What follows belongs to an exercise in optimizing a design on an open flow for small area; a production flow would make more cautious choices. RTL that was checked went through simulation tests only; none was proved equivalent to the original. Not every run is shown, and edits may drop behaviour that the tests do not exercise. Only the layout flow was run in runs 2 and 5 to 8; the RTL was not checked for function there. Power figures rest on the tool's default switching activity, not on a simulated workload.

==> design/flow/constraint.sdc <==
create_clock -name core_clock -period 5.0 [get_ports {clk}]
set_input_delay 1.0000 -clock core_clock [delete_from_list [all_inputs] [get_ports {clk}]]
set_output_delay 1.0000 -clock core_clock [all_outputs]
set_load 0.01 [all_outputs]
==> design/flow/run.sh <==
#!/bin/bash
# synth_recipe.tcl (not shown) runs the flow's synth.tcl, then flattens the netlist and writes it again
# the make line also repeats each setting of config.mk as NAME=value (left out here)
make -C /OpenROAD-flow-scripts/flow DESIGN_CONFIG=/design/flow/config.mk WORK_HOME=/design/flow/orfs CLKGATE_MAP_FILE= SYNTH_SCRIPT=/design/flow/synth_recipe.tcl finish
==> design/flow/config.mk <==
export PLATFORM = sky130hd
export DESIGN_NAME = rgb2ycbcr
export DESIGN_NICKNAME = rgb2ycbcr
export VERILOG_FILES = /design/flow/design.v
export SDC_FILE = /design/flow/constraint.sdc
export NUM_CORES = 4
export LEC_CHECK = 0
export CAP_MARGIN = 20
export CORE_MARGIN = 2
export CORE_UTILIZATION = 40
export SLEW_MARGIN = 20
==> design/flow/design.v <==
module rgb2ycbcr
(
    input clk,
    input rst_n,
    input [7:0] R,
    input [7:0] G,
    input [7:0] B,
    output reg [7:0] Y,
    output reg [7:0] Cb,
    output reg [7:0] Cr
);
reg [7:0] R_ff, G_ff, B_ff;
reg [7:0] Y_ff, Cb_ff, Cr_ff;
reg [15:0] r0, r1, r2;
reg [15:0] g0, g1, g2;
reg [15:0] b0, b1, b2;
reg [15:0] r0_next, r1_next, r2_next;
reg [15:0] g0_next, g1_next, g2_next;
reg [15:0] b0_next, b1_next, b2_next;
always @(posedge clk) begin
    if(!rst_n) begin
        r0 <= 0;
        r1 <= 0;
        r2 <= 0;
        g0 <= 0;
        g1 <= 0;
        g2 <= 0;
        b0 <= 0;
        b1 <= 0;
        b2 <= 0;
    end
    else begin
        r0 <= r0_next;
        r1 <= r1_next;
        r2 <= r2_next;
        g0 <= g0_next;
        g1 <= g1_next;
        g2 <= g2_next;
        b0 <= b0_next;
        b1 <= b1_next;
        b2 <= b2_next;
    end
end
always @(posedge clk) begin
    if(!rst_n) begin
        R_ff <= 0;
        G_ff <= 0;
        B_ff <= 0;
    end
    else begin
        R_ff <= R;
        G_ff <= G;
        B_ff <= B;
    end
end
always @* begin
    r0_next = R_ff * 8'd66;
    r1_next = R_ff * 8'd38;
    r2_next = R_ff * 8'd112;
    g0_next = G_ff * 8'd129;
    g1_next = G_ff * 8'd74;
    g2_next = G_ff * 8'd94;
    b0_next = B_ff * 8'd25;
    b1_next = B_ff * 8'd112;
    b2_next = B_ff * 8'd18;
end
reg [15:0] Y0, Y0_next;
reg [15:0] Cb0, Cb0_next;
reg [15:0] Cr0, Cr0_next;
always @(posedge clk) begin
    if(!rst_n) begin
        Y0 <= 0;
        Cb0 <= 0;
        Cr0 <= 0;
    end
    else begin
        Y0 <= Y0_next;
        Cb0 <= Cb0_next;
        Cr0 <= Cr0_next;
    end
end
always@* begin
    Y0_next = r0 + g0 + b0 + 16'd4096;
    Cb0_next = b1 - r1 - g1 + 16'd32768;
    Cr0_next = r2 - g2 - b2 + 16'd32768;
end
reg [7:0] Y1, Cb1, Cr1;
always @(posedge clk) begin
    if(!rst_n) begin
        Y <= 0;
        Cb <= 0;
        Cr <= 0;
    end
    else begin
        Y <= Y_ff;
        Cb <= Cb_ff;
        Cr <= Cr_ff;
    end
end
always @* begin
    Y_ff = Y0[15:8] + Y0[7];
    Cb_ff = Cb0[15:8] + Cb0[7];
    Cr_ff = Cr0[15:8] + Cr0[7];
end
endmodule 
==> run_1/m2.png <==
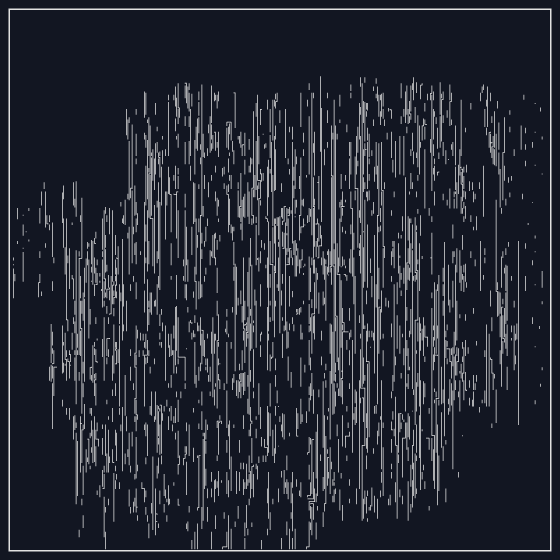
longest straight run: 100 um
nets with wire on the layer: 1255
wire length on this layer: 11100 um
main direction: vertical
share of all routed wire: 47%
Routed WL: 23.67 mm
overall via count from detail_route: 7774
global-route met2 utilization: 0.2692

==> run_1/gates.png <==
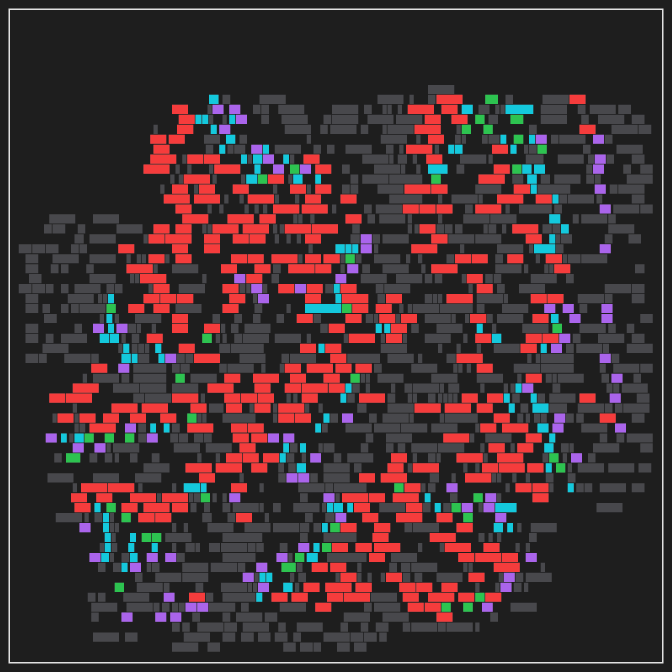
legend:
  non-inverting ao/oa cells:
    color: green
    cells: 42
    where: widely spread
  aoi and oai cells:
    color: cyan
    cells: 105
    where: widely spread
  xor and xnor cells:
    color: purple
    cells: 81
    where: widely spread
  fa/ha/maj cells:
    color: red
    cells: 283
Layout Cells excl Fill: 1677
fraction of standard cell area in multi-input logic: 0.5611
most common cell after layout, fill and taps aside: sky130_fd_sc_hd__ha_1

==> run_1/floorplan.png <==
Pins as bars on the die edge. Tap cells in gray.
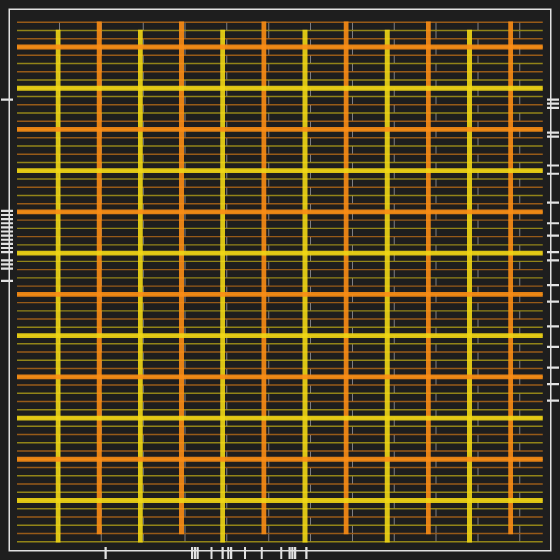
legend:
  VDD:
    color: orange
  VSS:
    color: yellow
met4 straps: 12
met5 straps: 12
tap cells: 390
Worst VDD drop: 240.9 uV
CORE AREA: 0.02972 mm^2

-- run 1: power by group --
| part | internal (mW) | switching, mW |
|---|---|---|
| clock network | 0.771 | 0.611 |
| registers | 1.68 | 0.131 |
| logic | 0.926 | 0.954 |
| total | 3.37 | 1.70 |
-- run 1: cell usage in the layout (no fill, tap or decap), types with 3 or more instances in the layout --
master / count
sky130_fd_sc_hd__nor3b_1: 10
sky130_fd_sc_hd__and2_1: 146
sky130_fd_sc_hd__clkinvlp_4: 3
sky130_fd_sc_hd__dfxtp_1: 182
sky130_fd_sc_hd__nand3_1: 22
sky130_fd_sc_hd__clkinv_4: 3
sky130_fd_sc_hd__o21a_1: 12
sky130_fd_sc_hd__or3_1: 7
sky130_fd_sc_hd__o21bai_1: 6
sky130_fd_sc_hd__xor2_1: 25
sky130_fd_sc_hd__and3_1: 13
sky130_fd_sc_hd__a21oi_1: 40
sky130_fd_sc_hd__a211oi_1: 5
sky130_fd_sc_hd__fa_1: 77
sky130_fd_sc_hd__clkdlybuf4s50_1: 48
sky130_fd_sc_hd__nand2_1: 22
sky130_fd_sc_hd__ha_1: 206
sky130_fd_sc_hd__or2_2: 4
sky130_fd_sc_hd__inv_1: 198
sky130_fd_sc_hd__a31oi_1: 4
sky130_fd_sc_hd__clkbuf_16: 17
sky130_fd_sc_hd__nor2b_1: 25
sky130_fd_sc_hd__a21o_1: 26
sky130_fd_sc_hd__buf_4: 4
sky130_fd_sc_hd__and3b_1: 3
sky130_fd_sc_hd__nand4_1: 3
sky130_fd_sc_hd__nand2b_1: 8
sky130_fd_sc_hd__nor3_1: 11
sky130_fd_sc_hd__o21ai_0: 24
sky130_fd_sc_hd__o21ai_1: 6
sky130_fd_sc_hd__nor2_1: 32
sky130_fd_sc_hd__xnor2_1: 56
-- run 1: through the flow --
stage / std cells / utilization / total power, mW / cell area, um^2
3_3_place_gp: 1645 / 0.4388 / 3.707 / 13040
4_1_cts: 1677 / 0.4590 / 5.140 / 13640
3_5_place_dp: 1645 / 0.4388 / 3.735 / 13040
2_1_floorplan: 1226 / - / 3.257 / 12130
6_report: 1677 / 0.4590 / 5.070 / 13640
5_1_grt: 1677 / 0.4590 / 5.486 / 13640
-- run 1: sequential cells by signal (all words and copies together), names as in the netlist, 9 cells and up --
name and flops:
g1 12, Y0 9, b1 10, r0 13, b0 13, Cb0 9, g2 13, g0 16
Cr0 9, r1 13, r2 9
==> impl_metrics.ini, run 1 <==
[status]
outcome = complete, no violations

[floorplan]
num_rows = 63
full_die_area_mm2 = 0.03173
floorplan.initialDensity = 0.4081

[min_path]
min_delay_path_class = reg -> reg
hold-path-endpoint = Cr[0]

[global_routing]
grt_start_max_net_pins = 113
use_met1 = 0.2151
number_of_antenna_violations_at_the_first_check_in_global_routing = 1
grt_usage = 0.1612

[timing]
timing.hold.ws_ns = 0.5534
worst_rel_slew_slack = 0.4025
setup_tns_ns = 0
post-route-period-util = 0.7918
timing.fmax_ghz = 0.2526
worst_pin_slew_ns = 0.8963
finalSetupViolCount = 0

[yosys]
synthesis.area_per_instance_um2 = 9.891
yosys.cell_types.count = 50
ys.flop_type = sky130_fd_sc_hd__dfxtp_1
synthTopCellsByCount = 206 x sky130_fd_sc_hd__ha_1, 198 x sky130_fd_sc_hd__inv_1, 182 x sky130_fd_sc_hd__dfxtp_1, 146 x sky130_fd_sc_hd__and2_1, 77 x sky130_fd_sc_hd__fa_1
synth_edf_count = 0
synth.area.top_cells = sky130_fd_sc_hd__dfxtp_1 30%, sky130_fd_sc_hd__ha_1 21%, sky130_fd_sc_hd__fa_1 13%
compound_gate_portion_of_the_synthesized_area = 0.08337
post-synth-top-count-cell = sky130_fd_sc_hd__ha_1
synth_xor_area_frac = 0.05850
netlist.area_leader.share = 0.3005
post_synth_inst_count = 1226
mappedNetlistNets = 1535

[drt]
post-route-drc-count = 0
routed_length_on_met2_mm = 11.08
detail_route.wirelength.met1_mm = 11.31
highest-signal-layer = met4
drt.antenna.violating_nets = 0
wl_met3_um = 876
post_drt_via_cell_ratio = 4.636
detail_route.first_pass.iterations = 4

[clocking]
cts_inserted_buffers = 17
clock_tree.htree_level_count = 4
cts-root-buf = sky130_fd_sc_hd__clkbuf_16
number_of_setup_buffers_added_after_cts = 0

[place]
hpwlAfterDp_mm = 18.86
portBuffers = 49
globalplace.congestion = 0.8319

[finish]
final.signal_buffer_count = 52
multi_input_cells = 823
area_delta_synth_final_pct = 12.47
clockBufferCount = 19
clock_tree_area_fraction = 0.04403
antenna_cells_inserted = 0
final_nets = 1583
sequential_cell_total = 182
bufAreaShareNonClock = 0.03743

[setup_path]
timing.rr.start = G_ff[4]
critical-path-top-cell-by-count = sky130_fd_sc_hd__fa_1
worst_path_max_delay_cell = sky130_fd_sc_hd__dfxtp_1
timing.critical_path.slowest_cell_delay_ns = 0.63
path_max_fanout = 10
worstSetupPathType = reg -> reg
critical_path_depth = 13
worst_ep_arrival_time_ns = 4.29
worstPathCellList = inv_1 > fa_1 > inv_1 > ha_1 > fa_1 > fa_1 > a21o_1 > a211oi_1 > nor2_1 > nor4_2 > o31ai_1 > xor2_1 > and2_1
startpoint_type = flip-flop
==> run_1/critical_path.png <==
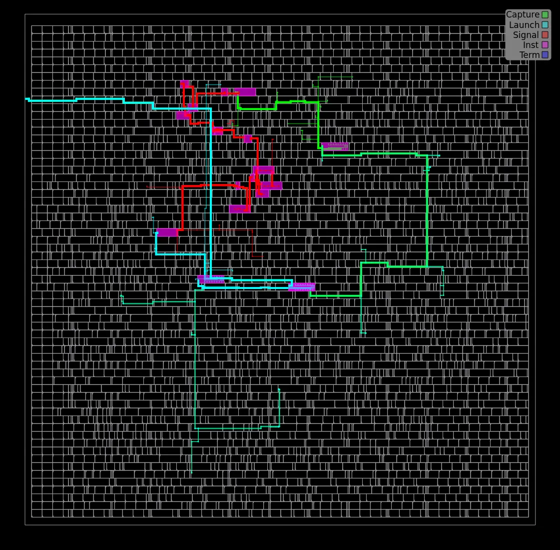

==> run 2: a larger rewrite; changed files in full <==
==> design/flow/design.v <==
module rgb2ycbcr
(
    input clk,
    input rst_n,
    input [7:0] R,
    input [7:0] G,
    input [7:0] B,
    output [7:0] Y,
    output [7:0] Cb,
    output [7:0] Cr
);
reg [7:0] R_ff, G_ff, B_ff;
reg [7:0] Y1_ff;
reg [8:0] D_ff, E_ff;
reg [23:0] s2, s3;
reg [2:0] ph;
wire y1;
an2 u_y1 (.a(G_ff[0]), .b(B_ff[0]), .y(y1));
wire y2, y3;
fa u_y2 (.a(R_ff[0]), .b(G_ff[1]), .c(B_ff[1]), .y(y2), .z(y3));
wire y4;
an2 u_y4 (.a(y1), .b(y2), .y(y4));
wire y5, y6;
fa u_y5 (.a(R_ff[1]), .b(G_ff[2]), .c(B_ff[2]), .y(y5), .z(y6));
wire y7;
mj3 u_y7 (.a(y3), .b(y5), .c(y4), .y(y7));
wire y8, y9;
fa u_y8 (.a(R_ff[2]), .b(G_ff[3]), .c(B_ff[0]), .y(y8), .z(y9));
wire y10, y11;
fa u_y10 (.a(B_ff[3]), .b(y6), .c(y8), .y(y10), .z(y11));
wire y12;
an2 u_y12 (.a(y7), .b(y10), .y(y12));
wire y13, y14;
fa u_y13 (.a(R_ff[3]), .b(G_ff[4]), .c(B_ff[0]), .y(y13), .z(y14));
wire y15, y16;
fa u_y15 (.a(B_ff[1]), .b(B_ff[4]), .c(y9), .y(y15), .z(y16));
wire y17, y18;
fa u_y17 (.a(y13), .b(y11), .c(y15), .y(y17), .z(y18));
wire y19;
an2 u_y19 (.a(y12), .b(y17), .y(y19));
wire y20, y21;
fa u_y20 (.a(R_ff[4]), .b(G_ff[5]), .c(B_ff[1]), .y(y20), .z(y21));
wire y22, y23;
fa u_y22 (.a(B_ff[2]), .b(B_ff[5]), .c(y14), .y(y22), .z(y23));
wire y24, y25;
fa u_y24 (.a(y20), .b(y16), .c(y22), .y(y24), .z(y25));
wire y26;
mj3 u_y26 (.a(y18), .b(y24), .c(y19), .y(y26));
wire y27, y28;
fa u_y27 (.a(R_ff[0]), .b(R_ff[5]), .c(G_ff[6]), .y(y27), .z(y28));
wire y29, y30;
fa u_y29 (.a(B_ff[2]), .b(B_ff[3]), .c(B_ff[6]), .y(y29), .z(y30));
wire y31, y32;
fa u_y31 (.a(y21), .b(y27), .c(y29), .y(y31), .z(y32));
wire y33, y34;
fa u_y33 (.a(y23), .b(y31), .c(y25), .y(y33), .z(y34));
wire y35;
an2 u_y35 (.a(y26), .b(y33), .y(y35));
wire y36;
xn2 u_y36 (.a(R_ff[1]), .b(R_ff[6]), .y(y36));
wire y37;
or2 u_y37 (.a(R_ff[1]), .b(R_ff[6]), .y(y37));
wire y38, y39;
fa u_y38 (.a(G_ff[0]), .b(G_ff[7]), .c(B_ff[3]), .y(y38), .z(y39));
wire y40, y41;
fa u_y40 (.a(B_ff[4]), .b(B_ff[7]), .c(y36), .y(y40), .z(y41));
wire y42, y43;
fa u_y42 (.a(y28), .b(y30), .c(y38), .y(y42), .z(y43));
wire y44, y45;
fa u_y44 (.a(y40), .b(y32), .c(y42), .y(y44), .z(y45));
wire y46;
mj3 u_y46 (.a(y44), .b(y34), .c(y35), .y(y46));
wire y47, y48;
fa u_y47 (.a(R_ff[2]), .b(R_ff[7]), .c(G_ff[1]), .y(y47), .z(y48));
wire y49, y50;
fa u_y49 (.a(B_ff[4]), .b(B_ff[5]), .c(y37), .y(y49), .z(y50));
wire y51, y52;
fa u_y51 (.a(y39), .b(y47), .c(y41), .y(y51), .z(y52));
wire y53, y54;
fa u_y53 (.a(y49), .b(y43), .c(y51), .y(y53), .z(y54));
wire y55, y56;
fa u_y55 (.a(y45), .b(y53), .c(y46), .y(y55), .z(y56));
wire y57, y58;
fa u_y57 (.a(R_ff[3]), .b(G_ff[2]), .c(B_ff[5]), .y(y57), .z(y58));
wire y59, y60;
fa u_y59 (.a(B_ff[6]), .b(y48), .c(y57), .y(y59), .z(y60));
wire y61, y62;
fa u_y61 (.a(y50), .b(y52), .c(y59), .y(y61), .z(y62));
wire y63, y64;
fa u_y63 (.a(y54), .b(y61), .c(y56), .y(y63), .z(y64));
wire y65, y66;
fa u_y65 (.a(R_ff[4]), .b(G_ff[3]), .c(B_ff[6]), .y(y65), .z(y66));
wire y67, y68;
fa u_y67 (.a(B_ff[7]), .b(y58), .c(y65), .y(y67), .z(y68));
wire y69, y70;
fa u_y69 (.a(y60), .b(y67), .c(y62), .y(y69), .z(y70));
wire y71, y72;
ha u_y71 (.a(y64), .b(y69), .y(y71), .z(y72));
wire y73, y74;
fa u_y73 (.a(R_ff[5]), .b(G_ff[4]), .c(B_ff[7]), .y(y73), .z(y74));
wire y75, y76;
fa u_y75 (.a(y66), .b(y73), .c(y68), .y(y75), .z(y76));
wire y77, y78;
fa u_y77 (.a(y75), .b(y70), .c(y72), .y(y77), .z(y78));
wire y79;
xn2 u_y79 (.a(R_ff[6]), .b(G_ff[5]), .y(y79));
wire y80;
or2 u_y80 (.a(R_ff[6]), .b(G_ff[5]), .y(y80));
wire y81, y82;
fa u_y81 (.a(y79), .b(y74), .c(y76), .y(y81), .z(y82));
wire y83, y84;
ha u_y83 (.a(y78), .b(y81), .y(y83), .z(y84));
wire y85, y86;
fa u_y85 (.a(R_ff[7]), .b(G_ff[6]), .c(y80), .y(y85), .z(y86));
wire y87, y88;
fa u_y87 (.a(y85), .b(y82), .c(y84), .y(y87), .z(y88));
wire y89, y90;
fa u_y89 (.a(G_ff[7]), .b(y86), .c(y88), .y(y89), .z(y90));
wire d91;
xn2 u_d91 (.a(B_ff[0]), .b(G_ff[0]), .y(d91));
wire d92;
an2 u_d92 (.a(B_ff[0]), .b(~G_ff[0]), .y(d92));
wire d93, d94;
fa u_d93 (.a(B_ff[1]), .b(~G_ff[1]), .c(d92), .y(d93), .z(d94));
wire d95, d96;
fa u_d95 (.a(B_ff[2]), .b(~G_ff[2]), .c(d94), .y(d95), .z(d96));
wire d97, d98;
fa u_d97 (.a(B_ff[3]), .b(~G_ff[3]), .c(d96), .y(d97), .z(d98));
wire d99, d100;
fa u_d99 (.a(B_ff[4]), .b(~G_ff[4]), .c(d98), .y(d99), .z(d100));
wire d101, d102;
fa u_d101 (.a(B_ff[5]), .b(~G_ff[5]), .c(d100), .y(d101), .z(d102));
wire d103, d104;
fa u_d103 (.a(B_ff[6]), .b(~G_ff[6]), .c(d102), .y(d103), .z(d104));
wire d105, d106;
fa u_d105 (.a(B_ff[7]), .b(~G_ff[7]), .c(d104), .y(d105), .z(d106));
wire e107;
xn2 u_e107 (.a(R_ff[0]), .b(G_ff[0]), .y(e107));
wire e108;
an2 u_e108 (.a(R_ff[0]), .b(~G_ff[0]), .y(e108));
wire e109, e110;
fa u_e109 (.a(R_ff[1]), .b(~G_ff[1]), .c(e108), .y(e109), .z(e110));
wire e111, e112;
fa u_e111 (.a(R_ff[2]), .b(~G_ff[2]), .c(e110), .y(e111), .z(e112));
wire e113, e114;
fa u_e113 (.a(R_ff[3]), .b(~G_ff[3]), .c(e112), .y(e113), .z(e114));
wire e115, e116;
fa u_e115 (.a(R_ff[4]), .b(~G_ff[4]), .c(e114), .y(e115), .z(e116));
wire e117, e118;
fa u_e117 (.a(R_ff[5]), .b(~G_ff[5]), .c(e116), .y(e117), .z(e118));
wire e119, e120;
fa u_e119 (.a(R_ff[6]), .b(~G_ff[6]), .c(e118), .y(e119), .z(e120));
wire e121, e122;
fa u_e121 (.a(R_ff[7]), .b(~G_ff[7]), .c(e120), .y(e121), .z(e122));
wire cb123;
or2 u_cb123 (.a(E_ff[0]), .b(E_ff[1]), .y(cb123));
wire cb124;
mj3 u_cb124 (.a(E_ff[1]), .b(E_ff[2]), .c(cb123), .y(cb124));
wire cb125;
xn2 u_cb125 (.a(D_ff[0]), .b(E_ff[2]), .y(cb125));
wire cb126;
or2 u_cb126 (.a(D_ff[0]), .b(E_ff[2]), .y(cb126));
wire cb127;
mj3 u_cb127 (.a(E_ff[3]), .b(cb125), .c(cb124), .y(cb127));
wire cb128;
xn2 u_cb128 (.a(D_ff[1]), .b(E_ff[0]), .y(cb128));
wire cb129;
or2 u_cb129 (.a(D_ff[1]), .b(E_ff[0]), .y(cb129));
wire cb130, cb131;
fa u_cb130 (.a(E_ff[3]), .b(E_ff[4]), .c(cb126), .y(cb130), .z(cb131));
wire cb132;
mj3 u_cb132 (.a(cb128), .b(cb130), .c(cb127), .y(cb132));
wire cb133, cb134;
fa u_cb133 (.a(D_ff[2]), .b(E_ff[1]), .c(E_ff[4]), .y(cb133), .z(cb134));
wire cb135, cb136;
fa u_cb135 (.a(E_ff[5]), .b(cb129), .c(cb133), .y(cb135), .z(cb136));
wire cb137;
mj3 u_cb137 (.a(cb131), .b(cb135), .c(cb132), .y(cb137));
wire cb138;
xr2 u_cb138 (.a(D_ff[0]), .b(D_ff[3]), .y(cb138));
wire cb139;
or2 u_cb139 (.a(D_ff[3]), .b(~D_ff[0]), .y(cb139));
wire cb140, cb141;
fa u_cb140 (.a(E_ff[2]), .b(E_ff[5]), .c(E_ff[6]), .y(cb140), .z(cb141));
wire cb142, cb143;
fa u_cb142 (.a(cb138), .b(cb134), .c(cb140), .y(cb142), .z(cb143));
wire cb144;
mj3 u_cb144 (.a(cb136), .b(cb142), .c(cb137), .y(cb144));
wire cb145;
xr2 u_cb145 (.a(D_ff[1]), .b(D_ff[4]), .y(cb145));
wire cb146;
or2 u_cb146 (.a(D_ff[4]), .b(~D_ff[1]), .y(cb146));
wire cb147, cb148;
fa u_cb147 (.a(E_ff[3]), .b(E_ff[6]), .c(E_ff[7]), .y(cb147), .z(cb148));
wire cb149, cb150;
fa u_cb149 (.a(cb139), .b(cb145), .c(cb141), .y(cb149), .z(cb150));
wire cb151, cb152;
fa u_cb151 (.a(cb147), .b(cb143), .c(cb149), .y(cb151), .z(cb152));
wire cb153, cb154;
ha u_cb153 (.a(cb144), .b(cb151), .y(cb153), .z(cb154));
wire cb155, cb156;
fa u_cb155 (.a(D_ff[5]), .b(E_ff[4]), .c(E_ff[7]), .y(cb155), .z(cb156));
wire cb157, cb158;
fa u_cb157 (.a(~D_ff[2]), .b(E_ff[8]), .c(cb146), .y(cb157), .z(cb158));
wire cb159, cb160;
fa u_cb159 (.a(cb148), .b(cb155), .c(cb150), .y(cb159), .z(cb160));
wire cb161, cb162;
fa u_cb161 (.a(cb157), .b(cb152), .c(cb159), .y(cb161), .z(cb162));
wire cb163, cb164;
ha u_cb163 (.a(cb154), .b(cb161), .y(cb163), .z(cb164));
wire cb165, cb166;
fa u_cb165 (.a(D_ff[6]), .b(E_ff[5]), .c(E_ff[8]), .y(cb165), .z(cb166));
wire cb167, cb168;
fa u_cb167 (.a(~D_ff[3]), .b(cb156), .c(cb165), .y(cb167), .z(cb168));
wire cb169, cb170;
fa u_cb169 (.a(cb158), .b(cb167), .c(cb160), .y(cb169), .z(cb170));
wire cb171, cb172;
fa u_cb171 (.a(cb162), .b(cb169), .c(cb164), .y(cb171), .z(cb172));
wire cb173;
xr2 u_cb173 (.a(D_ff[4]), .b(D_ff[7]), .y(cb173));
wire cb174;
or2 u_cb174 (.a(D_ff[7]), .b(~D_ff[4]), .y(cb174));
wire cb175, cb176;
fa u_cb175 (.a(E_ff[6]), .b(cb173), .c(cb166), .y(cb175), .z(cb176));
wire cb177, cb178;
fa u_cb177 (.a(cb168), .b(cb175), .c(cb170), .y(cb177), .z(cb178));
wire cb179, cb180;
ha u_cb179 (.a(cb172), .b(cb177), .y(cb179), .z(cb180));
wire cb181, cb182;
fa u_cb181 (.a(~D_ff[5]), .b(D_ff[8]), .c(E_ff[7]), .y(cb181), .z(cb182));
wire cb183, cb184;
fa u_cb183 (.a(cb174), .b(cb181), .c(cb176), .y(cb183), .z(cb184));
wire cb185, cb186;
fa u_cb185 (.a(cb183), .b(cb178), .c(cb180), .y(cb185), .z(cb186));
wire cb187, cb188;
fa u_cb187 (.a(~D_ff[6]), .b(E_ff[8]), .c(cb182), .y(cb187), .z(cb188));
wire cb189, cb190;
fa u_cb189 (.a(cb187), .b(cb184), .c(cb186), .y(cb189), .z(cb190));
wire cb191;
xr2 u_cb191 (.a(D_ff[7]), .b(cb188), .y(cb191));
wire cb192;
or2 u_cb192 (.a(cb188), .b(~D_ff[7]), .y(cb192));
wire cb193, cb194;
ha u_cb193 (.a(cb190), .b(cb191), .y(cb193), .z(cb194));
wire cb195;
xr2 u_cb195 (.a(D_ff[8]), .b(cb192), .y(cb195));
wire cb196;
xr2 u_cb196 (.a(cb194), .b(cb195), .y(cb196));
wire cr197;
mj3 u_cr197 (.a(E_ff[0]), .b(D_ff[0]), .c(D_ff[3]), .y(cr197));
wire cr198;
xn2 u_cr198 (.a(E_ff[1]), .b(D_ff[1]), .y(cr198));
wire cr199;
or2 u_cr199 (.a(E_ff[1]), .b(D_ff[1]), .y(cr199));
wire cr200;
mj3 u_cr200 (.a(D_ff[4]), .b(cr198), .c(cr197), .y(cr200));
wire cr201, cr202;
fa u_cr201 (.a(E_ff[2]), .b(D_ff[2]), .c(D_ff[5]), .y(cr201), .z(cr202));
wire cr203;
mj3 u_cr203 (.a(cr199), .b(cr201), .c(cr200), .y(cr203));
wire cr204;
xr2 u_cr204 (.a(E_ff[0]), .b(E_ff[3]), .y(cr204));
wire cr205;
or2 u_cr205 (.a(E_ff[3]), .b(~E_ff[0]), .y(cr205));
wire cr206, cr207;
fa u_cr206 (.a(D_ff[3]), .b(D_ff[6]), .c(cr204), .y(cr206), .z(cr207));
wire cr208;
mj3 u_cr208 (.a(cr202), .b(cr206), .c(cr203), .y(cr208));
wire cr209;
xr2 u_cr209 (.a(E_ff[1]), .b(E_ff[4]), .y(cr209));
wire cr210;
or2 u_cr210 (.a(E_ff[4]), .b(~E_ff[1]), .y(cr210));
wire cr211, cr212;
fa u_cr211 (.a(D_ff[4]), .b(D_ff[7]), .c(cr205), .y(cr211), .z(cr212));
wire cr213, cr214;
fa u_cr213 (.a(cr209), .b(cr207), .c(cr211), .y(cr213), .z(cr214));
wire cr215, cr216;
ha u_cr215 (.a(cr208), .b(cr213), .y(cr215), .z(cr216));
wire cr217, cr218;
fa u_cr217 (.a(E_ff[5]), .b(D_ff[5]), .c(D_ff[8]), .y(cr217), .z(cr218));
wire cr219, cr220;
fa u_cr219 (.a(~E_ff[2]), .b(cr210), .c(cr217), .y(cr219), .z(cr220));
wire cr221, cr222;
fa u_cr221 (.a(cr212), .b(cr219), .c(cr214), .y(cr221), .z(cr222));
wire cr223, cr224;
ha u_cr223 (.a(cr216), .b(cr221), .y(cr223), .z(cr224));
wire cr225;
xr2 u_cr225 (.a(E_ff[3]), .b(E_ff[6]), .y(cr225));
wire cr226;
or2 u_cr226 (.a(E_ff[6]), .b(~E_ff[3]), .y(cr226));
wire cr227, cr228;
fa u_cr227 (.a(D_ff[6]), .b(cr225), .c(cr218), .y(cr227), .z(cr228));
wire cr229, cr230;
fa u_cr229 (.a(cr220), .b(cr227), .c(cr222), .y(cr229), .z(cr230));
wire cr231, cr232;
ha u_cr231 (.a(cr224), .b(cr229), .y(cr231), .z(cr232));
wire cr233;
xr2 u_cr233 (.a(E_ff[4]), .b(E_ff[7]), .y(cr233));
wire cr234;
or2 u_cr234 (.a(E_ff[7]), .b(~E_ff[4]), .y(cr234));
wire cr235, cr236;
fa u_cr235 (.a(D_ff[7]), .b(cr226), .c(cr233), .y(cr235), .z(cr236));
wire cr237, cr238;
fa u_cr237 (.a(cr228), .b(cr235), .c(cr230), .y(cr237), .z(cr238));
wire cr239, cr240;
ha u_cr239 (.a(cr232), .b(cr237), .y(cr239), .z(cr240));
wire cr241;
xr2 u_cr241 (.a(E_ff[5]), .b(E_ff[8]), .y(cr241));
wire cr242;
or2 u_cr242 (.a(E_ff[8]), .b(~E_ff[5]), .y(cr242));
wire cr243, cr244;
fa u_cr243 (.a(D_ff[8]), .b(cr234), .c(cr241), .y(cr243), .z(cr244));
wire cr245, cr246;
fa u_cr245 (.a(cr236), .b(cr243), .c(cr238), .y(cr245), .z(cr246));
wire cr247, cr248;
ha u_cr247 (.a(cr240), .b(cr245), .y(cr247), .z(cr248));
wire cr249, cr250;
fa u_cr249 (.a(~E_ff[6]), .b(cr242), .c(cr244), .y(cr249), .z(cr250));
wire cr251, cr252;
fa u_cr251 (.a(cr249), .b(cr246), .c(cr248), .y(cr251), .z(cr252));
wire cr253;
xr2 u_cr253 (.a(E_ff[7]), .b(cr250), .y(cr253));
wire cr254;
or2 u_cr254 (.a(cr250), .b(~E_ff[7]), .y(cr254));
wire cr255, cr256;
ha u_cr255 (.a(cr252), .b(cr253), .y(cr255), .z(cr256));
wire cr257;
xr2 u_cr257 (.a(E_ff[8]), .b(cr254), .y(cr257));
wire cr258;
xr2 u_cr258 (.a(cr256), .b(cr257), .y(cr258));
always @(posedge clk) begin
    R_ff <= R;
    G_ff <= G;
    B_ff <= B;
    Y1_ff <= {y90, y89, y87, y83, y77, y71, y63, y55};
    D_ff <= {d106, d105, d103, d101, d99, d97, d95, d93, d91};
    E_ff <= {e122, e121, e119, e117, e115, e113, e111, e109, e107};
    s2 <= {Y1_ff, {cb196, cb193, cb189, cb185, cb179, cb171, cb163, cb153}, {cr258, cr255, cr251, cr247, cr239, cr231, cr223, cr215}};
    s3 <= s2;
end
always @(posedge clk) begin
    ph[0] <= rst_n & ~ph[2];
    ph[1] <= rst_n & (ph[0] | ph[1]);
    ph[2] <= rst_n & ph[1];
end
wire on = ph[2] & ~ph[0];     
wire blk = ph[1] & ph[0];     
assign Y[0] = (on & s3[16]);
assign Y[1] = (on & s3[17]);
assign Y[2] = (on & s3[18]);
assign Y[3] = (on & s3[19]);
assign Y[4] = (on & s3[20]) | blk;
assign Y[5] = (on & s3[21]);
assign Y[6] = (on & s3[22]);
assign Y[7] = (on & s3[23]);
assign Cb[0] = (on & ~s3[8]);
assign Cb[1] = (on & ~s3[9]);
assign Cb[2] = (on & ~s3[10]);
assign Cb[3] = (on & ~s3[11]);
assign Cb[4] = (on & ~s3[12]);
assign Cb[5] = (on & ~s3[13]);
assign Cb[6] = (on & ~s3[14]);
assign Cb[7] = (on & ~s3[15]) | blk;
assign Cr[0] = (on & ~s3[0]);
assign Cr[1] = (on & ~s3[1]);
assign Cr[2] = (on & ~s3[2]);
assign Cr[3] = (on & ~s3[3]);
assign Cr[4] = (on & ~s3[4]);
assign Cr[5] = (on & ~s3[5]);
assign Cr[6] = (on & ~s3[6]);
assign Cr[7] = (on & ~s3[7]) | blk;
endmodule
module an2 (input a, input b, output y);
assign y = a & b;
endmodule
module fa (input a, input b, input c, output y, output z);
assign y = a ^ b ^ c;
assign z = (a & b) | (a & c) | (b & c);
endmodule
module ha (input a, input b, output y, output z);
assign y = a ^ b;
assign z = a & b;
endmodule
module mj3 (input a, input b, input c, output y);
assign y = (a & b) | (a & c) | (b & c);
endmodule
module or2 (input a, input b, output y);
assign y = a | b;
endmodule
module xn2 (input a, input b, output y);
assign y = ~(a ^ b);
endmodule
module xr2 (input a, input b, output y);
assign y = a ^ b;
endmodule
==> design/flow/config.mk <==
export PLATFORM = sky130hd
export DESIGN_NAME = rgb2ycbcr
export DESIGN_NICKNAME = rgb2ycbcr
export VERILOG_FILES = /design/flow/design.v
export SDC_FILE = /design/flow/constraint.sdc
export NUM_CORES = 4
export LEC_CHECK = 0
export CAP_MARGIN = 20
export CORE_MARGIN = 2
export CORE_UTILIZATION = 40
export SLEW_MARGIN = 20
export SYNTH_HIERARCHICAL = 1
==> run_2/critical_path.png <==
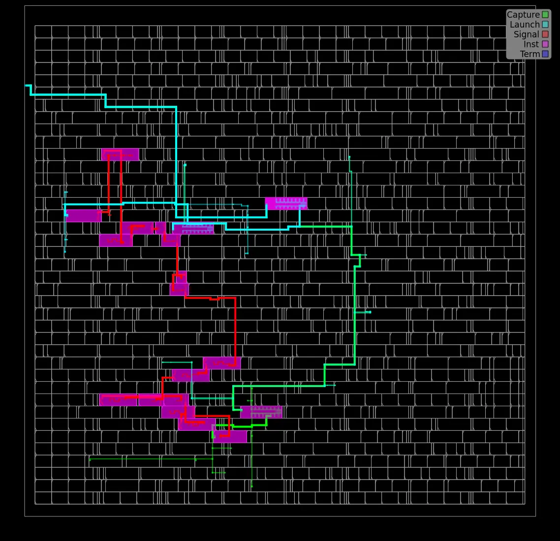
Layout Cells excl Fill: 541
Final TNS setup: 0 ns
post-layout minimum cycle time: 4.862 ns
least setup slack across all paths after layout: 0.1382 ns
post-layout util: 0.5151

==> run_2/floorplan.png <==
Pins as bars on the die edge. Tap cells in gray.
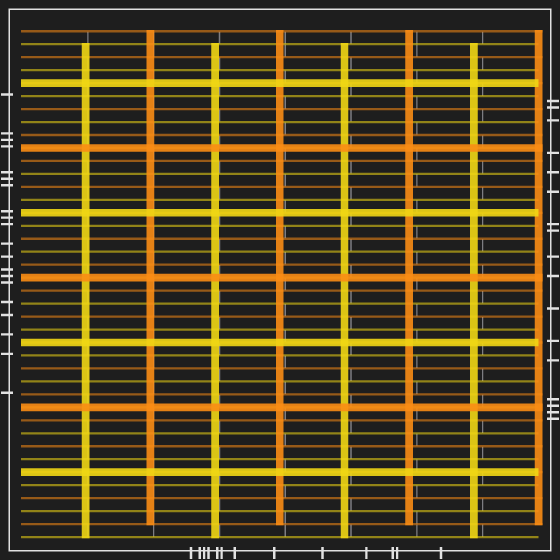
legend:
  VSS:
    color: yellow
  VDD:
    color: orange
tap cells: 143
met5 straps: 7
rows: 39
met4 straps: 8
met1 rails: 40
Worst VDD drop: 167.7 uV
horizontal extent of the die: 113.3 um
Die Y-Extent: 113.3 um

==> impl_metrics.ini, run 2 <==
[setup_path]
path_max_fanout = 2
worst_ep_arrival_time_ns = 5.08
critical-path-top-cell-by-count = sky130_fd_sc_hd__fa_2
worstSetupPathType = reg -> reg
worst_path_max_delay_cell = sky130_fd_sc_hd__fa_1
timing.critical_path.slowest_cell_delay_ns = 0.50
worstPathCellList = fa_2 > fa_1 > fa_1 > and2_1 > maj3_2 > and2_1 > maj3_2 > fa_2 > fa_2 > ha_2 > fa_2 > ha_2 > fa_2 > fa_1
startpoint_type = flip-flop

[drt]
post_drt_via_cell_ratio = 4.257
post-route-drc-count = 0
detail_route.first_pass.iterations = 17
drt.antenna.violating_nets = 0

[finish]
top_regs = s2 x24, s3 x24
mostFrequentLayoutCells = 98 x sky130_fd_sc_hd__dfxtp_1, 82 x sky130_fd_sc_hd__fa_1, 49 x sky130_fd_sc_hd__clkdlybuf4s50_1, 25 x sky130_fd_sc_hd__inv_1, 20 x sky130_fd_sc_hd__buf_4
layout_commonest_cell = sky130_fd_sc_hd__dfxtp_1
drive_above_1_share = 0.1809
area_delta_synth_final_pct = 24.24
antenna_cells_inserted = 0
final_nets = 520

[yosys]
synth_edf_count = 0
netlist.area_leader.share = 0.4235
ys.flop_type = sky130_fd_sc_hd__dfxtp_1
post_synth_inst_count = 315
synthTopCellsByCount = 101 x sky130_fd_sc_hd__dfxtp_1, 89 x sky130_fd_sc_hd__fa_1, 25 x sky130_fd_sc_hd__inv_1, 16 x sky130_fd_sc_hd__or2_1, 15 x sky130_fd_sc_hd__and2_1
netlist_area_mm2 = 0.004775
mappedNetlistNets = 442
synth.area.top_cells = sky130_fd_sc_hd__dfxtp_1 42%, sky130_fd_sc_hd__fa_1 37%, sky130_fd_sc_hd__ha_1 3.1%
post-synth-top-count-cell = sky130_fd_sc_hd__dfxtp_1
yosys.cell_types.count = 19
synthesis.area_per_instance_um2 = 15.16
compound_gate_portion_of_the_synthesized_area = 0.004717
synthDominantAreaCellType = sky130_fd_sc_hd__dfxtp_1
synth_xor_area_frac = 0.03852

[global_routing]
number_of_antenna_violations_at_the_first_check_in_global_routing = 0
grt_usage = 0.1298
grt_start_max_net_pins = 20

[place]
hpwlAfterDp_mm = 6.131
globalplace.congestion = 0.8358
dpl.cell_count = 525
portBuffers = 49

[status]
outcome = complete, no violations

[timing]
worst_rel_slew_slack = 0.7081
worst_pin_slew_ns = 0.4372
finalSetupViolCount = 0
timing_max_transition_violations_final = 0
timing.fmax_ghz = 0.2057
post-route-period-util = 0.9724

[floorplan]
full_die_area_mm2 = 0.01283
num_rows = 39
floorplan.initialDensity = 0.4146
fp.coreArea_mm2 = 0.01152

[clocking]
cts_repair_resized_insts = 6
number_of_setup_buffers_added_after_cts = 0
cts-root-buf = sky130_fd_sc_hd__clkbuf_16
clock_tree.htree_level_count = 3
cts_inserted_buffers = 9

[min_path]
min_delay_path_class = reg -> reg
==> run_2/ff_map.png <==
Scale bar: 20 um. Other sequential cells in the stronger gray, the rest of the logic in the fainter gray.
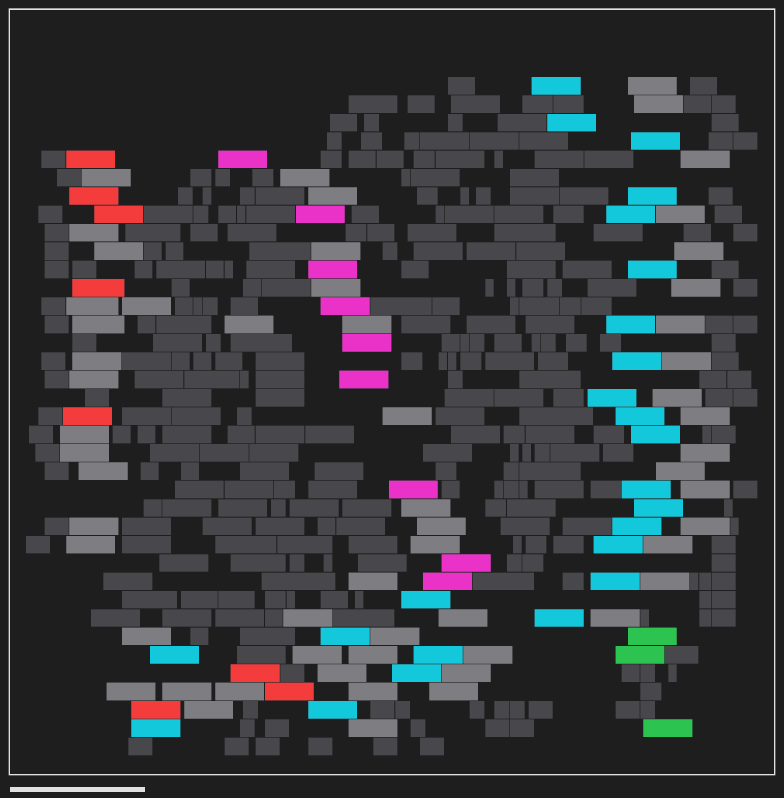
legend:
  G_ff:
    color: red
    flops: 8
  s2:
    color: cyan
    flops: 24
  E_ff:
    color: magenta
    flops: 9
  ph:
    color: green
    flops: 3
Sequential Power: 1.26 mW
share of cell area taken by flip-flops and latches: 0.3415
sequential cell area in the final layout: 0.002026 mm^2

==> run_2/m2.png <==
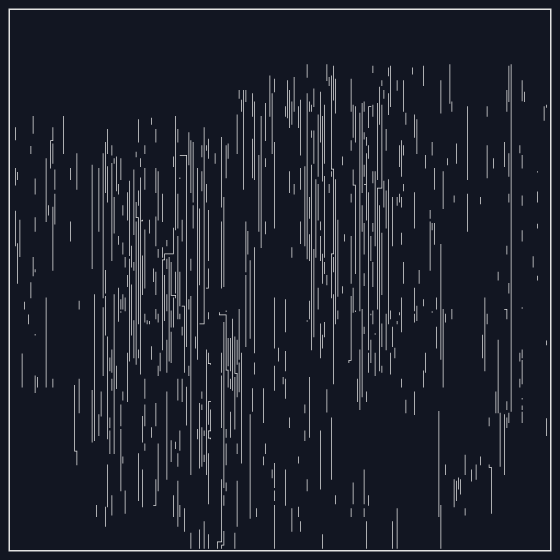
wire length on this layer: 3730 um
nets with wire on the layer: 424
Routed WL: 7.289 mm
overall via count from detail_route: 2303
global-route met2 utilization: 0.2200

==> run 2: where the power goes <==
group | switching, mW | internal (mW) | total [mW]
clock | 0.318 | 0.453 | 0.771
sequential | 0.139 | 1.12 | 1.26
combinational | 0.554 | 0.608 | 1.16
==> run 2: through the flow <==
stage / instance area [um^2] / setup TNS [ns] / hold slack (ns) / utilization / power (mW)
6_report: 5932 / 0 / 0.3232 / 0.5151 / 3.191
5_1_grt: 5932 / 0 / 0.3269 / 0.5151 / 3.555
4_1_cts: 5918 / 0 / 0.3252 / 0.5139 / 3.261
3_5_place_dp: 5563 / -0.1869 / 0.3121 / 0.4831 / 2.454
3_3_place_gp: 5563 / -0.04851 / 0.3102 / 0.4831 / 2.444
2_1_floorplan: 4775 / 0 / 0.3096 / - / 2.104
==> run 2: cells by family (layout without fill, tap and decap cells) <==
logic type / after synthesis / after routing
XOR/XNOR: 21 / 21
buffers and inverters: 27 / 110
adder cells (fa/ha/maj): 113 / 113
AND/OR/NAND/NOR: 49 / 49
AO/OA/AOI/OAI: 4 / 4
flip-flops: 101 / 101
==> run 2: final cells by class <==
class,instances,share of cell area
tap,143,0.03016
clock buffer,9,0.03797
inverter,25,0.01582
timing repair buffer,69,0.1080
clock inverter,7,0.01983
multi-input combinational,187,0.4467
sequential,101,0.3415
==> run 2: per-module statistics from Yosys, one instance, submodules excluded <==
module / cells / flops+latches
rgb2ycbcr: 158 / 101
an2: 1 / 0
fa: 1 / 0
or2: 1 / 0
mj3: 1 / 0
xr2: 1 / 0
ha: 1 / 0
xn2: 1 / 0
==> run 2: final timing paths <==
kind | start | to | cells after the start
min | Y1_ff[5] | s2[21] | 0
max reg2reg | R_ff[2] | Y1_ff[6] | 14
max | R_ff[2] | Y1_ff[6] | 14
min reg2reg | Y1_ff[5] | s2[21] | 0
==> run 2: per-layer routing <==
layer,GRT usage,part of all wire,vias to the layer above
li1,-,-,1112
met1,0.1684,0.44,1126
met2,0.2200,0.51,58
met3,0.03107,0.045,7
met4,0.03415,0.0081,0
met5,0,0,-
==> run 2: critical path: cells and delay by family (launching register included) <==
| kind | cells | cell delay (ns) |
|---|---|---|
| adder cells (fa/ha/maj) | 12 | 4.07 |
| flip-flops | 1 | 0.33 |
| AND/OR/NAND/NOR | 2 | 0.31 |
==> run_2/gates.png <==
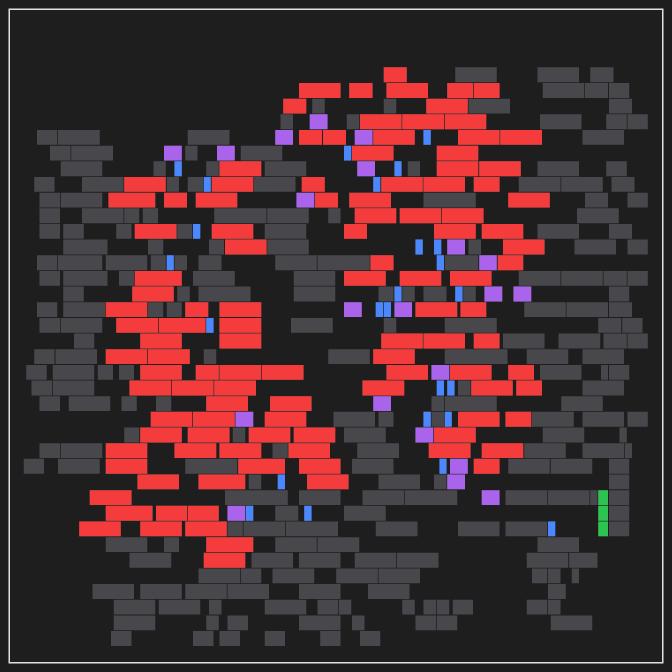

==> run 2 -> run 3 <==
--- a/design/flow/design.v
+++ b/design/flow/design.v
@@ -119,7 +119,7 @@
 wire d91;
 xn2 u_d91 (.a(B_ff[0]), .b(G_ff[0]), .y(d91));
 wire d92;
-an2 u_d92 (.a(B_ff[0]), .b(~G_ff[0]), .y(d92));
+a2b u_d92 (.a(B_ff[0]), .b(G_ff[0]), .y(d92));
 wire d93, d94;
 fa u_d93 (.a(B_ff[1]), .b(~G_ff[1]), .c(d92), .y(d93), .z(d94));
 wire d95, d96;
@@ -137,7 +137,7 @@
 wire e107;
 xn2 u_e107 (.a(R_ff[0]), .b(G_ff[0]), .y(e107));
 wire e108;
-an2 u_e108 (.a(R_ff[0]), .b(~G_ff[0]), .y(e108));
+a2b u_e108 (.a(R_ff[0]), .b(G_ff[0]), .y(e108));
 wire e109, e110;
 fa u_e109 (.a(R_ff[1]), .b(~G_ff[1]), .c(e108), .y(e109), .z(e110));
 wire e111, e112;
@@ -179,7 +179,7 @@
 wire cb138;
 xr2 u_cb138 (.a(D_ff[0]), .b(D_ff[3]), .y(cb138));
 wire cb139;
-or2 u_cb139 (.a(D_ff[3]), .b(~D_ff[0]), .y(cb139));
+o2b u_cb139 (.a(D_ff[3]), .b(D_ff[0]), .y(cb139));
 wire cb140, cb141;
 fa u_cb140 (.a(E_ff[2]), .b(E_ff[5]), .c(E_ff[6]), .y(cb140), .z(cb141));
 wire cb142, cb143;
@@ -189,7 +189,7 @@
 wire cb145;
 xr2 u_cb145 (.a(D_ff[1]), .b(D_ff[4]), .y(cb145));
 wire cb146;
-or2 u_cb146 (.a(D_ff[4]), .b(~D_ff[1]), .y(cb146));
+o2b u_cb146 (.a(D_ff[4]), .b(D_ff[1]), .y(cb146));
 wire cb147, cb148;
 fa u_cb147 (.a(E_ff[3]), .b(E_ff[6]), .c(E_ff[7]), .y(cb147), .z(cb148));
 wire cb149, cb150;
@@ -219,7 +219,7 @@
 wire cb173;
 xr2 u_cb173 (.a(D_ff[4]), .b(D_ff[7]), .y(cb173));
 wire cb174;
-or2 u_cb174 (.a(D_ff[7]), .b(~D_ff[4]), .y(cb174));
+o2b u_cb174 (.a(D_ff[7]), .b(D_ff[4]), .y(cb174));
 wire cb175, cb176;
 fa u_cb175 (.a(E_ff[6]), .b(cb173), .c(cb166), .y(cb175), .z(cb176));
 wire cb177, cb178;
@@ -239,7 +239,7 @@
 wire cb191;
 xr2 u_cb191 (.a(D_ff[7]), .b(cb188), .y(cb191));
 wire cb192;
-or2 u_cb192 (.a(cb188), .b(~D_ff[7]), .y(cb192));
+o2b u_cb192 (.a(cb188), .b(D_ff[7]), .y(cb192));
 wire cb193, cb194;
 ha u_cb193 (.a(cb190), .b(cb191), .y(cb193), .z(cb194));
 wire cb195;
@@ -261,7 +261,7 @@
 wire cr204;
 xr2 u_cr204 (.a(E_ff[0]), .b(E_ff[3]), .y(cr204));
 wire cr205;
-or2 u_cr205 (.a(E_ff[3]), .b(~E_ff[0]), .y(cr205));
+o2b u_cr205 (.a(E_ff[3]), .b(E_ff[0]), .y(cr205));
 wire cr206, cr207;
 fa u_cr206 (.a(D_ff[3]), .b(D_ff[6]), .c(cr204), .y(cr206), .z(cr207));
 wire cr208;
@@ -269,7 +269,7 @@
 wire cr209;
 xr2 u_cr209 (.a(E_ff[1]), .b(E_ff[4]), .y(cr209));
 wire cr210;
-or2 u_cr210 (.a(E_ff[4]), .b(~E_ff[1]), .y(cr210));
+o2b u_cr210 (.a(E_ff[4]), .b(E_ff[1]), .y(cr210));
 wire cr211, cr212;
 fa u_cr211 (.a(D_ff[4]), .b(D_ff[7]), .c(cr205), .y(cr211), .z(cr212));
 wire cr213, cr214;
@@ -287,7 +287,7 @@
 wire cr225;
 xr2 u_cr225 (.a(E_ff[3]), .b(E_ff[6]), .y(cr225));
 wire cr226;
-or2 u_cr226 (.a(E_ff[6]), .b(~E_ff[3]), .y(cr226));
+o2b u_cr226 (.a(E_ff[6]), .b(E_ff[3]), .y(cr226));
 wire cr227, cr228;
 fa u_cr227 (.a(D_ff[6]), .b(cr225), .c(cr218), .y(cr227), .z(cr228));
 wire cr229, cr230;
@@ -297,7 +297,7 @@
 wire cr233;
 xr2 u_cr233 (.a(E_ff[4]), .b(E_ff[7]), .y(cr233));
 wire cr234;
-or2 u_cr234 (.a(E_ff[7]), .b(~E_ff[4]), .y(cr234));
+o2b u_cr234 (.a(E_ff[7]), .b(E_ff[4]), .y(cr234));
 wire cr235, cr236;
 fa u_cr235 (.a(D_ff[7]), .b(cr226), .c(cr233), .y(cr235), .z(cr236));
 wire cr237, cr238;
@@ -307,7 +307,7 @@
 wire cr241;
 xr2 u_cr241 (.a(E_ff[5]), .b(E_ff[8]), .y(cr241));
 wire cr242;
-or2 u_cr242 (.a(E_ff[8]), .b(~E_ff[5]), .y(cr242));
+o2b u_cr242 (.a(E_ff[8]), .b(E_ff[5]), .y(cr242));
 wire cr243, cr244;
 fa u_cr243 (.a(D_ff[8]), .b(cr234), .c(cr241), .y(cr243), .z(cr244));
 wire cr245, cr246;
@@ -321,7 +321,7 @@
 wire cr253;
 xr2 u_cr253 (.a(E_ff[7]), .b(cr250), .y(cr253));
 wire cr254;
-or2 u_cr254 (.a(cr250), .b(~E_ff[7]), .y(cr254));
+o2b u_cr254 (.a(cr250), .b(E_ff[7]), .y(cr254));
 wire cr255, cr256;
 ha u_cr255 (.a(cr252), .b(cr253), .y(cr255), .z(cr256));
 wire cr257;
@@ -344,35 +344,45 @@
     ph[2] <= rst_n & ph[1];
 end
 wire on = ph[2] & ~ph[0];     
+wire off = ~on;
 wire blk = ph[1] & ph[0];     
-assign Y[0] = (on & s3[16]);
-assign Y[1] = (on & s3[17]);
-assign Y[2] = (on & s3[18]);
-assign Y[3] = (on & s3[19]);
-assign Y[4] = (on & s3[20]) | blk;
-assign Y[5] = (on & s3[21]);
-assign Y[6] = (on & s3[22]);
-assign Y[7] = (on & s3[23]);
-assign Cb[0] = (on & ~s3[8]);
-assign Cb[1] = (on & ~s3[9]);
-assign Cb[2] = (on & ~s3[10]);
-assign Cb[3] = (on & ~s3[11]);
-assign Cb[4] = (on & ~s3[12]);
-assign Cb[5] = (on & ~s3[13]);
-assign Cb[6] = (on & ~s3[14]);
-assign Cb[7] = (on & ~s3[15]) | blk;
-assign Cr[0] = (on & ~s3[0]);
-assign Cr[1] = (on & ~s3[1]);
-assign Cr[2] = (on & ~s3[2]);
-assign Cr[3] = (on & ~s3[3]);
-assign Cr[4] = (on & ~s3[4]);
-assign Cr[5] = (on & ~s3[5]);
-assign Cr[6] = (on & ~s3[6]);
-assign Cr[7] = (on & ~s3[7]) | blk;
+an2 u_Y0 (.a(on), .b(s3[16]), .y(Y[0]));
+an2 u_Y1 (.a(on), .b(s3[17]), .y(Y[1]));
+an2 u_Y2 (.a(on), .b(s3[18]), .y(Y[2]));
+an2 u_Y3 (.a(on), .b(s3[19]), .y(Y[3]));
+ao1 u_Y4 (.a(on), .b(s3[20]), .c(blk), .y(Y[4]));
+an2 u_Y5 (.a(on), .b(s3[21]), .y(Y[5]));
+an2 u_Y6 (.a(on), .b(s3[22]), .y(Y[6]));
+an2 u_Y7 (.a(on), .b(s3[23]), .y(Y[7]));
+nr2 u_Cb0 (.a(off), .b(s3[8]), .y(Cb[0]));
+nr2 u_Cb1 (.a(off), .b(s3[9]), .y(Cb[1]));
+nr2 u_Cb2 (.a(off), .b(s3[10]), .y(Cb[2]));
+nr2 u_Cb3 (.a(off), .b(s3[11]), .y(Cb[3]));
+nr2 u_Cb4 (.a(off), .b(s3[12]), .y(Cb[4]));
+nr2 u_Cb5 (.a(off), .b(s3[13]), .y(Cb[5]));
+nr2 u_Cb6 (.a(off), .b(s3[14]), .y(Cb[6]));
+ao2 u_Cb7 (.a(on), .b(s3[15]), .c(blk), .y(Cb[7]));
+nr2 u_Cr0 (.a(off), .b(s3[0]), .y(Cr[0]));
+nr2 u_Cr1 (.a(off), .b(s3[1]), .y(Cr[1]));
+nr2 u_Cr2 (.a(off), .b(s3[2]), .y(Cr[2]));
+nr2 u_Cr3 (.a(off), .b(s3[3]), .y(Cr[3]));
+nr2 u_Cr4 (.a(off), .b(s3[4]), .y(Cr[4]));
+nr2 u_Cr5 (.a(off), .b(s3[5]), .y(Cr[5]));
+nr2 u_Cr6 (.a(off), .b(s3[6]), .y(Cr[6]));
+ao2 u_Cr7 (.a(on), .b(s3[7]), .c(blk), .y(Cr[7]));
+endmodule
+module a2b (input a, input b, output y);
+assign y = a & ~b;
 endmodule
 module an2 (input a, input b, output y);
 assign y = a & b;
 endmodule
+module ao1 (input a, input b, input c, output y);
+assign y = (a & b) | c;
+endmodule
+module ao2 (input a, input b, input c, output y);
+assign y = (a & ~b) | c;
+endmodule
 module fa (input a, input b, input c, output y, output z);
 assign y = a ^ b ^ c;
 assign z = (a & b) | (a & c) | (b & c);
@@ -384,6 +394,12 @@
 module mj3 (input a, input b, input c, output y);
 assign y = (a & b) | (a & c) | (b & c);
 endmodule
+module nr2 (input a, input b, output y);
+assign y = ~(a | b);
+endmodule
+module o2b (input a, input b, output y);
+assign y = a | ~b;
+endmodule
 module or2 (input a, input b, output y);
 assign y = a | b;
 endmodule
==> design/flow/flow/run.sh (new file) <==
#!/bin/bash
# Layout: the standard ORFS flow (standard.sh, unchanged synthesis and
# steps), except that the input and output port buffers use the smallest
# buffer cell, sky130_fd_sc_hd__buf_1. The make output goes to orfs_make.log;
# each ORFS step keeps its own log under orfs/logs/.
set -euo pipefail
bash standard.sh "BUFFER_PORTS_ARGS=-buffer_cell sky130_fd_sc_hd__buf_1" finish > orfs_make.log 2>&1
==> design/flow/standard.sh (new file) <==
#!/bin/bash
# synth_recipe.tcl (not shown) runs the flow's synth.tcl, then flattens the netlist and writes it again
# the make line also repeats each setting of config.mk as NAME=value (left out here)
make -C /OpenROAD-flow-scripts/flow DESIGN_CONFIG=/design/flow/config.mk WORK_HOME=/design/flow/orfs CLKGATE_MAP_FILE= SYNTH_SCRIPT=/design/flow/synth_recipe.tcl "${@:-finish}"
--- a/design/flow/config.mk
+++ b/design/flow/config.mk
@@ -7,6 +7,8 @@
 export LEC_CHECK = 0
 export CAP_MARGIN = 20
 export CORE_MARGIN = 2
-export CORE_UTILIZATION = 40
+export CORE_UTILIZATION = 60
+export CTS_BUF_LIST = sky130_fd_sc_hd__clkbuf_8
+export PLACE_DENSITY = 0.7
 export SLEW_MARGIN = 20
 export SYNTH_HIERARCHICAL = 1
removed: design/flow/run.sh
==> run_3/gates.png <==
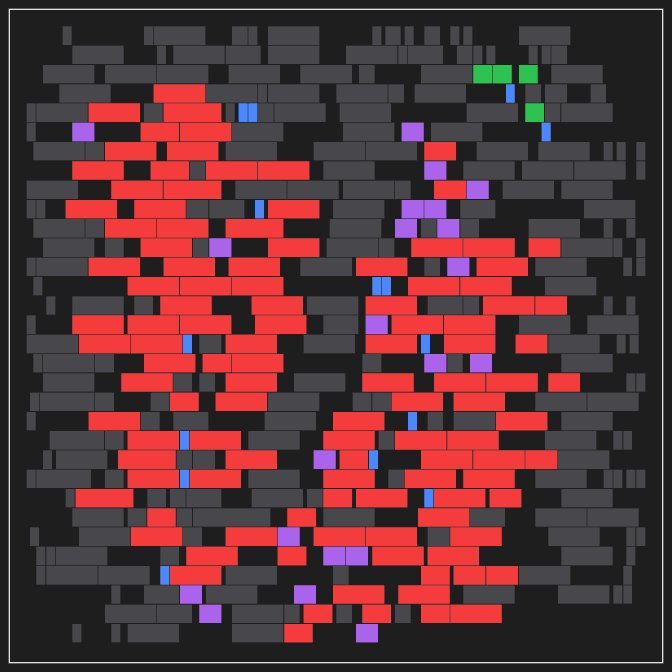
legend:
  fa/ha/maj cells:
    color: red
    cells: 113
  inv cells:
    color: blue
    cells: 15
  non-inverting ao/oa cells:
    color: green
    cells: 4
    where: top right
  xor and xnor cells:
    color: purple
    cells: 21
fraction of standard cell area in multi-input logic: 0.4856
Layout Cells excl Fill: 489

==> run_3/ff_map.png <==
Scale bar: 20 um. Other sequential cells in the stronger gray, the rest of the logic in the fainter gray.
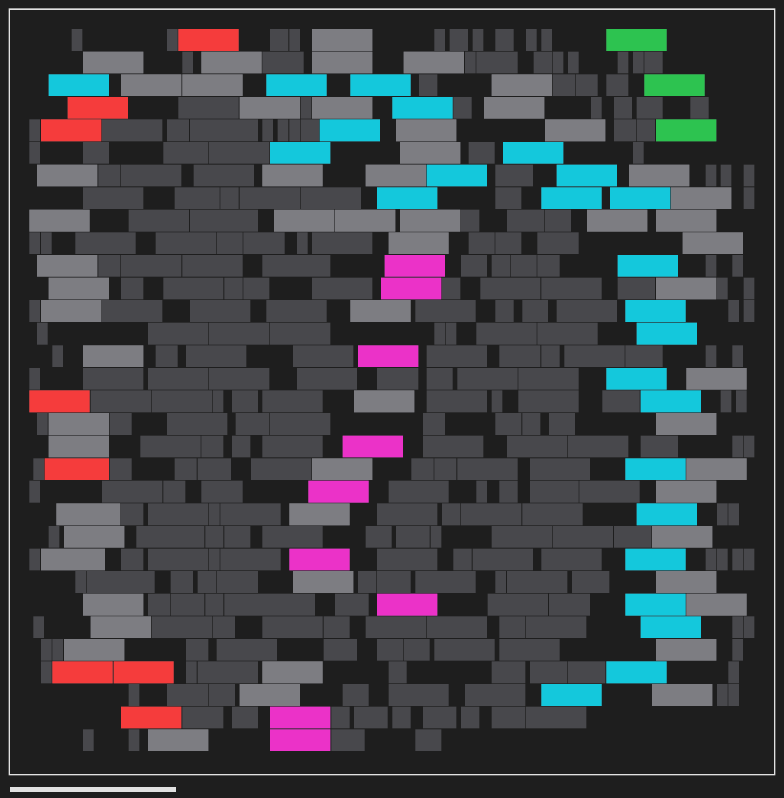
legend:
  G_ff:
    color: red
    flops: 8
  E_ff:
    color: magenta
    flops: 9
  s2:
    color: cyan
    flops: 24
  ph:
    color: green
    flops: 3
not colored: 57
Sequential Power: 1.24 mW
post-layout util: 0.7012
share of cell area taken by flip-flops and latches: 0.3798

==> run_3/critical_path.png <==
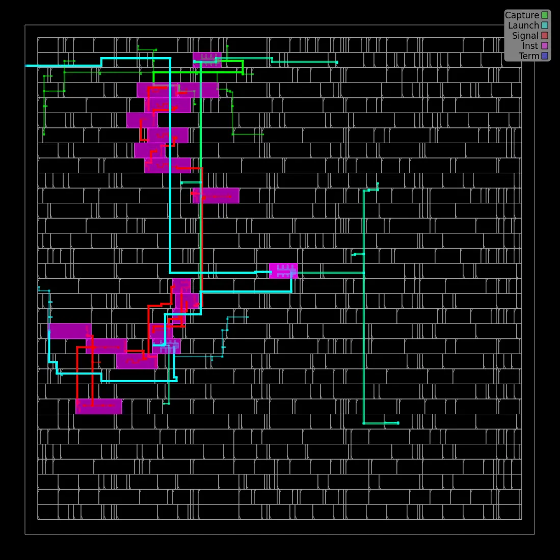
post-layout minimum cycle time: 4.906 ns
least setup slack across all paths after layout: 0.09415 ns

==> run_3/m2.png <==
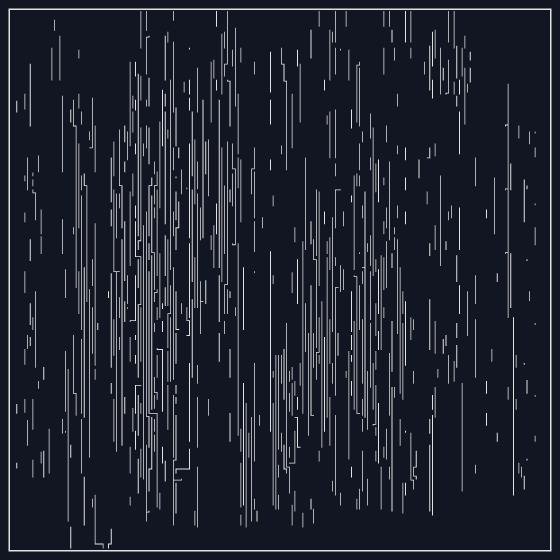
main direction: vertical
nets with wire on the layer: 425
longest straight run: 43.2 um
wire length on this layer: 3740 um
share of all routed wire: 53%
Routed WL: 7.066 mm
global-route met2 utilization: 0.3364
overall via count from detail_route: 2315

==> impl_metrics.ini, run 3 <==
[status]
outcome = complete, no violations

[setup_path]
worstReg2RegEnd = Y1_ff[6]
critical_path_depth = 14
worst_path_max_delay_cell = sky130_fd_sc_hd__fa_1
setup.worst_path.end_class = flip-flop
worst_ep_arrival_time_ns = 5.17
critPathCapture = Y1_ff[6]
startpoint_type = flip-flop
timing.rr.start = G_ff[3]
worstPathCellList = fa_2 > fa_1 > fa_1 > and2_4 > maj3_2 > and2_1 > maj3_2 > fa_2 > fa_2 > ha_2 > fa_1 > ha_2 > fa_2 > fa_1
rr_worst_depth = 14
crit_path_leading_delay_family = adder cells
path_max_fanout = 2
worstSetupPathType = reg -> reg
timing.critical_path.slowest_cell_delay_ns = 0.53
worst-path-buf-inv = 0

[timing]
worst_rel_slew_slack = 0.6159
finalSetupViolCount = 0
timing_max_transition_violations_final = 0
post-route-period-util = 0.9812
timing.hold.ws_ns = 0.3315

[drt]
post_drt_via_cell_ratio = 4.734
detail_route.first_pass.iterations = 4
drt.antenna.violating_nets = 0
post-route-drc-count = 0

[yosys]
netlist_area_mm2 = 0.004648
post-synth-top-count-cell = sky130_fd_sc_hd__dfxtp_1
synth_edf_count = 0
ys.flop_type = sky130_fd_sc_hd__dfxtp_1
netlist.area_leader.share = 0.4350
synthDominantAreaCellType = sky130_fd_sc_hd__dfxtp_1
yosys.cell_types.count = 16
synthesis.area_per_instance_um2 = 15.34
synth.area.top_cells = sky130_fd_sc_hd__dfxtp_1 43%, sky130_fd_sc_hd__fa_1 38%, sky130_fd_sc_hd__ha_1 3.2%
synthTopCellsByCount = 101 x sky130_fd_sc_hd__dfxtp_1, 89 x sky130_fd_sc_hd__fa_1, 15 x sky130_fd_sc_hd__inv_1
mappedNetlistNets = 430

[power]
peakVddDrop_uv = 208.0
power_mw = 2.920
fraction_of_power_consumed_by_the_clock_network = 0.180
p_seq_frac = 0.423
power.share.switching = 0.3340
power.internal_mw = 1.944
p_sw_uw = 975.2
share_comb_of_total_power = 0.397

[finish]
antenna_cells_inserted = 0
area_delta_synth_final_pct = 14.75
top_regs = s2 x24, s3 x24
layout_commonest_cell = sky130_fd_sc_hd__dfxtp_1
mostFrequentLayoutCells = 98 x sky130_fd_sc_hd__dfxtp_1, 84 x sky130_fd_sc_hd__fa_1, 49 x sky130_fd_sc_hd__buf_1, 19 x sky130_fd_sc_hd__buf_4, 16 x sky130_fd_sc_hd__inv_1

[floorplan]
horizontal_extent_of_the_die_um = 92.02
floorplan.initialDensity = 0.6110
num_rows = 32
die-height_um = 92.02

[place]
hpwlAfterDp_mm = 5.740
dpl.cell_count = 472
globalplace.congestion = 0.8870
portBuffers = 49

[global_routing]
grt_usage = 0.1969
number_of_antenna_violations_at_the_first_check_in_global_routing = 0
grt_start_max_net_pins = 19

[clocking]
cts_inserted_buffers = 9
clock_tree.htree_level_count = 3

[min_path]
min_delay_path_class = reg -> reg
## run 3: cell count changes in the layout (fill, tap and decap cells not counted), sizes merged, moves of 3 or more
cell,previous run,this run
or2,16,6
inv,28,18
clkdlybuf4s50,49,0
a21o,0,3
o21ai,3,0
nand2b,1,11
buf,20,68
## run 3: worst min-delay path by stage
stage,endpoint,slack [ns],depth (start not counted)
after floorplan,s2[16],0.31,0
after global routing,s2[21],0.34,0
after detailed placement,s3[1],0.31,0
final,s3[10],0.33,0
after global placement,s3[0],0.31,0
after CTS,s2[16],0.33,0
## run 3: layout make-up
cell class / instances / area [um^2] / share of cell area
flip-flops and latches: 101 / 2026 / 0.3798
well taps: 102 / 127.6 / 0.02393
clock inverters: 7 / 83.83 / 0.01572
inverters: 15 / 56.30 / 0.01056
multi-input cells: 187 / 2590 / 0.4856
repair buffers: 68 / 326.6 / 0.06122
clock buffers: 9 / 123.9 / 0.02322
## run 3: metal layers
| metal | track usage | up-vias | wire [um] |
|---|---|---|---|
| met3 | 0.04191 | 12 | 248 |
| met1 | 0.2442 | 1160 | 2944 |
| met4 | 0.08458 | 0 | 132 |
| li1 | - | 1091 | - |
| met2 | 0.3364 | 52 | 3740 |
| met5 | 0 | - | 0 |
## run 3: cells by family (layout without fill, tap and decap cells)
kind of cell / after synthesis / after routing / share of synthesized area
compound gates: 4 / 4 / 0.006461
xor+xnor: 21 / 21 / 0.03957
fa+ha+maj: 113 / 113 / 0.4447
buf+inv: 15 / 99 / 0.01211
flops: 101 / 101 / 0.4350
simple gates: 49 / 49 / 0.06218
## run 3: power by group through the flow
stage	clock [mW]	sequential, mW	combinational [mW]
floorplan	0	1.23	0.841
global placement	0	1.25	1.11
detailed placement	0	1.26	1.17
CTS	0.537	1.24	1.19
global route	0.571	1.27	1.38
finish	0.524	1.24	1.16
## run 3: stage by stage
step           area, um^2  utilization  setup TNS, ns  setup slack (ns)
5_1_grt              5334       0.7012       -0.01069          -0.01069
6_report             5334       0.7012              0           0.09415
4_1_cts              5314       0.6985              0           0.01079
3_3_place_gp         5095       0.6697       -0.03171          -0.03171
2_1_floorplan        4648            -              0          0.006565
3_5_place_dp         5095       0.6697        -0.1065          -0.08508
## run 3: what timing repair did
action                     CTS  global route
pin swaps                    0             5
gates resized for setup      6             5
buffers inserted             0             1
hold endpoints to repair     0             0
setup endpoints to repair    2             2
hold buffers                 0             0
==> run 3 -> run 4 <==
==> design/flow/run.sh (new file) <==
#!/bin/bash
# synth_recipe.tcl (not shown) runs the flow's synth.tcl, then flattens the netlist and writes it again
# the make line also repeats each setting of config.mk as NAME=value (left out here)
make -C /OpenROAD-flow-scripts/flow DESIGN_CONFIG=/design/flow/config.mk WORK_HOME=/design/flow/orfs CLKGATE_MAP_FILE= SYNTH_SCRIPT=/design/flow/synth_recipe.tcl finish
removed: design/flow/flow/run.sh
removed: design/flow/standard.sh
==> run_4/m2.png <==
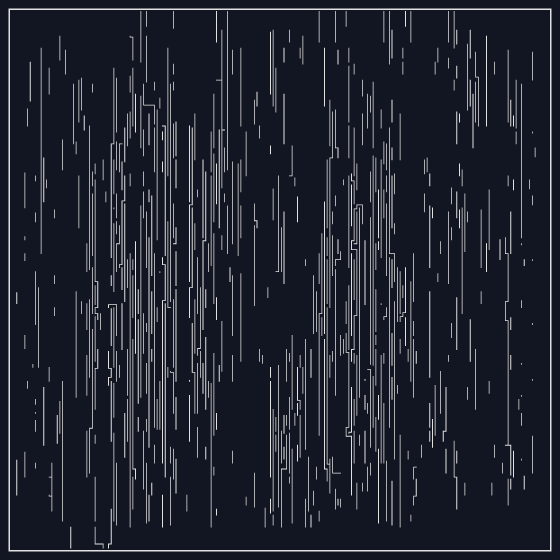
share of all routed wire: 54%
wire length on this layer: 3840 um
longest straight run: 46.6 um
main direction: vertical
Routed WL: 7.117 mm
overall via count from detail_route: 2289
global-route met2 utilization: 0.3578

==> run_4/ff_map.png <==
Scale bar: 20 um. Other sequential cells in the stronger gray, the rest of the logic in the fainter gray.
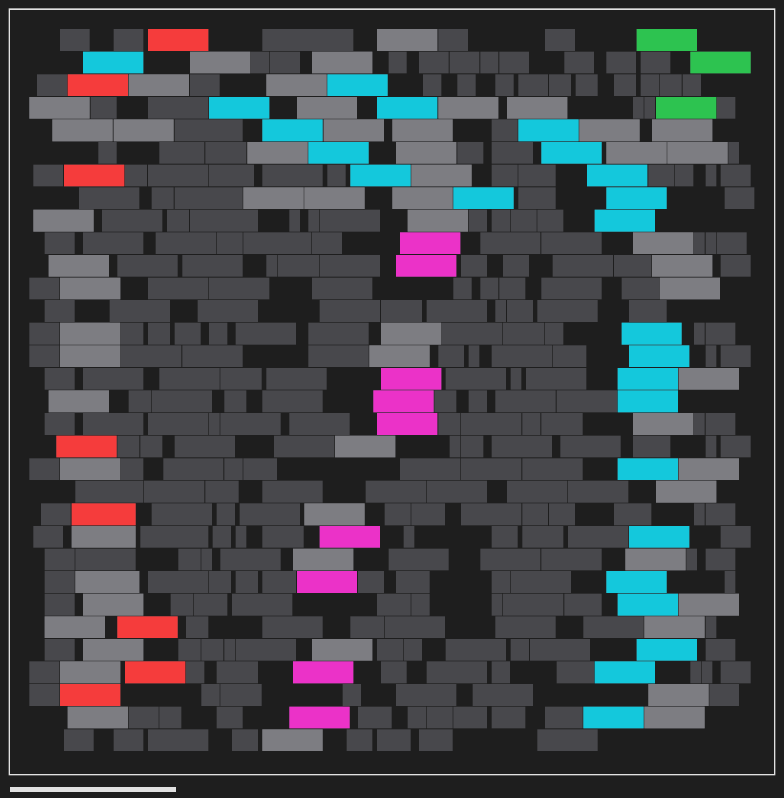
legend:
  ph:
    color: green
    flops: 3
  E_ff:
    color: magenta
    flops: 9
  s2:
    color: cyan
    flops: 24
  G_ff:
    color: red
    flops: 8
not colored: 57
Sequential Power: 1.23 mW
share of cell area taken by flip-flops and latches: 0.3585
post-layout util: 0.7428

==> impl_metrics.ini, run 4 <==
[setup_path]
worst-path-buf-inv = 0
critPathCapture = Y1_ff[6]
timing.rr.start = R_ff[2]
rr_worst_depth = 14
critical_path_depth = 14
worstReg2RegEnd = Y1_ff[6]
worstSetupPathType = reg -> reg
startpoint_type = flip-flop
setup.worst_path.end_class = flip-flop
crit_path_leading_delay_family = adder cells

[timing]
setup_tns_ns = 0
timing.hold.ws_ns = 0.3329
timing_max_transition_violations_final = 0
worst_rel_slew_slack = 0.6576

[finish]
multi_input_area_mm2 = 0.002590
design_area_mm2 = 0.005650
layout_commonest_cell = sky130_fd_sc_hd__dfxtp_1
top_regs = s2 x24, s3 x24
area_delta_synth_final_pct = 21.56
ff_latch_area_mm2 = 0.002026

[yosys]
synth.area.top_cells = sky130_fd_sc_hd__dfxtp_1 43%, sky130_fd_sc_hd__fa_1 38%, sky130_fd_sc_hd__ha_1 3.2%
netlist_area_mm2 = 0.004648
synth_edf_count = 0
post-synth-top-count-cell = sky130_fd_sc_hd__dfxtp_1
netlist.area_leader.share = 0.4350
mappedNetlistNets = 430
synthesis.area_per_instance_um2 = 15.34
synthDominantAreaCellType = sky130_fd_sc_hd__dfxtp_1

[drt]
post_drt_via_cell_ratio = 4.671
detail_route.first_pass.iterations = 4
post-route-drc-count = 0

[clocking]
hold_buffers = 0
clock_tree.htree_level_count = 3
number_of_setup_buffers_added_after_cts = 0
cts_repair_resized_insts = 8
cts_inserted_buffers = 9

[status]
outcome = complete, no violations

[global_routing]
grt_start_max_net_pins = 20
use_met1 = 0.2349
grt_usage = 0.1960
use_met3 = 0.03287

[power]
pwr.group.combinational_mw = 1.19
p_sw_uw = 978.2
p_seq_frac = 0.418
fraction_of_power_consumed_by_the_clock_network = 0.181
power.share.switching = 0.3313

[place]
globalplace.congestion = 0.8554
hpwlAfterDp_mm = 5.945
==> run_4/floorplan.png <==
Pins as bars on the die edge. Tap cells in gray.
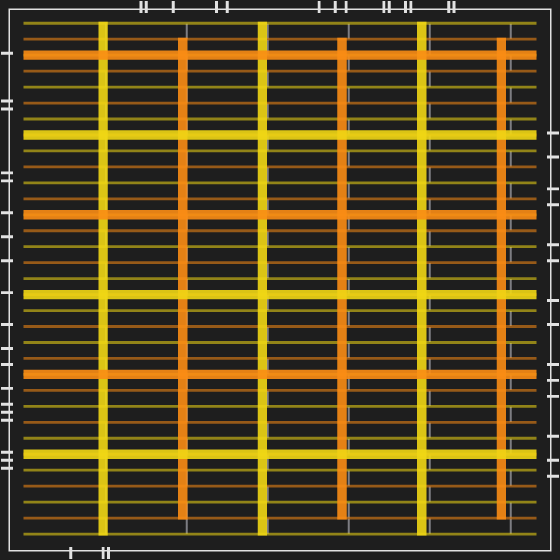
legend:
  VDD:
    color: orange
  VSS:
    color: yellow
met1 rails: 33
signal pins: 50
Worst VDD drop: 243.6 uV
horizontal extent of the die: 92.02 um

==> run_4/critical_path.png <==
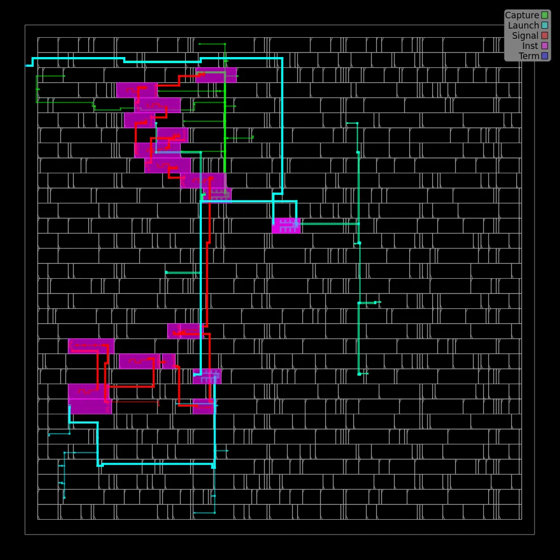
post-layout minimum cycle time: 4.870 ns
least setup slack across all paths after layout: 0.1298 ns
Layout Cells excl Fill: 490

==> run 4: cell count changes in the layout (fill, tap and decap cells not counted), sizes merged <==
cell	previous run	this run
clkdlybuf4s50	0	49
buf	68	20
clkinv	2	1
inv	18	19
==> run 4: Yosys stat by module (local to each module, per instance), a selection <==
module / cells inside / cell area, um^2 / flip-flops and latches / copies in the design
nr2: 1 / 3.754 / 0 / 14
fa: 1 / 20.02 / 0 / 89
ao1: 1 / 7.507 / 0 / 1
mj3: 1 / 11.26 / 0 / 12
o2b: 1 / 6.256 / 0 / 10
a2b: 1 / 13.76 / 0 / 2
xn2: 1 / 8.758 / 0 / 7
==> run 4: cells by family (layout without fill, tap and decap cells) <==
group,after synthesis,after routing,synth area share
XOR/XNOR,21,21,0.03957
AND/OR/NAND/NOR,49,49,0.06218
adder cells (fa/ha/maj),113,113,0.4447
flip-flops,101,101,0.4350
buffers and inverters,15,100,0.01211
AO/OA/AOI/OAI,4,4,0.006461
==> run 4: per-stage QoR <==
step / total power [mW] / setup WS (ns)
6_report: 2.953 / 0.1298
5_1_grt: 3.266 / 0.003630
4_1_cts: 2.999 / 0.003936
3_5_place_dp: 2.451 / -0.1229
3_3_place_gp: 2.388 / -0.02768
2_1_floorplan: 2.074 / 0.006565
==> run 4: worst reg2reg max path, stage by stage, from the launching register on <==
cell,delay [ns]
sky130_fd_sc_hd__dfxtp_2,0.35
sky130_fd_sc_hd__fa_2,0.38
sky130_fd_sc_hd__fa_1,0.52
sky130_fd_sc_hd__fa_1,0.40
sky130_fd_sc_hd__and2_1,0.15
sky130_fd_sc_hd__maj3_2,0.31
sky130_fd_sc_hd__and2_1,0.16
sky130_fd_sc_hd__maj3_2,0.33
sky130_fd_sc_hd__fa_2,0.35
sky130_fd_sc_hd__fa_2,0.34
sky130_fd_sc_hd__ha_2,0.19
sky130_fd_sc_hd__fa_2,0.33
sky130_fd_sc_hd__ha_2,0.19
sky130_fd_sc_hd__fa_2,0.33
sky130_fd_sc_hd__fa_1,0.43
==> run 4: layout make-up <==
cell class	count	share of cell area
flip-flops and latches	101	0.3585
clock buffers	9	0.02192
repair buffers	69	0.1134
well taps	102	0.02259
multi-input cells	187	0.4584
inverters	15	0.009965
clock inverters	7	0.01528
==> run 4: metal layers <==
metal / share of wire / wire length, um
met5: 0 / 0
met4: 0.015 / 110
met3: 0.029 / 204
met2: 0.54 / 3838
met1: 0.42 / 2963
==> run_4/gates.png <==
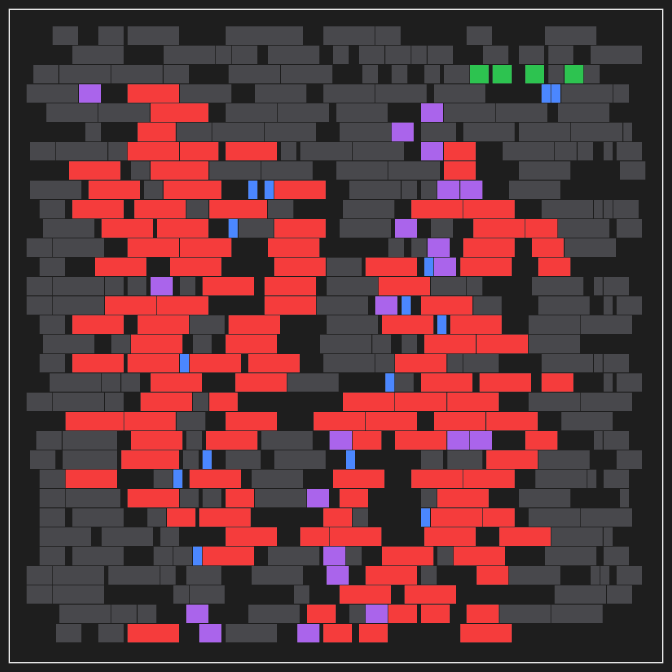

==> run 4 -> run 5 <==
--- a/design/flow/design.v
+++ b/design/flow/design.v
@@ -245,7 +245,7 @@
 wire cb195;
 xr2 u_cb195 (.a(D_ff[8]), .b(cb192), .y(cb195));
 wire cb196;
-xr2 u_cb196 (.a(cb194), .b(cb195), .y(cb196));
+xn2 u_cb196 (.a(cb194), .b(cb195), .y(cb196));
 wire cr197;
 mj3 u_cr197 (.a(E_ff[0]), .b(D_ff[0]), .c(D_ff[3]), .y(cr197));
 wire cr198;
@@ -327,7 +327,7 @@
 wire cr257;
 xr2 u_cr257 (.a(E_ff[8]), .b(cr254), .y(cr257));
 wire cr258;
-xr2 u_cr258 (.a(cr256), .b(cr257), .y(cr258));
+xn2 u_cr258 (.a(cr256), .b(cr257), .y(cr258));
 always @(posedge clk) begin
     R_ff <= R;
     G_ff <= G;
@@ -361,7 +361,7 @@
 nr2 u_Cb4 (.a(off), .b(s3[12]), .y(Cb[4]));
 nr2 u_Cb5 (.a(off), .b(s3[13]), .y(Cb[5]));
 nr2 u_Cb6 (.a(off), .b(s3[14]), .y(Cb[6]));
-ao2 u_Cb7 (.a(on), .b(s3[15]), .c(blk), .y(Cb[7]));
+ao1 u_Cb7 (.a(on), .b(s3[15]), .c(blk), .y(Cb[7]));
 nr2 u_Cr0 (.a(off), .b(s3[0]), .y(Cr[0]));
 nr2 u_Cr1 (.a(off), .b(s3[1]), .y(Cr[1]));
 nr2 u_Cr2 (.a(off), .b(s3[2]), .y(Cr[2]));
@@ -369,7 +369,7 @@
 nr2 u_Cr4 (.a(off), .b(s3[4]), .y(Cr[4]));
 nr2 u_Cr5 (.a(off), .b(s3[5]), .y(Cr[5]));
 nr2 u_Cr6 (.a(off), .b(s3[6]), .y(Cr[6]));
-ao2 u_Cr7 (.a(on), .b(s3[7]), .c(blk), .y(Cr[7]));
+ao1 u_Cr7 (.a(on), .b(s3[7]), .c(blk), .y(Cr[7]));
 endmodule
 module a2b (input a, input b, output y);
 assign y = a & ~b;
@@ -380,9 +380,6 @@
 module ao1 (input a, input b, input c, output y);
 assign y = (a & b) | c;
 endmodule
-module ao2 (input a, input b, input c, output y);
-assign y = (a & ~b) | c;
-endmodule
 module fa (input a, input b, input c, output y, output z);
 assign y = a ^ b ^ c;
 assign z = (a & b) | (a & c) | (b & c);
==> design/flow/flow/run.sh (new file) <==
#!/bin/bash
# Layout: the standard ORFS flow (standard.sh, unchanged synthesis and
# steps), except that the input and output port buffers use the smallest
# buffer cell, sky130_fd_sc_hd__buf_1. The make output goes to orfs_make.log;
# each ORFS step keeps its own log under orfs/logs/.
set -euo pipefail
bash standard.sh "BUFFER_PORTS_ARGS=-buffer_cell sky130_fd_sc_hd__buf_1" finish > orfs_make.log 2>&1
==> design/flow/standard.sh (new file) <==
#!/bin/bash
# synth_recipe.tcl (not shown) runs the flow's synth.tcl, then flattens the netlist and writes it again
# the make line also repeats each setting of config.mk as NAME=value (left out here)
make -C /OpenROAD-flow-scripts/flow DESIGN_CONFIG=/design/flow/config.mk WORK_HOME=/design/flow/orfs CLKGATE_MAP_FILE= SYNTH_SCRIPT=/design/flow/synth_recipe.tcl "${@:-finish}"
--- a/design/flow/config.mk
+++ b/design/flow/config.mk
@@ -9,6 +9,7 @@
 export CORE_MARGIN = 2
 export CORE_UTILIZATION = 60
 export CTS_BUF_LIST = sky130_fd_sc_hd__clkbuf_8
+export GPL_TIMING_DRIVEN = 0
 export PLACE_DENSITY = 0.7
 export SLEW_MARGIN = 20
 export SYNTH_HIERARCHICAL = 1
removed: design/flow/run.sh
==> run_5/gates.png <==
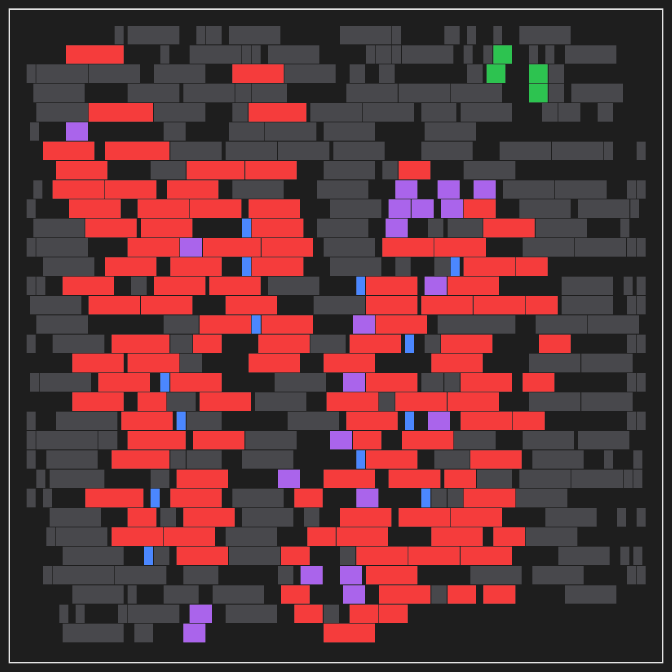
legend:
  fa/ha/maj cells:
    color: red
    cells: 113
  xor and xnor cells:
    color: purple
    cells: 21
  non-inverting ao/oa cells:
    color: green
    cells: 4
    where: top right
  inv cells:
    color: blue
    cells: 13
Layout Cells excl Fill: 471
fraction of standard cell area in multi-input logic: 0.4970

==> run_5/critical_path.png <==
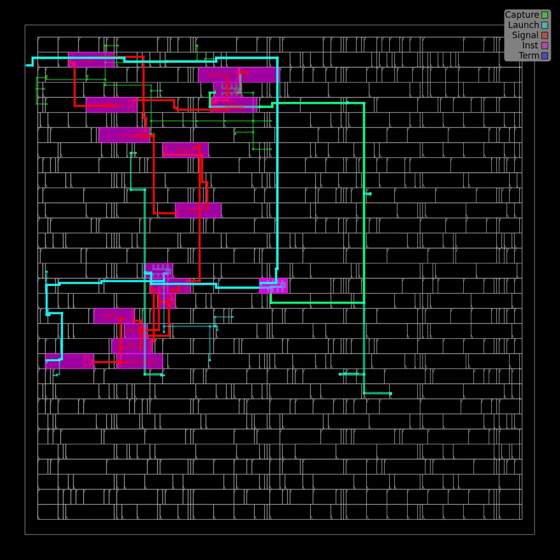
post-layout minimum cycle time: 4.880 ns
least setup slack across all paths after layout: 0.1200 ns
post-layout util: 0.6929

==> impl_metrics.ini, run 5 <==
[finish]
drive_above_1_share = 0.1409
mostFrequentLayoutCells = 95 x sky130_fd_sc_hd__dfxtp_1, 81 x sky130_fd_sc_hd__fa_1, 49 x sky130_fd_sc_hd__buf_1, 14 x sky130_fd_sc_hd__nor2_1, 13 x sky130_fd_sc_hd__inv_1
fillerInstances = 573
top_regs = s2 x24, s3 x24
area_delta_synth_final_pct = 13.59
antenna_cells_inserted = 0
final_nets = 491
multi_input_area_mm2 = 0.002620
layout_commonest_cell = sky130_fd_sc_hd__dfxtp_1

[yosys]
synthesis.area_per_instance_um2 = 15.42
ys_ff_latch = 101
post-synth-top-count-cell = sky130_fd_sc_hd__dfxtp_1
fraction_of_synthesis_flops_using_an_asynchronous_set_or_reset_pin = 0
synthMuxAreaShare = 0
synth-simple-area-share = 0.06228
ys_seq_area_frac = 0.4357
synthDominantAreaCellType = sky130_fd_sc_hd__dfxtp_1
mappedNetlistNets = 428
compound_gate_portion_of_the_synthesized_area = 0.006471
synth_fa_ha_area_frac = 0.4454
synth_xor_area_frac = 0.03963
combinational_family_with_the_most_area_after_synthesis = adder cells
synth.area.top_cells = sky130_fd_sc_hd__dfxtp_1 44%, sky130_fd_sc_hd__fa_1 38%, sky130_fd_sc_hd__ha_1 3.2%
yosysWarnings = 7
synthTopCellsByCount = 101 x sky130_fd_sc_hd__dfxtp_1, 89 x sky130_fd_sc_hd__fa_1, 14 x sky130_fd_sc_hd__and2_1, 14 x sky130_fd_sc_hd__nor2_1, 13 x sky130_fd_sc_hd__inv_1
synth_edf_count = 0
netlist.area_leader.share = 0.4357
netlist_area_mm2 = 0.004641

[job]
max_cap_viol_count = 0

[global_routing]
grt_usage = 0.1877
globalRouteOverflowTotal = 0
number_of_antenna_violations_at_the_first_check_in_global_routing = 0
number_of_global_route_vias_before_repair = 2468
grt_start_max_net_pins = 19

[timing]
setup_tns_ns = 0
finalSetupViolCount = 0
timing.fmax_ghz = 0.2049
timing_max_transition_violations_final = 0
rsz0062_at_grt = false
post-route-period-util = 0.9760
worst_rel_slew_slack = 0.6260

[place]
globalplace.congestion = 0.8524
portBuffers = 49
dpl.cell_count = 452
hpwlAfterDp_mm = 5.377
place_ws_ns = -0.2403

[status]
outcome = complete, no violations

[setup_path]
worstSetupPathType = reg -> reg
setup.worst_path.end_class = flip-flop
startpoint_type = flip-flop
path_max_fanout = 2

[clocking]
cts_inserted_buffers = 9
clock_tree.htree_level_count = 3
clk_path_buf_depth = 2
cts-root-buf = sky130_fd_sc_hd__clkbuf_8
clkSlewWorstSetupHoldPaths_ns = 0.10
clock_tree_from_tritoncts = yes
tritoncts_num_sinks = 101

[drt]
first_iter_violations = 30
post_drt_via_cell_ratio = 4.594
route.detailed.wl_per_inst_um = 14.26
vias = 2164
drt.antenna.violating_nets = 0
detail_route.wirelength_mm = 6.718
post-route-drc-count = 0
detail_route.first_pass.iterations = 4

[power]
power_density_mw_per_mm2 = 561.6
static_leakage_nw = 2.114

[floorplan]
floorplan.initialDensity = 0.6100
ios = 50

[min_path]
min_delay_path_class = reg -> reg
==> run_5/floorplan.png <==
Pins as bars on the die edge. Tap cells in gray.
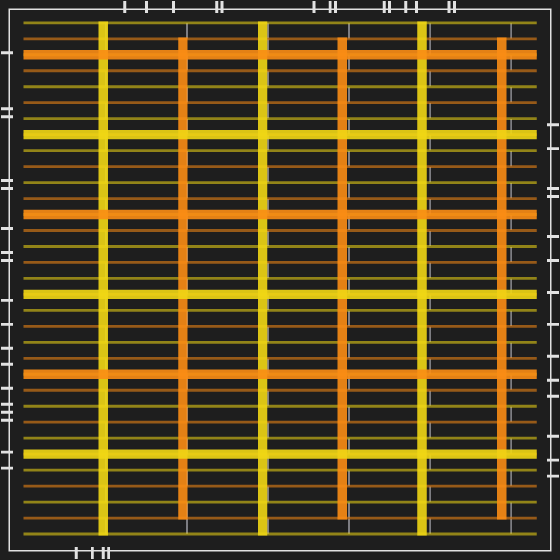
legend:
  VDD:
    color: orange
  VSS:
    color: yellow
rows: 32
tap cells: 102
met5 straps: 6
met4 straps: 6
signal pins: 50
Die Y-Extent: 91.95 um
CORE AREA: 0.007607 mm^2
Worst VDD drop: 282.7 uV
horizontal extent of the die: 91.95 um

==> run_5/ff_map.png <==
Scale bar: 20 um. Other sequential cells in the stronger gray, the rest of the logic in the fainter gray.
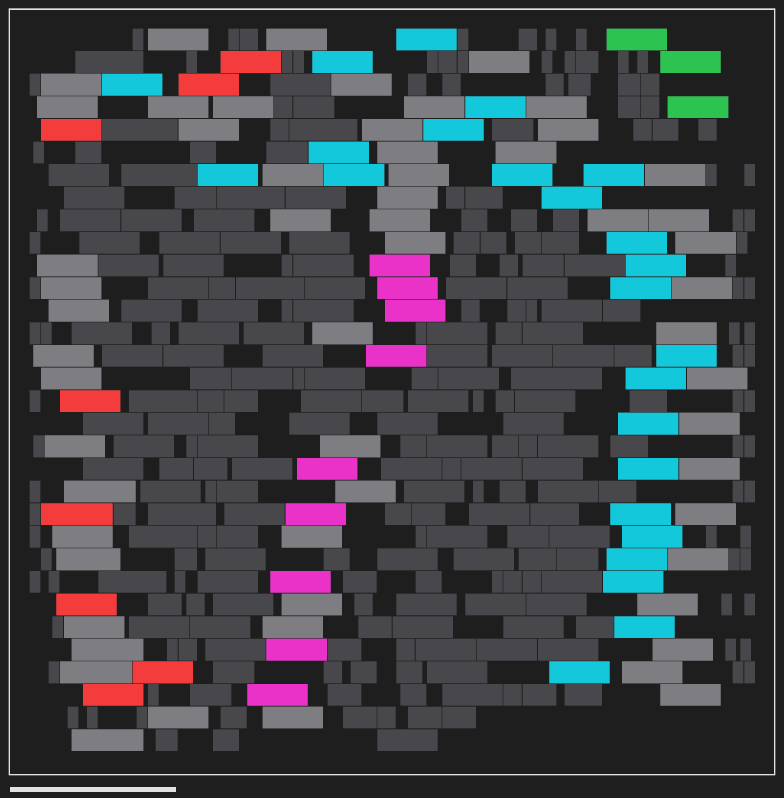
legend:
  E_ff:
    color: magenta
    flops: 9
  G_ff:
    color: red
    flops: 8
  s2:
    color: cyan
    flops: 24
  ph:
    color: green
    flops: 3
not colored: 57
sequential cell area in the final layout: 0.002042 mm^2
Sequential Power: 1.25 mW
share of cell area taken by flip-flops and latches: 0.3874

run 5: final cells by class:
class,instances,area share
flip-flops and latches,101,0.3874
multi-input cells,187,0.4970
well taps,102,0.02421
clock inverters,5,0.01424
inverters,13,0.009257
repair buffers,52,0.03916
clock buffers,11,0.02872
run 5: worst paths after layout:
check	from	endpoint	slack, ns	depth (start not counted)
min reg2reg	s2[1]	s3[1]	0.33	0
max	G_ff[3]	Y1_ff[6]	0.12	14
max reg2reg	G_ff[3]	Y1_ff[6]	0.12	14
min	s2[1]	s3[1]	0.33	0
run 5: where the power goes:
| group | leakage, nW | total [mW] | switching, mW | internal, mW |
|---|---|---|---|---|
| Sequential | 0.854 | 1.25 | 0.134 | 1.12 |
| Combinational | 1.15 | 1.15 | 0.555 | 0.597 |
| Clock | 0.115 | 0.559 | 0.289 | 0.270 |
run 5: stage by stage:
| stage | hold WS (ns) | area (um^2) | total power [mW] |
|---|---|---|---|
| global placement | 0.3102 | 4952 | 2.341 |
| floorplan | 0.3096 | 4641 | 2.076 |
| finish | 0.3335 | 5271 | 2.960 |
| global route | 0.3352 | 5271 | 3.256 |
| CTS | 0.3338 | 5250 | 3.017 |
| detailed placement | 0.3121 | 4952 | 2.395 |
run 5: critical path, stage by stage (launching register included):
cell and delay (ns):
sky130_fd_sc_hd__dfxtp_4 0.36, sky130_fd_sc_hd__fa_2 0.38, sky130_fd_sc_hd__fa_1 0.50, sky130_fd_sc_hd__fa_1 0.42, sky130_fd_sc_hd__and2_4 0.15, sky130_fd_sc_hd__maj3_2 0.30
sky130_fd_sc_hd__and2_4 0.15, sky130_fd_sc_hd__maj3_2 0.31, sky130_fd_sc_hd__fa_2 0.35, sky130_fd_sc_hd__fa_2 0.38, sky130_fd_sc_hd__ha_4 0.18, sky130_fd_sc_hd__fa_2 0.36
sky130_fd_sc_hd__ha_4 0.18, sky130_fd_sc_hd__fa_2 0.33, sky130_fd_sc_hd__fa_1 0.42
run 5: what timing repair did:
item | 4_1_cts | 5_1_grt
endpoints found under the setup margin | 2 | 2
gates resized for setup | 19 | 6
buffers inserted | 2 | 1
hold buffers | 0 | 0
pin swaps | 5 | 3
run 5: metal layers:
layer | vias up | share of wire | track usage
met2 | 47 | 0.52 | 0.3168
met4 | 0 | 0.021 | 0.07463
li1 | 1051 | - | -
met5 | - | 0 | 0
met3 | 12 | 0.035 | 0.04273
met1 | 1054 | 0.43 | 0.2372
==> run_5/m2.png <==
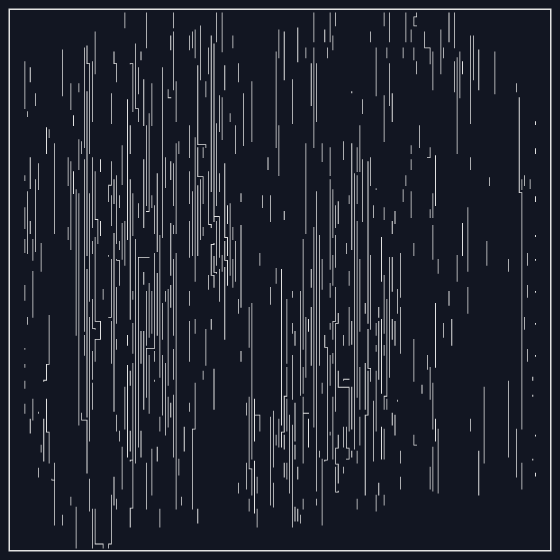

==> run 5 -> run 6 <==
==> design/flow/flow/run.sh (replaced) <==
#!/bin/bash
# Layout: the standard ORFS flow (standard.sh, unchanged synthesis and
# steps), except that the input and output port buffers use the smallest
# buffer cell, sky130_fd_sc_hd__buf_1, and clock tree synthesis inserts no
# dummy loads. The make output goes to orfs_make.log; each ORFS step keeps its
# own log under orfs/logs/.
set -euo pipefail
bash standard.sh "BUFFER_PORTS_ARGS=-buffer_cell sky130_fd_sc_hd__buf_1" \
  "CTS_ARGS=-sink_clustering_enable -repair_clock_nets -buf_list sky130_fd_sc_hd__clkbuf_8 -dont_use_dummy_load" \
  finish > orfs_make.log 2>&1
--- a/design/flow/config.mk
+++ b/design/flow/config.mk
@@ -9,7 +9,6 @@
 export CORE_MARGIN = 2
 export CORE_UTILIZATION = 60
 export CTS_BUF_LIST = sky130_fd_sc_hd__clkbuf_8
-export GPL_TIMING_DRIVEN = 0
 export PLACE_DENSITY = 0.7
 export SLEW_MARGIN = 20
 export SYNTH_HIERARCHICAL = 1
==> run_6/m2.png <==
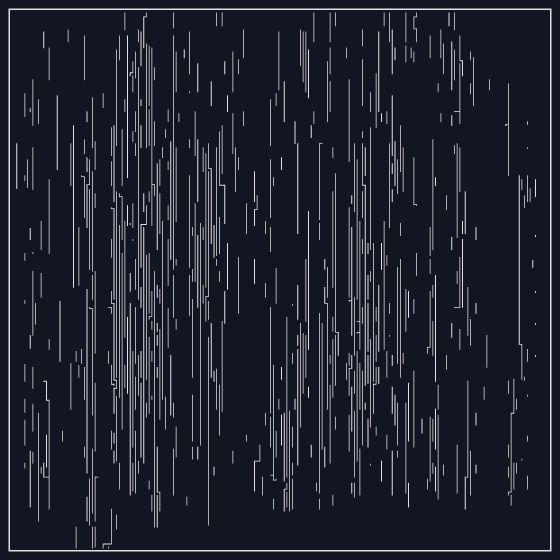
longest straight run: 43.5 um
main direction: vertical
wire length on this layer: 3590 um
share of all routed wire: 53%
Routed WL: 6.804 mm
overall via count from detail_route: 2227
global-route met2 utilization: 0.3346

==> run_6/critical_path.png <==
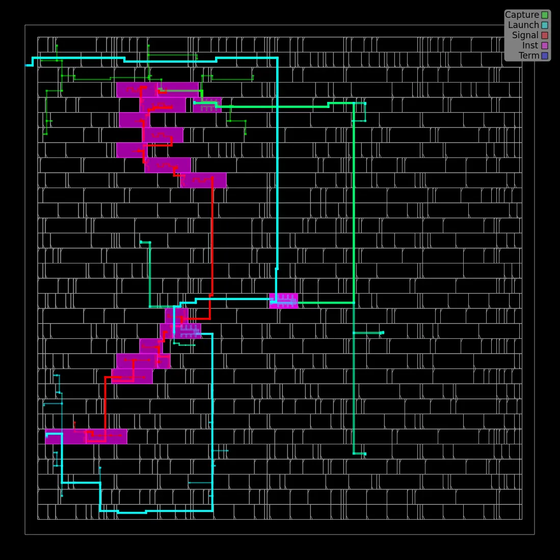
Layout Cells excl Fill: 482
post-layout minimum cycle time: 4.892 ns
post-layout util: 0.6910
least setup slack across all paths after layout: 0.1083 ns

==> impl_metrics.ini, run 6 <==
[place]
portBuffers = 49
globalplace.congestion = 0.8833
hpwlAfterDp_mm = 5.809
dpl.cell_count = 473

[global_routing]
top_usage_layer = met2
number_of_antenna_violations_at_the_first_check_in_global_routing = 0
use_met1 = 0.2145
use_met3 = 0.04273

[yosys]
synthesis.area_per_instance_um2 = 15.42
netlist.area_leader.share = 0.4357
combinational_family_with_the_most_area_after_synthesis = adder cells
ys_seq_area_frac = 0.4357
synthMuxAreaShare = 0
mappedNetlistNets = 428
ys_ff_latch = 101
synthTopCellsByCount = 101 x sky130_fd_sc_hd__dfxtp_1, 89 x sky130_fd_sc_hd__fa_1, 14 x sky130_fd_sc_hd__and2_1, 14 x sky130_fd_sc_hd__nor2_1, 13 x sky130_fd_sc_hd__inv_1
compound_gate_portion_of_the_synthesized_area = 0.006471
post-synth-top-count-cell = sky130_fd_sc_hd__dfxtp_1
synthDominantAreaCellType = sky130_fd_sc_hd__dfxtp_1
synth.area.top_cells = sky130_fd_sc_hd__dfxtp_1 44%, sky130_fd_sc_hd__fa_1 38%, sky130_fd_sc_hd__ha_1 3.2%
synth_edf_count = 0
synth-simple-area-share = 0.06228
yosysWarnings = 7

[setup_path]
worstPathCellList = fa_1 > fa_1 > fa_1 > and2_1 > maj3_2 > and2_1 > maj3_2 > fa_2 > fa_2 > ha_2 > fa_1 > ha_2 > fa_2 > fa_1
r2r_slack_ns = 0.11
timing.rr.start = R_ff[1]
worstSetupPathType = reg -> reg
path_max_fanout = 2
critPathCapture = Y1_ff[6]
setup.worst_path.end_class = flip-flop
critPathLaunch = R_ff[1]
worstReg2RegEnd = Y1_ff[6]
worst_path_max_delay_cell = sky130_fd_sc_hd__fa_1

[floorplan]
floorplan.initialDensity = 0.6100
fp.coreArea_mm2 = 0.007607
ios = 50

[finish]
multi_input_area_mm2 = 0.002590
top_regs = s2 x24, s3 x24
mostFrequentLayoutCells = 99 x sky130_fd_sc_hd__dfxtp_1, 83 x sky130_fd_sc_hd__fa_1, 49 x sky130_fd_sc_hd__buf_1, 21 x sky130_fd_sc_hd__buf_4
drive_above_1_share = 0.1447
final_nets = 509

[clocking]
clk_path_buf_depth = 2
tritoncts_num_sinks = 101
clkSlewWorstSetupHoldPaths_ns = 0.09
number_of_setup_buffers_added_after_cts = 0
hold_buffers = 0
clock_tree_from_tritoncts = yes
cts_inserted_buffers = 9

[timing]
finalSetupViolCount = 0
timing_max_transition_violations_final = 0
post-route-period-util = 0.9783

[job]
max_cap_viol_count = 0

[status]
outcome = complete, no violations

[drt]
post_drt_via_cell_ratio = 4.620
first_iter_violations = 54
detail_route.first_pass.iterations = 4

[min_path]
min_delay_path_class = reg -> reg

[power]
peakVddDrop_uv = 207.0
==> run_6/ff_map.png <==
Scale bar: 20 um. Other sequential cells in the stronger gray, the rest of the logic in the fainter gray.
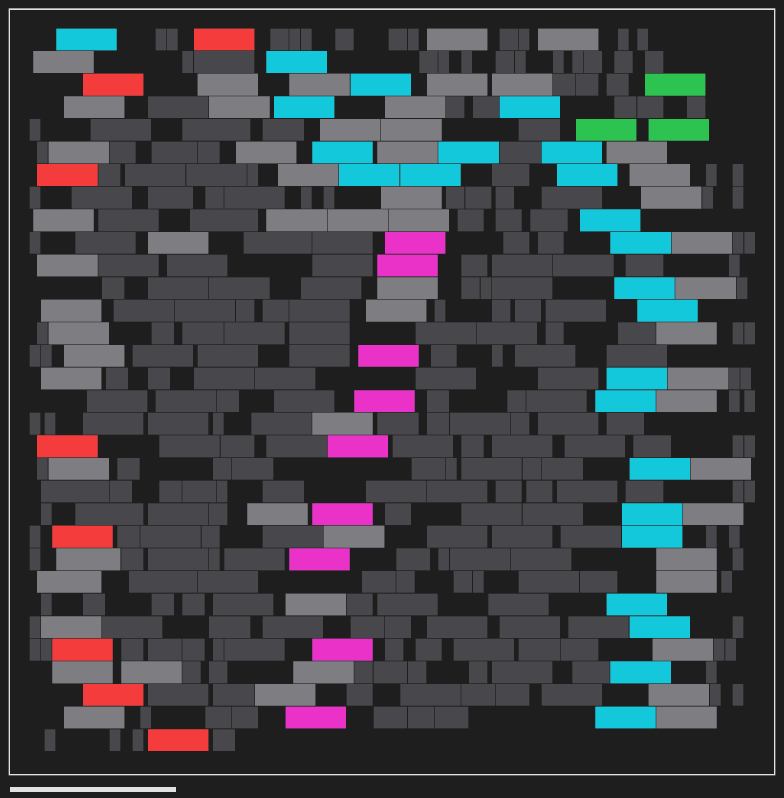
legend:
  ph:
    color: green
    flops: 3
  G_ff:
    color: red
    flops: 8
  s2:
    color: cyan
    flops: 24
  E_ff:
    color: magenta
    flops: 9
not colored: 57
share of cell area taken by flip-flops and latches: 0.3851
Sequential Power: 1.23 mW
sequential cell area in the final layout: 0.002024 mm^2

==> run_6/gates.png <==
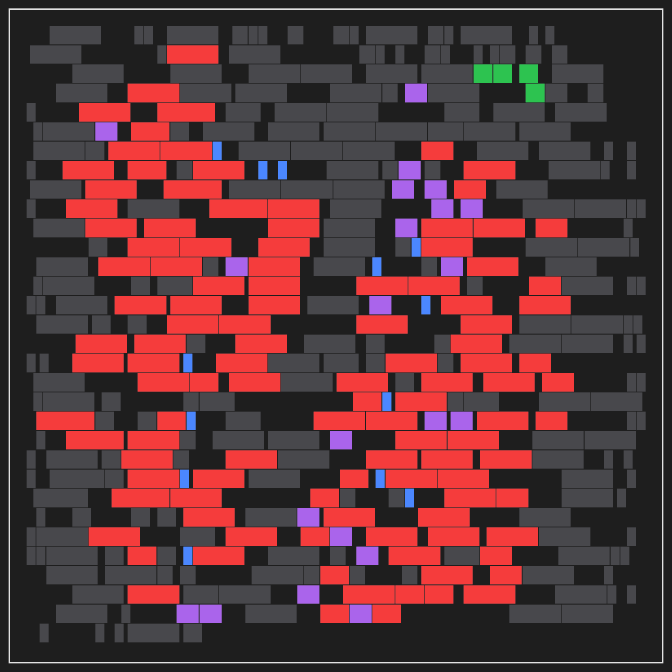
legend:
  fa/ha/maj cells:
    color: red
    cells: 113
  non-inverting ao/oa cells:
    color: green
    cells: 4
    where: top right
  inv cells:
    color: blue
    cells: 13
  xor and xnor cells:
    color: purple
    cells: 21
fraction of standard cell area in multi-input logic: 0.4927
most common cell after layout, fill and taps aside: sky130_fd_sc_hd__dfxtp_1

==> run 6: worst max-delay path: cells and delay by family, from the launching register on <==
kind                       cells  cell delay [ns]
adders and majority gates     12             4.13
DFF                            1             0.34
and+or+nand+nor                2             0.31
==> run 6: cell families (layout without fill, tap and decap cells) <==
| family | count (synthesis) | after routing |
|---|---|---|
| AO/OA/AOI/OAI | 4 | 4 |
| XOR/XNOR | 21 | 21 |
| adder cells (fa/ha/maj) | 113 | 113 |
| buffers and inverters | 13 | 92 |
| flip-flops | 101 | 101 |
| AND/OR/NAND/NOR | 49 | 49 |
==> run 6: repair_timing <==
item | 4_1_cts | 5_1_grt
pin swaps | 3 | 1
endpoints found under the hold margin | 0 | 0
resized for setup | 8 | 2
endpoints found under the setup margin | 2 | 2
==> run 6: how the worst min path moves through the flow <==
stage	depth (start not counted)	end	start	slack, ns
3_3_place_gp	0	s3[0]	s2[0]	0.31
6_report	0	s2[16]	Y1_ff[0]	0.32
5_1_grt	0	s2[16]	Y1_ff[0]	0.32
3_5_place_dp	0	s2[16]	Y1_ff[0]	0.31
4_1_cts	0	s2[16]	Y1_ff[0]	0.32
2_1_floorplan	0	s2[16]	Y1_ff[0]	0.31
==> run 6: area by class of cell <==
| cell class | instances | area share |
|---|---|---|
| multi-input combinational | 187 | 0.4927 |
| sequential | 101 | 0.3851 |
| timing repair buffer | 70 | 0.06498 |
| tap | 102 | 0.02428 |
| clock buffer | 9 | 0.02357 |
| inverter | 13 | 0.009284 |
==> run 6: where the power goes <==
part | switching, mW | internal [mW] | total, mW
Clock | 0.229 | 0.162 | 0.390
Sequential | 0.115 | 1.12 | 1.23
Combinational | 0.567 | 0.591 | 1.16
==> run 6: per-stage QoR <==
step	instance area (um^2)	utilization	power (mW)	TNS, ns	setup WS [ns]
2_1_floorplan	4641	-	2.076	0	0.006565
3_3_place_gp	5110	0.6717	2.363	-0.04034	-0.04034
3_5_place_dp	5110	0.6717	2.429	-0.1465	-0.1155
4_1_cts	5253	0.6905	2.843	0	0.008562
5_1_grt	5256	0.6910	3.093	-0.002919	-0.002919
6_report	5256	0.6910	2.781	0	0.1083
==> run 6: per-layer routing <==
layer	wire, um	vias to the layer above
met5	0	-
met1	2831	1092
met3	220	12
met4	163	0
met2	3588	44
li1	-	1079
==> run 6 -> run 7 <==
--- a/design/flow/config.mk
+++ b/design/flow/config.mk
@@ -9,6 +9,7 @@
 export CORE_MARGIN = 2
 export CORE_UTILIZATION = 60
 export CTS_BUF_LIST = sky130_fd_sc_hd__clkbuf_8
+export GPL_TIMING_DRIVEN = 0
 export PLACE_DENSITY = 0.7
 export SLEW_MARGIN = 20
 export SYNTH_HIERARCHICAL = 1
==> run_7/m2.png <==
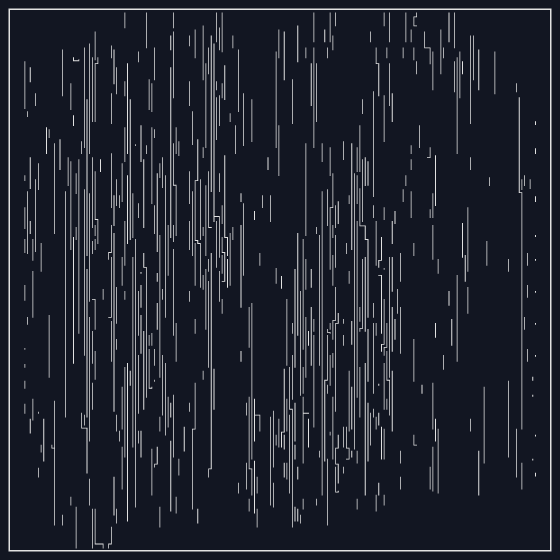
share of all routed wire: 52%
main direction: vertical
longest straight run: 51.7 um
wire length on this layer: 3420 um
nets with wire on the layer: 398
overall via count from detail_route: 2143
global-route met2 utilization: 0.3131
Routed WL: 6.555 mm

==> run_7/ff_map.png <==
Scale bar: 20 um. Other sequential cells in the stronger gray, the rest of the logic in the fainter gray.
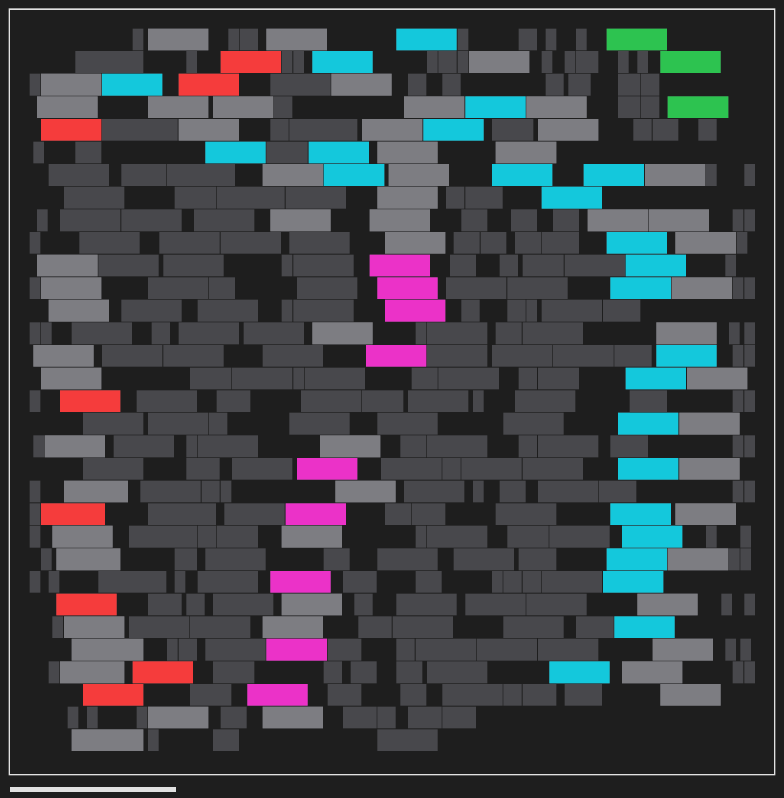
legend:
  ph:
    color: green
    flops: 3
  s2:
    color: cyan
    flops: 24
  G_ff:
    color: red
    flops: 8
  E_ff:
    color: magenta
    flops: 9
post-layout util: 0.6742
share of cell area taken by flip-flops and latches: 0.3967
sequential cell area in the final layout: 0.002034 mm^2

==> run_7/critical_path.png <==
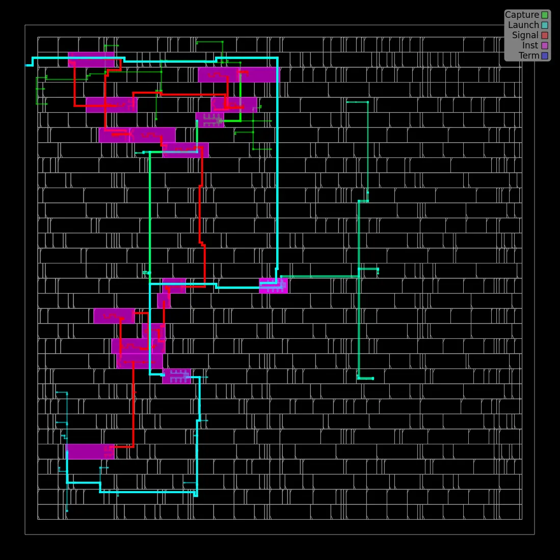
post-layout minimum cycle time: 4.860 ns
least setup slack across all paths after layout: 0.1401 ns
Layout Cells excl Fill: 462

==> run_7/gates.png <==
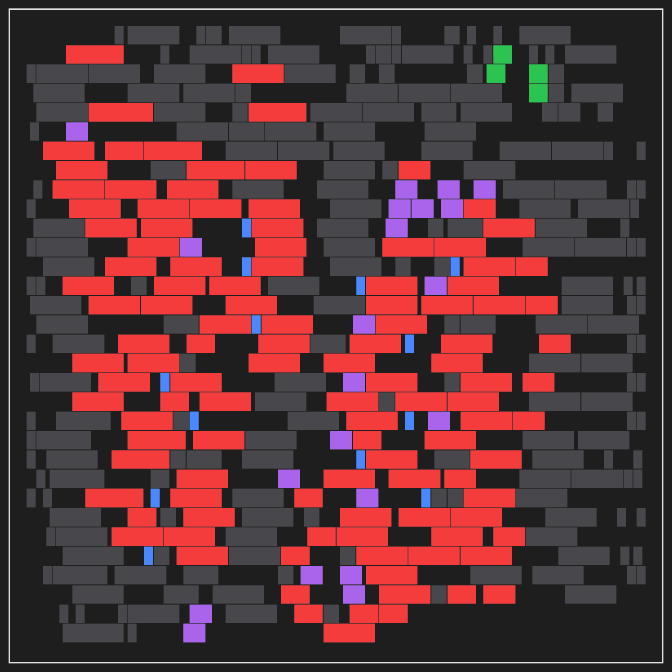
legend:
  fa/ha/maj cells:
    color: red
    cells: 113
  non-inverting ao/oa cells:
    color: green
    cells: 4
    where: top right
  xor and xnor cells:
    color: purple
    cells: 21
  inv cells:
    color: blue
    cells: 13
fraction of standard cell area in multi-input logic: 0.5074

==> impl_metrics.ini, run 7 <==
[status]
outcome = complete, no violations

[finish]
layout_commonest_cell = sky130_fd_sc_hd__dfxtp_1
bufAreaShareNonClock = 0.03733
design_area_mm2 = 0.005129
top_regs = s2 x24, s3 x24
clockBufferCount = 9
layout.area.top_class = multi-input gates
final.signal_buffer_count = 50
area_delta_synth_final_pct = 10.51
inverters_excl_clock = 13
mostFrequentLayoutCells = 95 x sky130_fd_sc_hd__dfxtp_1, 82 x sky130_fd_sc_hd__fa_1, 49 x sky130_fd_sc_hd__buf_1, 14 x sky130_fd_sc_hd__and2_1, 14 x sky130_fd_sc_hd__nor2_1
drive_above_1_share = 0.1111
multi_input_area_mm2 = 0.002603
multi_input_cells = 187
final_nets = 489
clock_tree_area_fraction = 0.02415
sequential_cell_total = 101

[power]
share_comb_of_total_power = 0.405
power_mw = 2.761
power.share.switching = 0.3275
power.internal_mw = 1.857
p_seq_frac = 0.453
peakVddDrop_uv = 257.3
static_leakage_nw = 2.049
fraction_of_power_consumed_by_the_clock_network = 0.141
p_sw_uw = 904.4

[setup_path]
r2r_slack_ns = 0.14
timing.rr.start = R_ff[2]
worstSetupPathType = reg -> reg
critPathCapture = Y1_ff[6]
path_max_fanout = 2
critPathLaunch = R_ff[2]
setup.worst_path.end_class = flip-flop
worstReg2RegEnd = Y1_ff[6]

[yosys]
post-synth-top-count-cell = sky130_fd_sc_hd__dfxtp_1
ys_seq_area_frac = 0.4357
yosys.cell_types.count = 16
yosysWarnings = 7
mappedNetlistNets = 428
synthDominantAreaCellType = sky130_fd_sc_hd__dfxtp_1
synthTopCellsByCount = 101 x sky130_fd_sc_hd__dfxtp_1, 89 x sky130_fd_sc_hd__fa_1, 14 x sky130_fd_sc_hd__and2_1, 14 x sky130_fd_sc_hd__nor2_1, 13 x sky130_fd_sc_hd__inv_1
synth.area.top_cells = sky130_fd_sc_hd__dfxtp_1 44%, sky130_fd_sc_hd__fa_1 38%, sky130_fd_sc_hd__ha_1 3.2%
ys_ff_latch = 101
synthesis.area_per_instance_um2 = 15.42
synth_edf_count = 0
netlist.area_leader.share = 0.4357

[min_path]
min_delay_path_class = reg -> reg
holdPathStages = 0
hold_path.startpoint = Y1_ff[1]
hold-path-endpoint = s2[17]

[place]
standard_cell_area_after_detailed_placement_mm2 = 0.004952
portBuffers = 49
place_ws_ns = -0.2403
globalplace.congestion = 0.8524
dpl.cell_count = 452
hpwlAfterDp_mm = 5.377

[clocking]
clk_path_buf_depth = 2
clkSlewWorstSetupHoldPaths_ns = 0.09
tritoncts_num_sinks = 101
clock_tree_from_tritoncts = yes
cts_inserted_buffers = 9
hold_buffers = 0

[global_routing]
number_of_antenna_violations_at_the_first_check_in_global_routing = 0
globalRouteOverflowTotal = 0

[drt]
post_drt_via_cell_ratio = 4.639
detail_route.first_pass.iterations = 4
post-route-drc-count = 0
first_iter_violations = 53

[timing]
setup_tns_ns = 0
timing_max_transition_violations_final = 0
finalSetupViolCount = 0
post-route-period-util = 0.9720
worst_pin_slew_ns = 0.5795

[floorplan]
floorplan.initialDensity = 0.6100
ios = 50
taps = 102
fp.coreArea_mm2 = 0.007607

[job]
max_cap_viol_count = 0
-- run 7: timing repair --
action	4_1_cts	5_1_grt
gates resized for setup	12	6
pin swaps	1	3
setup endpoints to repair	2	2
cloned	0	0
endpoints found under the hold margin	0	0
setup buffers	1	0
-- run 7: modules after synthesis, one instance, submodules excluded --
module,cell area [um^2],times used,cells inside
xr2,8.758,12,1
mj3,11.26,12,1
an2,6.256,12,1
fa,20.02,89,1
ha,12.51,12,1
ao1,7.507,3,1
rgb2ycbcr,2112,1,120
xn2,8.758,9,1
nr2,3.754,14,1
a2b,13.76,2,1
o2b,6.256,10,1
or2,6.256,6,1
-- run 7: kinds of logic after synthesis --
family | synth area share
AO/OA/AOI/OAI | 0.006471
XOR/XNOR | 0.03963
adder cells (fa/ha/maj) | 0.4454
buffers and inverters | 0.01052
flip-flops | 0.4357
AND/OR/NAND/NOR | 0.06228
-- run 7: critical path, cell delays in order (launching register included) --
cell	delay, ns
sky130_fd_sc_hd__dfxtp_4	0.36
sky130_fd_sc_hd__fa_2	0.38
sky130_fd_sc_hd__fa_1	0.51
sky130_fd_sc_hd__fa_1	0.40
sky130_fd_sc_hd__and2_1	0.15
sky130_fd_sc_hd__maj3_2	0.29
sky130_fd_sc_hd__and2_1	0.16
sky130_fd_sc_hd__maj3_2	0.33
sky130_fd_sc_hd__fa_2	0.34
sky130_fd_sc_hd__fa_2	0.33
sky130_fd_sc_hd__ha_2	0.19
sky130_fd_sc_hd__fa_2	0.38
sky130_fd_sc_hd__ha_4	0.18
sky130_fd_sc_hd__fa_2	0.33
sky130_fd_sc_hd__fa_1	0.42
-- run 7: per-layer routing --
layer | up-vias | routed length (um) | part of all wire | global-route usage
li1 | 1038 | - | - | -
met1 | 1049 | 2821 | 0.43 | 0.2307
met2 | 45 | 3417 | 0.52 | 0.3131
met3 | 11 | 191 | 0.029 | 0.03533
met4 | 0 | 125 | 0.019 | 0.07463
met5 | - | 0 | 0 | 0
-- run 7: power groups by stage --
| stage | Combinational [mW] | Clock [mW] | Sequential, mW |
|---|---|---|---|
| global placement | 1.07 | 0 | 1.27 |
| floorplan | 0.844 | 0 | 1.23 |
| CTS | 1.13 | 0.408 | 1.26 |
| global route | 1.34 | 0.430 | 1.29 |
| detailed placement | 1.12 | 0 | 1.28 |
| finish | 1.12 | 0.391 | 1.25 |
==> run 7 -> run 8 <==
--- a/design/flow/config.mk
+++ b/design/flow/config.mk
@@ -5,11 +5,11 @@
 export SDC_FILE = /design/flow/constraint.sdc
 export NUM_CORES = 4
 export LEC_CHECK = 0
-export CAP_MARGIN = 20
+export CAP_MARGIN = 0
 export CORE_MARGIN = 2
 export CORE_UTILIZATION = 60
 export CTS_BUF_LIST = sky130_fd_sc_hd__clkbuf_8
 export GPL_TIMING_DRIVEN = 0
 export PLACE_DENSITY = 0.7
-export SLEW_MARGIN = 20
+export SLEW_MARGIN = 0
 export SYNTH_HIERARCHICAL = 1
==> impl_metrics.ini, run 8 <==
[finish]
layout_commonest_cell = sky130_fd_sc_hd__dfxtp_1
finalCoreUtilization = 0.6742
area_delta_synth_final_pct = 10.51
drive_above_1_share = 0.1111
top_regs = s2 x24, s3 x24
finalNonFillerCells = 462
final_nets = 489
mostFrequentLayoutCells = 95 x sky130_fd_sc_hd__dfxtp_1, 82 x sky130_fd_sc_hd__fa_1, 49 x sky130_fd_sc_hd__buf_1, 14 x sky130_fd_sc_hd__and2_1, 14 x sky130_fd_sc_hd__nor2_1

[setup_path]
worstSetupPathType = reg -> reg
setup.worst_path.end_class = flip-flop
worst-path-buf-inv = 0
timing.critical_path.slowest_cell_delay_ns = 0.51
path_max_fanout = 2
crit_path_leading_delay_family = adder cells
worst_path_max_delay_cell = sky130_fd_sc_hd__fa_1
critical-path-top-cell-by-count = sky130_fd_sc_hd__fa_2
worstPathCellList = fa_2 > fa_1 > fa_1 > and2_1 > maj3_2 > and2_1 > maj3_2 > fa_2 > fa_2 > ha_2 > fa_2 > ha_4 > fa_2 > fa_1

[yosys]
compound_gate_portion_of_the_synthesized_area = 0.006471
synth_xor_area_frac = 0.03963
synth_edf_count = 0
synthTopCellsByCount = 101 x sky130_fd_sc_hd__dfxtp_1, 89 x sky130_fd_sc_hd__fa_1, 14 x sky130_fd_sc_hd__and2_1, 14 x sky130_fd_sc_hd__nor2_1, 13 x sky130_fd_sc_hd__inv_1
synthesis.area_per_instance_um2 = 15.42
combinational_family_with_the_most_area_after_synthesis = adder cells
ys_seq_area_frac = 0.4357
yosys.cell_types.count = 16
synth-simple-area-share = 0.06228
synth.area.top_cells = sky130_fd_sc_hd__dfxtp_1 44%, sky130_fd_sc_hd__fa_1 38%, sky130_fd_sc_hd__ha_1 3.2%
post-synth-top-count-cell = sky130_fd_sc_hd__dfxtp_1
synth_fa_ha_area_frac = 0.4454
netlist.area_leader.share = 0.4357
ys_ff_latch = 101
post_synth_inst_count = 301
yosysWarnings = 7
mappedNetlistNets = 428
synthDominantAreaCellType = sky130_fd_sc_hd__dfxtp_1
synthMuxAreaShare = 0

[global_routing]
number_of_global_route_vias_before_repair = 2429
global_route_wire_length_before_repair_mm = 11.46
number_of_antenna_violations_at_the_first_check_in_global_routing = 0
globalRouteOverflowTotal = 0
grt_usage = 0.1830

[clocking]
clkSlewWorstSetupHoldPaths_ns = 0.09
tritoncts_num_sinks = 101
clock_tree.htree_level_count = 3
hold_buffers = 0
clk-insertion-delay-late_ns = 0.36
clk_path_buf_depth = 2
clock_tree_from_tritoncts = yes
cts_inserted_buffers = 9

[timing]
timing_max_transition_violations_final = 0
finalSetupViolCount = 0
least_setup_slack_across_all_paths_after_layout_ns = 0.1401
post-route-period-util = 0.9720
period_needed_ns = 4.860
worst_pin_slew_ns = 0.5795
timing.fmax_ghz = 0.2058
largest_clock_skew_in_the_final_design_ns = 0.02826
worst_rel_slew_slack = 0.6128

[power]
peakVddDrop_uv = 257.3
power.share.switching = 0.3275
static_leakage_nw = 2.049
share_comb_of_total_power = 0.405
fraction_of_power_consumed_by_the_clock_network = 0.141
power.internal_mw = 1.857
p_sw_uw = 904.4
p_seq_frac = 0.453

[floorplan]
die-height_um = 91.95
ios = 50
fp.coreArea_mm2 = 0.007607
num_rows = 32
floorplan.initialDensity = 0.6100

[drt]
vias = 2143
detail_route.first_pass.iterations = 4
first_iter_violations = 53
post_drt_via_cell_ratio = 4.639
route.detailed.wl_per_inst_um = 14.19
detail_route.wirelength_mm = 6.555
post-route-drc-count = 0

[job]
max_cap_viol_count = 0

[place]
globalplace.congestion = 0.8524
place_ws_ns = -0.2403
dpl.cell_count = 452
portBuffers = 49
hpwlAfterDp_mm = 5.377

[min_path]
min_delay_path_class = reg -> reg

[status]
outcome = complete, no violations
==> run 8: layer usage <==
layer  wire length (um)  track usage  vias up
met5                  0            0        -
met2               3417       0.3131       45
li1                   -            -     1038
met4                125      0.07463        0
met1               2821       0.2307     1049
met3                191      0.03533       11
==> run 8: per-stage QoR <==
stage | total power, mW | cell area [um^2] | hold slack, ns | TNS [ns]
6_report | 2.761 | 5129 | 0.3173 | 0
5_1_grt | 3.052 | 5129 | 0.3184 | -0.001620
4_1_cts | 2.800 | 5109 | 0.3178 | 0
3_5_place_dp | 2.395 | 4952 | 0.3121 | -0.4209
3_3_place_gp | 2.341 | 4952 | 0.3102 | -0.3395
2_1_floorplan | 2.076 | 4641 | 0.3096 | 0
==> run 8: power groups by stage <==
| stage | Clock (mW) | Combinational (mW) | Sequential (mW) |
|---|---|---|---|
| floorplan | 0 | 0.844 | 1.23 |
| finish | 0.391 | 1.12 | 1.25 |
| CTS | 0.408 | 1.13 | 1.26 |
| detailed placement | 0 | 1.12 | 1.28 |
| global route | 0.430 | 1.34 | 1.29 |
| global placement | 0 | 1.07 | 1.27 |
==> run 8: what timing repair did <==
item | CTS | global route
endpoints found under the setup margin | 2 | 2
resized for setup | 12 | 6
buffers inserted | 1 | 0
pin swaps | 1 | 3
==> run 8: layout make-up <==
class | count | area [um^2] | area share
well taps | 102 | 127.6 | 0.02488
clock buffers | 9 | 123.9 | 0.02415
inverters | 13 | 48.80 | 0.009515
repair buffers | 50 | 191.4 | 0.03733
multi-input cells | 187 | 2603 | 0.5074
flip-flops and latches | 101 | 2034 | 0.3967
==> run 8: worst paths after layout <==
check	from	endpoint	slack, ns	cells past startpoint
max reg2reg	R_ff[2]	Y1_ff[6]	0.14	14
min reg2reg	Y1_ff[1]	s2[17]	0.32	0
max	R_ff[2]	Y1_ff[6]	0.14	14
min	Y1_ff[1]	s2[17]	0.32	0
==> run 8: cell families after synthesis <==
family	Yosys count
AO/OA/AOI/OAI	4
XOR/XNOR	21
adder cells (fa/ha/maj)	113
buffers and inverters	13
flip-flops	101
AND/OR/NAND/NOR	49

-- re-timing with driven ports --
The results above use ideal ports. As a check the final layouts listed here were re-extracted and re-timed, cells and wires unchanged. Step 1 sets driving cells, clkbuf_16 on the clock port and buf_2 on the other inputs (assumed; they add their load-dependent delay and slew). Step 2, shift: input delay + t, output delay - t, t = (earliest + latest rising clock arrival at the registers) / 2. This alone moves slack from input paths to output paths. Three values: no drivers, after step 1, after step 2; two values: the first two.
run | shift t [ns] | slack for setup (ns) | hold WS [ns] | worst slew at a driven data input, ns
run 1 | 0.475 | 1.041 / 1.041 / 1.041 | 0.553 / 0.553 / 0.553 | 0.04
run 2 | 0.371 | 0.138 / 0.138 / 0.138 | 0.323 / 0.323 / 0.323 | 0.04
run 3 | 0.399 | 0.094 / 0.094 / 0.094 | 0.332 / 0.332 / 0.332 | 0.04
run 4 | 0.387 | 0.130 / 0.130 / 0.130 | 0.333 / 0.333 / 0.333 | 0.04
run 5 | 0.400 | 0.120 / 0.120 / 0.120 | 0.333 / 0.333 / 0.333 | 0.03
run 6 | 0.380 | 0.108 / 0.108 / 0.108 | 0.319 / 0.319 / 0.319 | 0.03
run 7 | 0.379 | 0.140 / 0.140 / 0.140 | 0.317 / 0.317 / 0.317 | 0.03
run 8 | 0.379 | 0.140 / 0.140 / 0.140 | 0.317 / 0.317 / 0.317 | 0.03
After both steps every run listed still meets setup and hold.
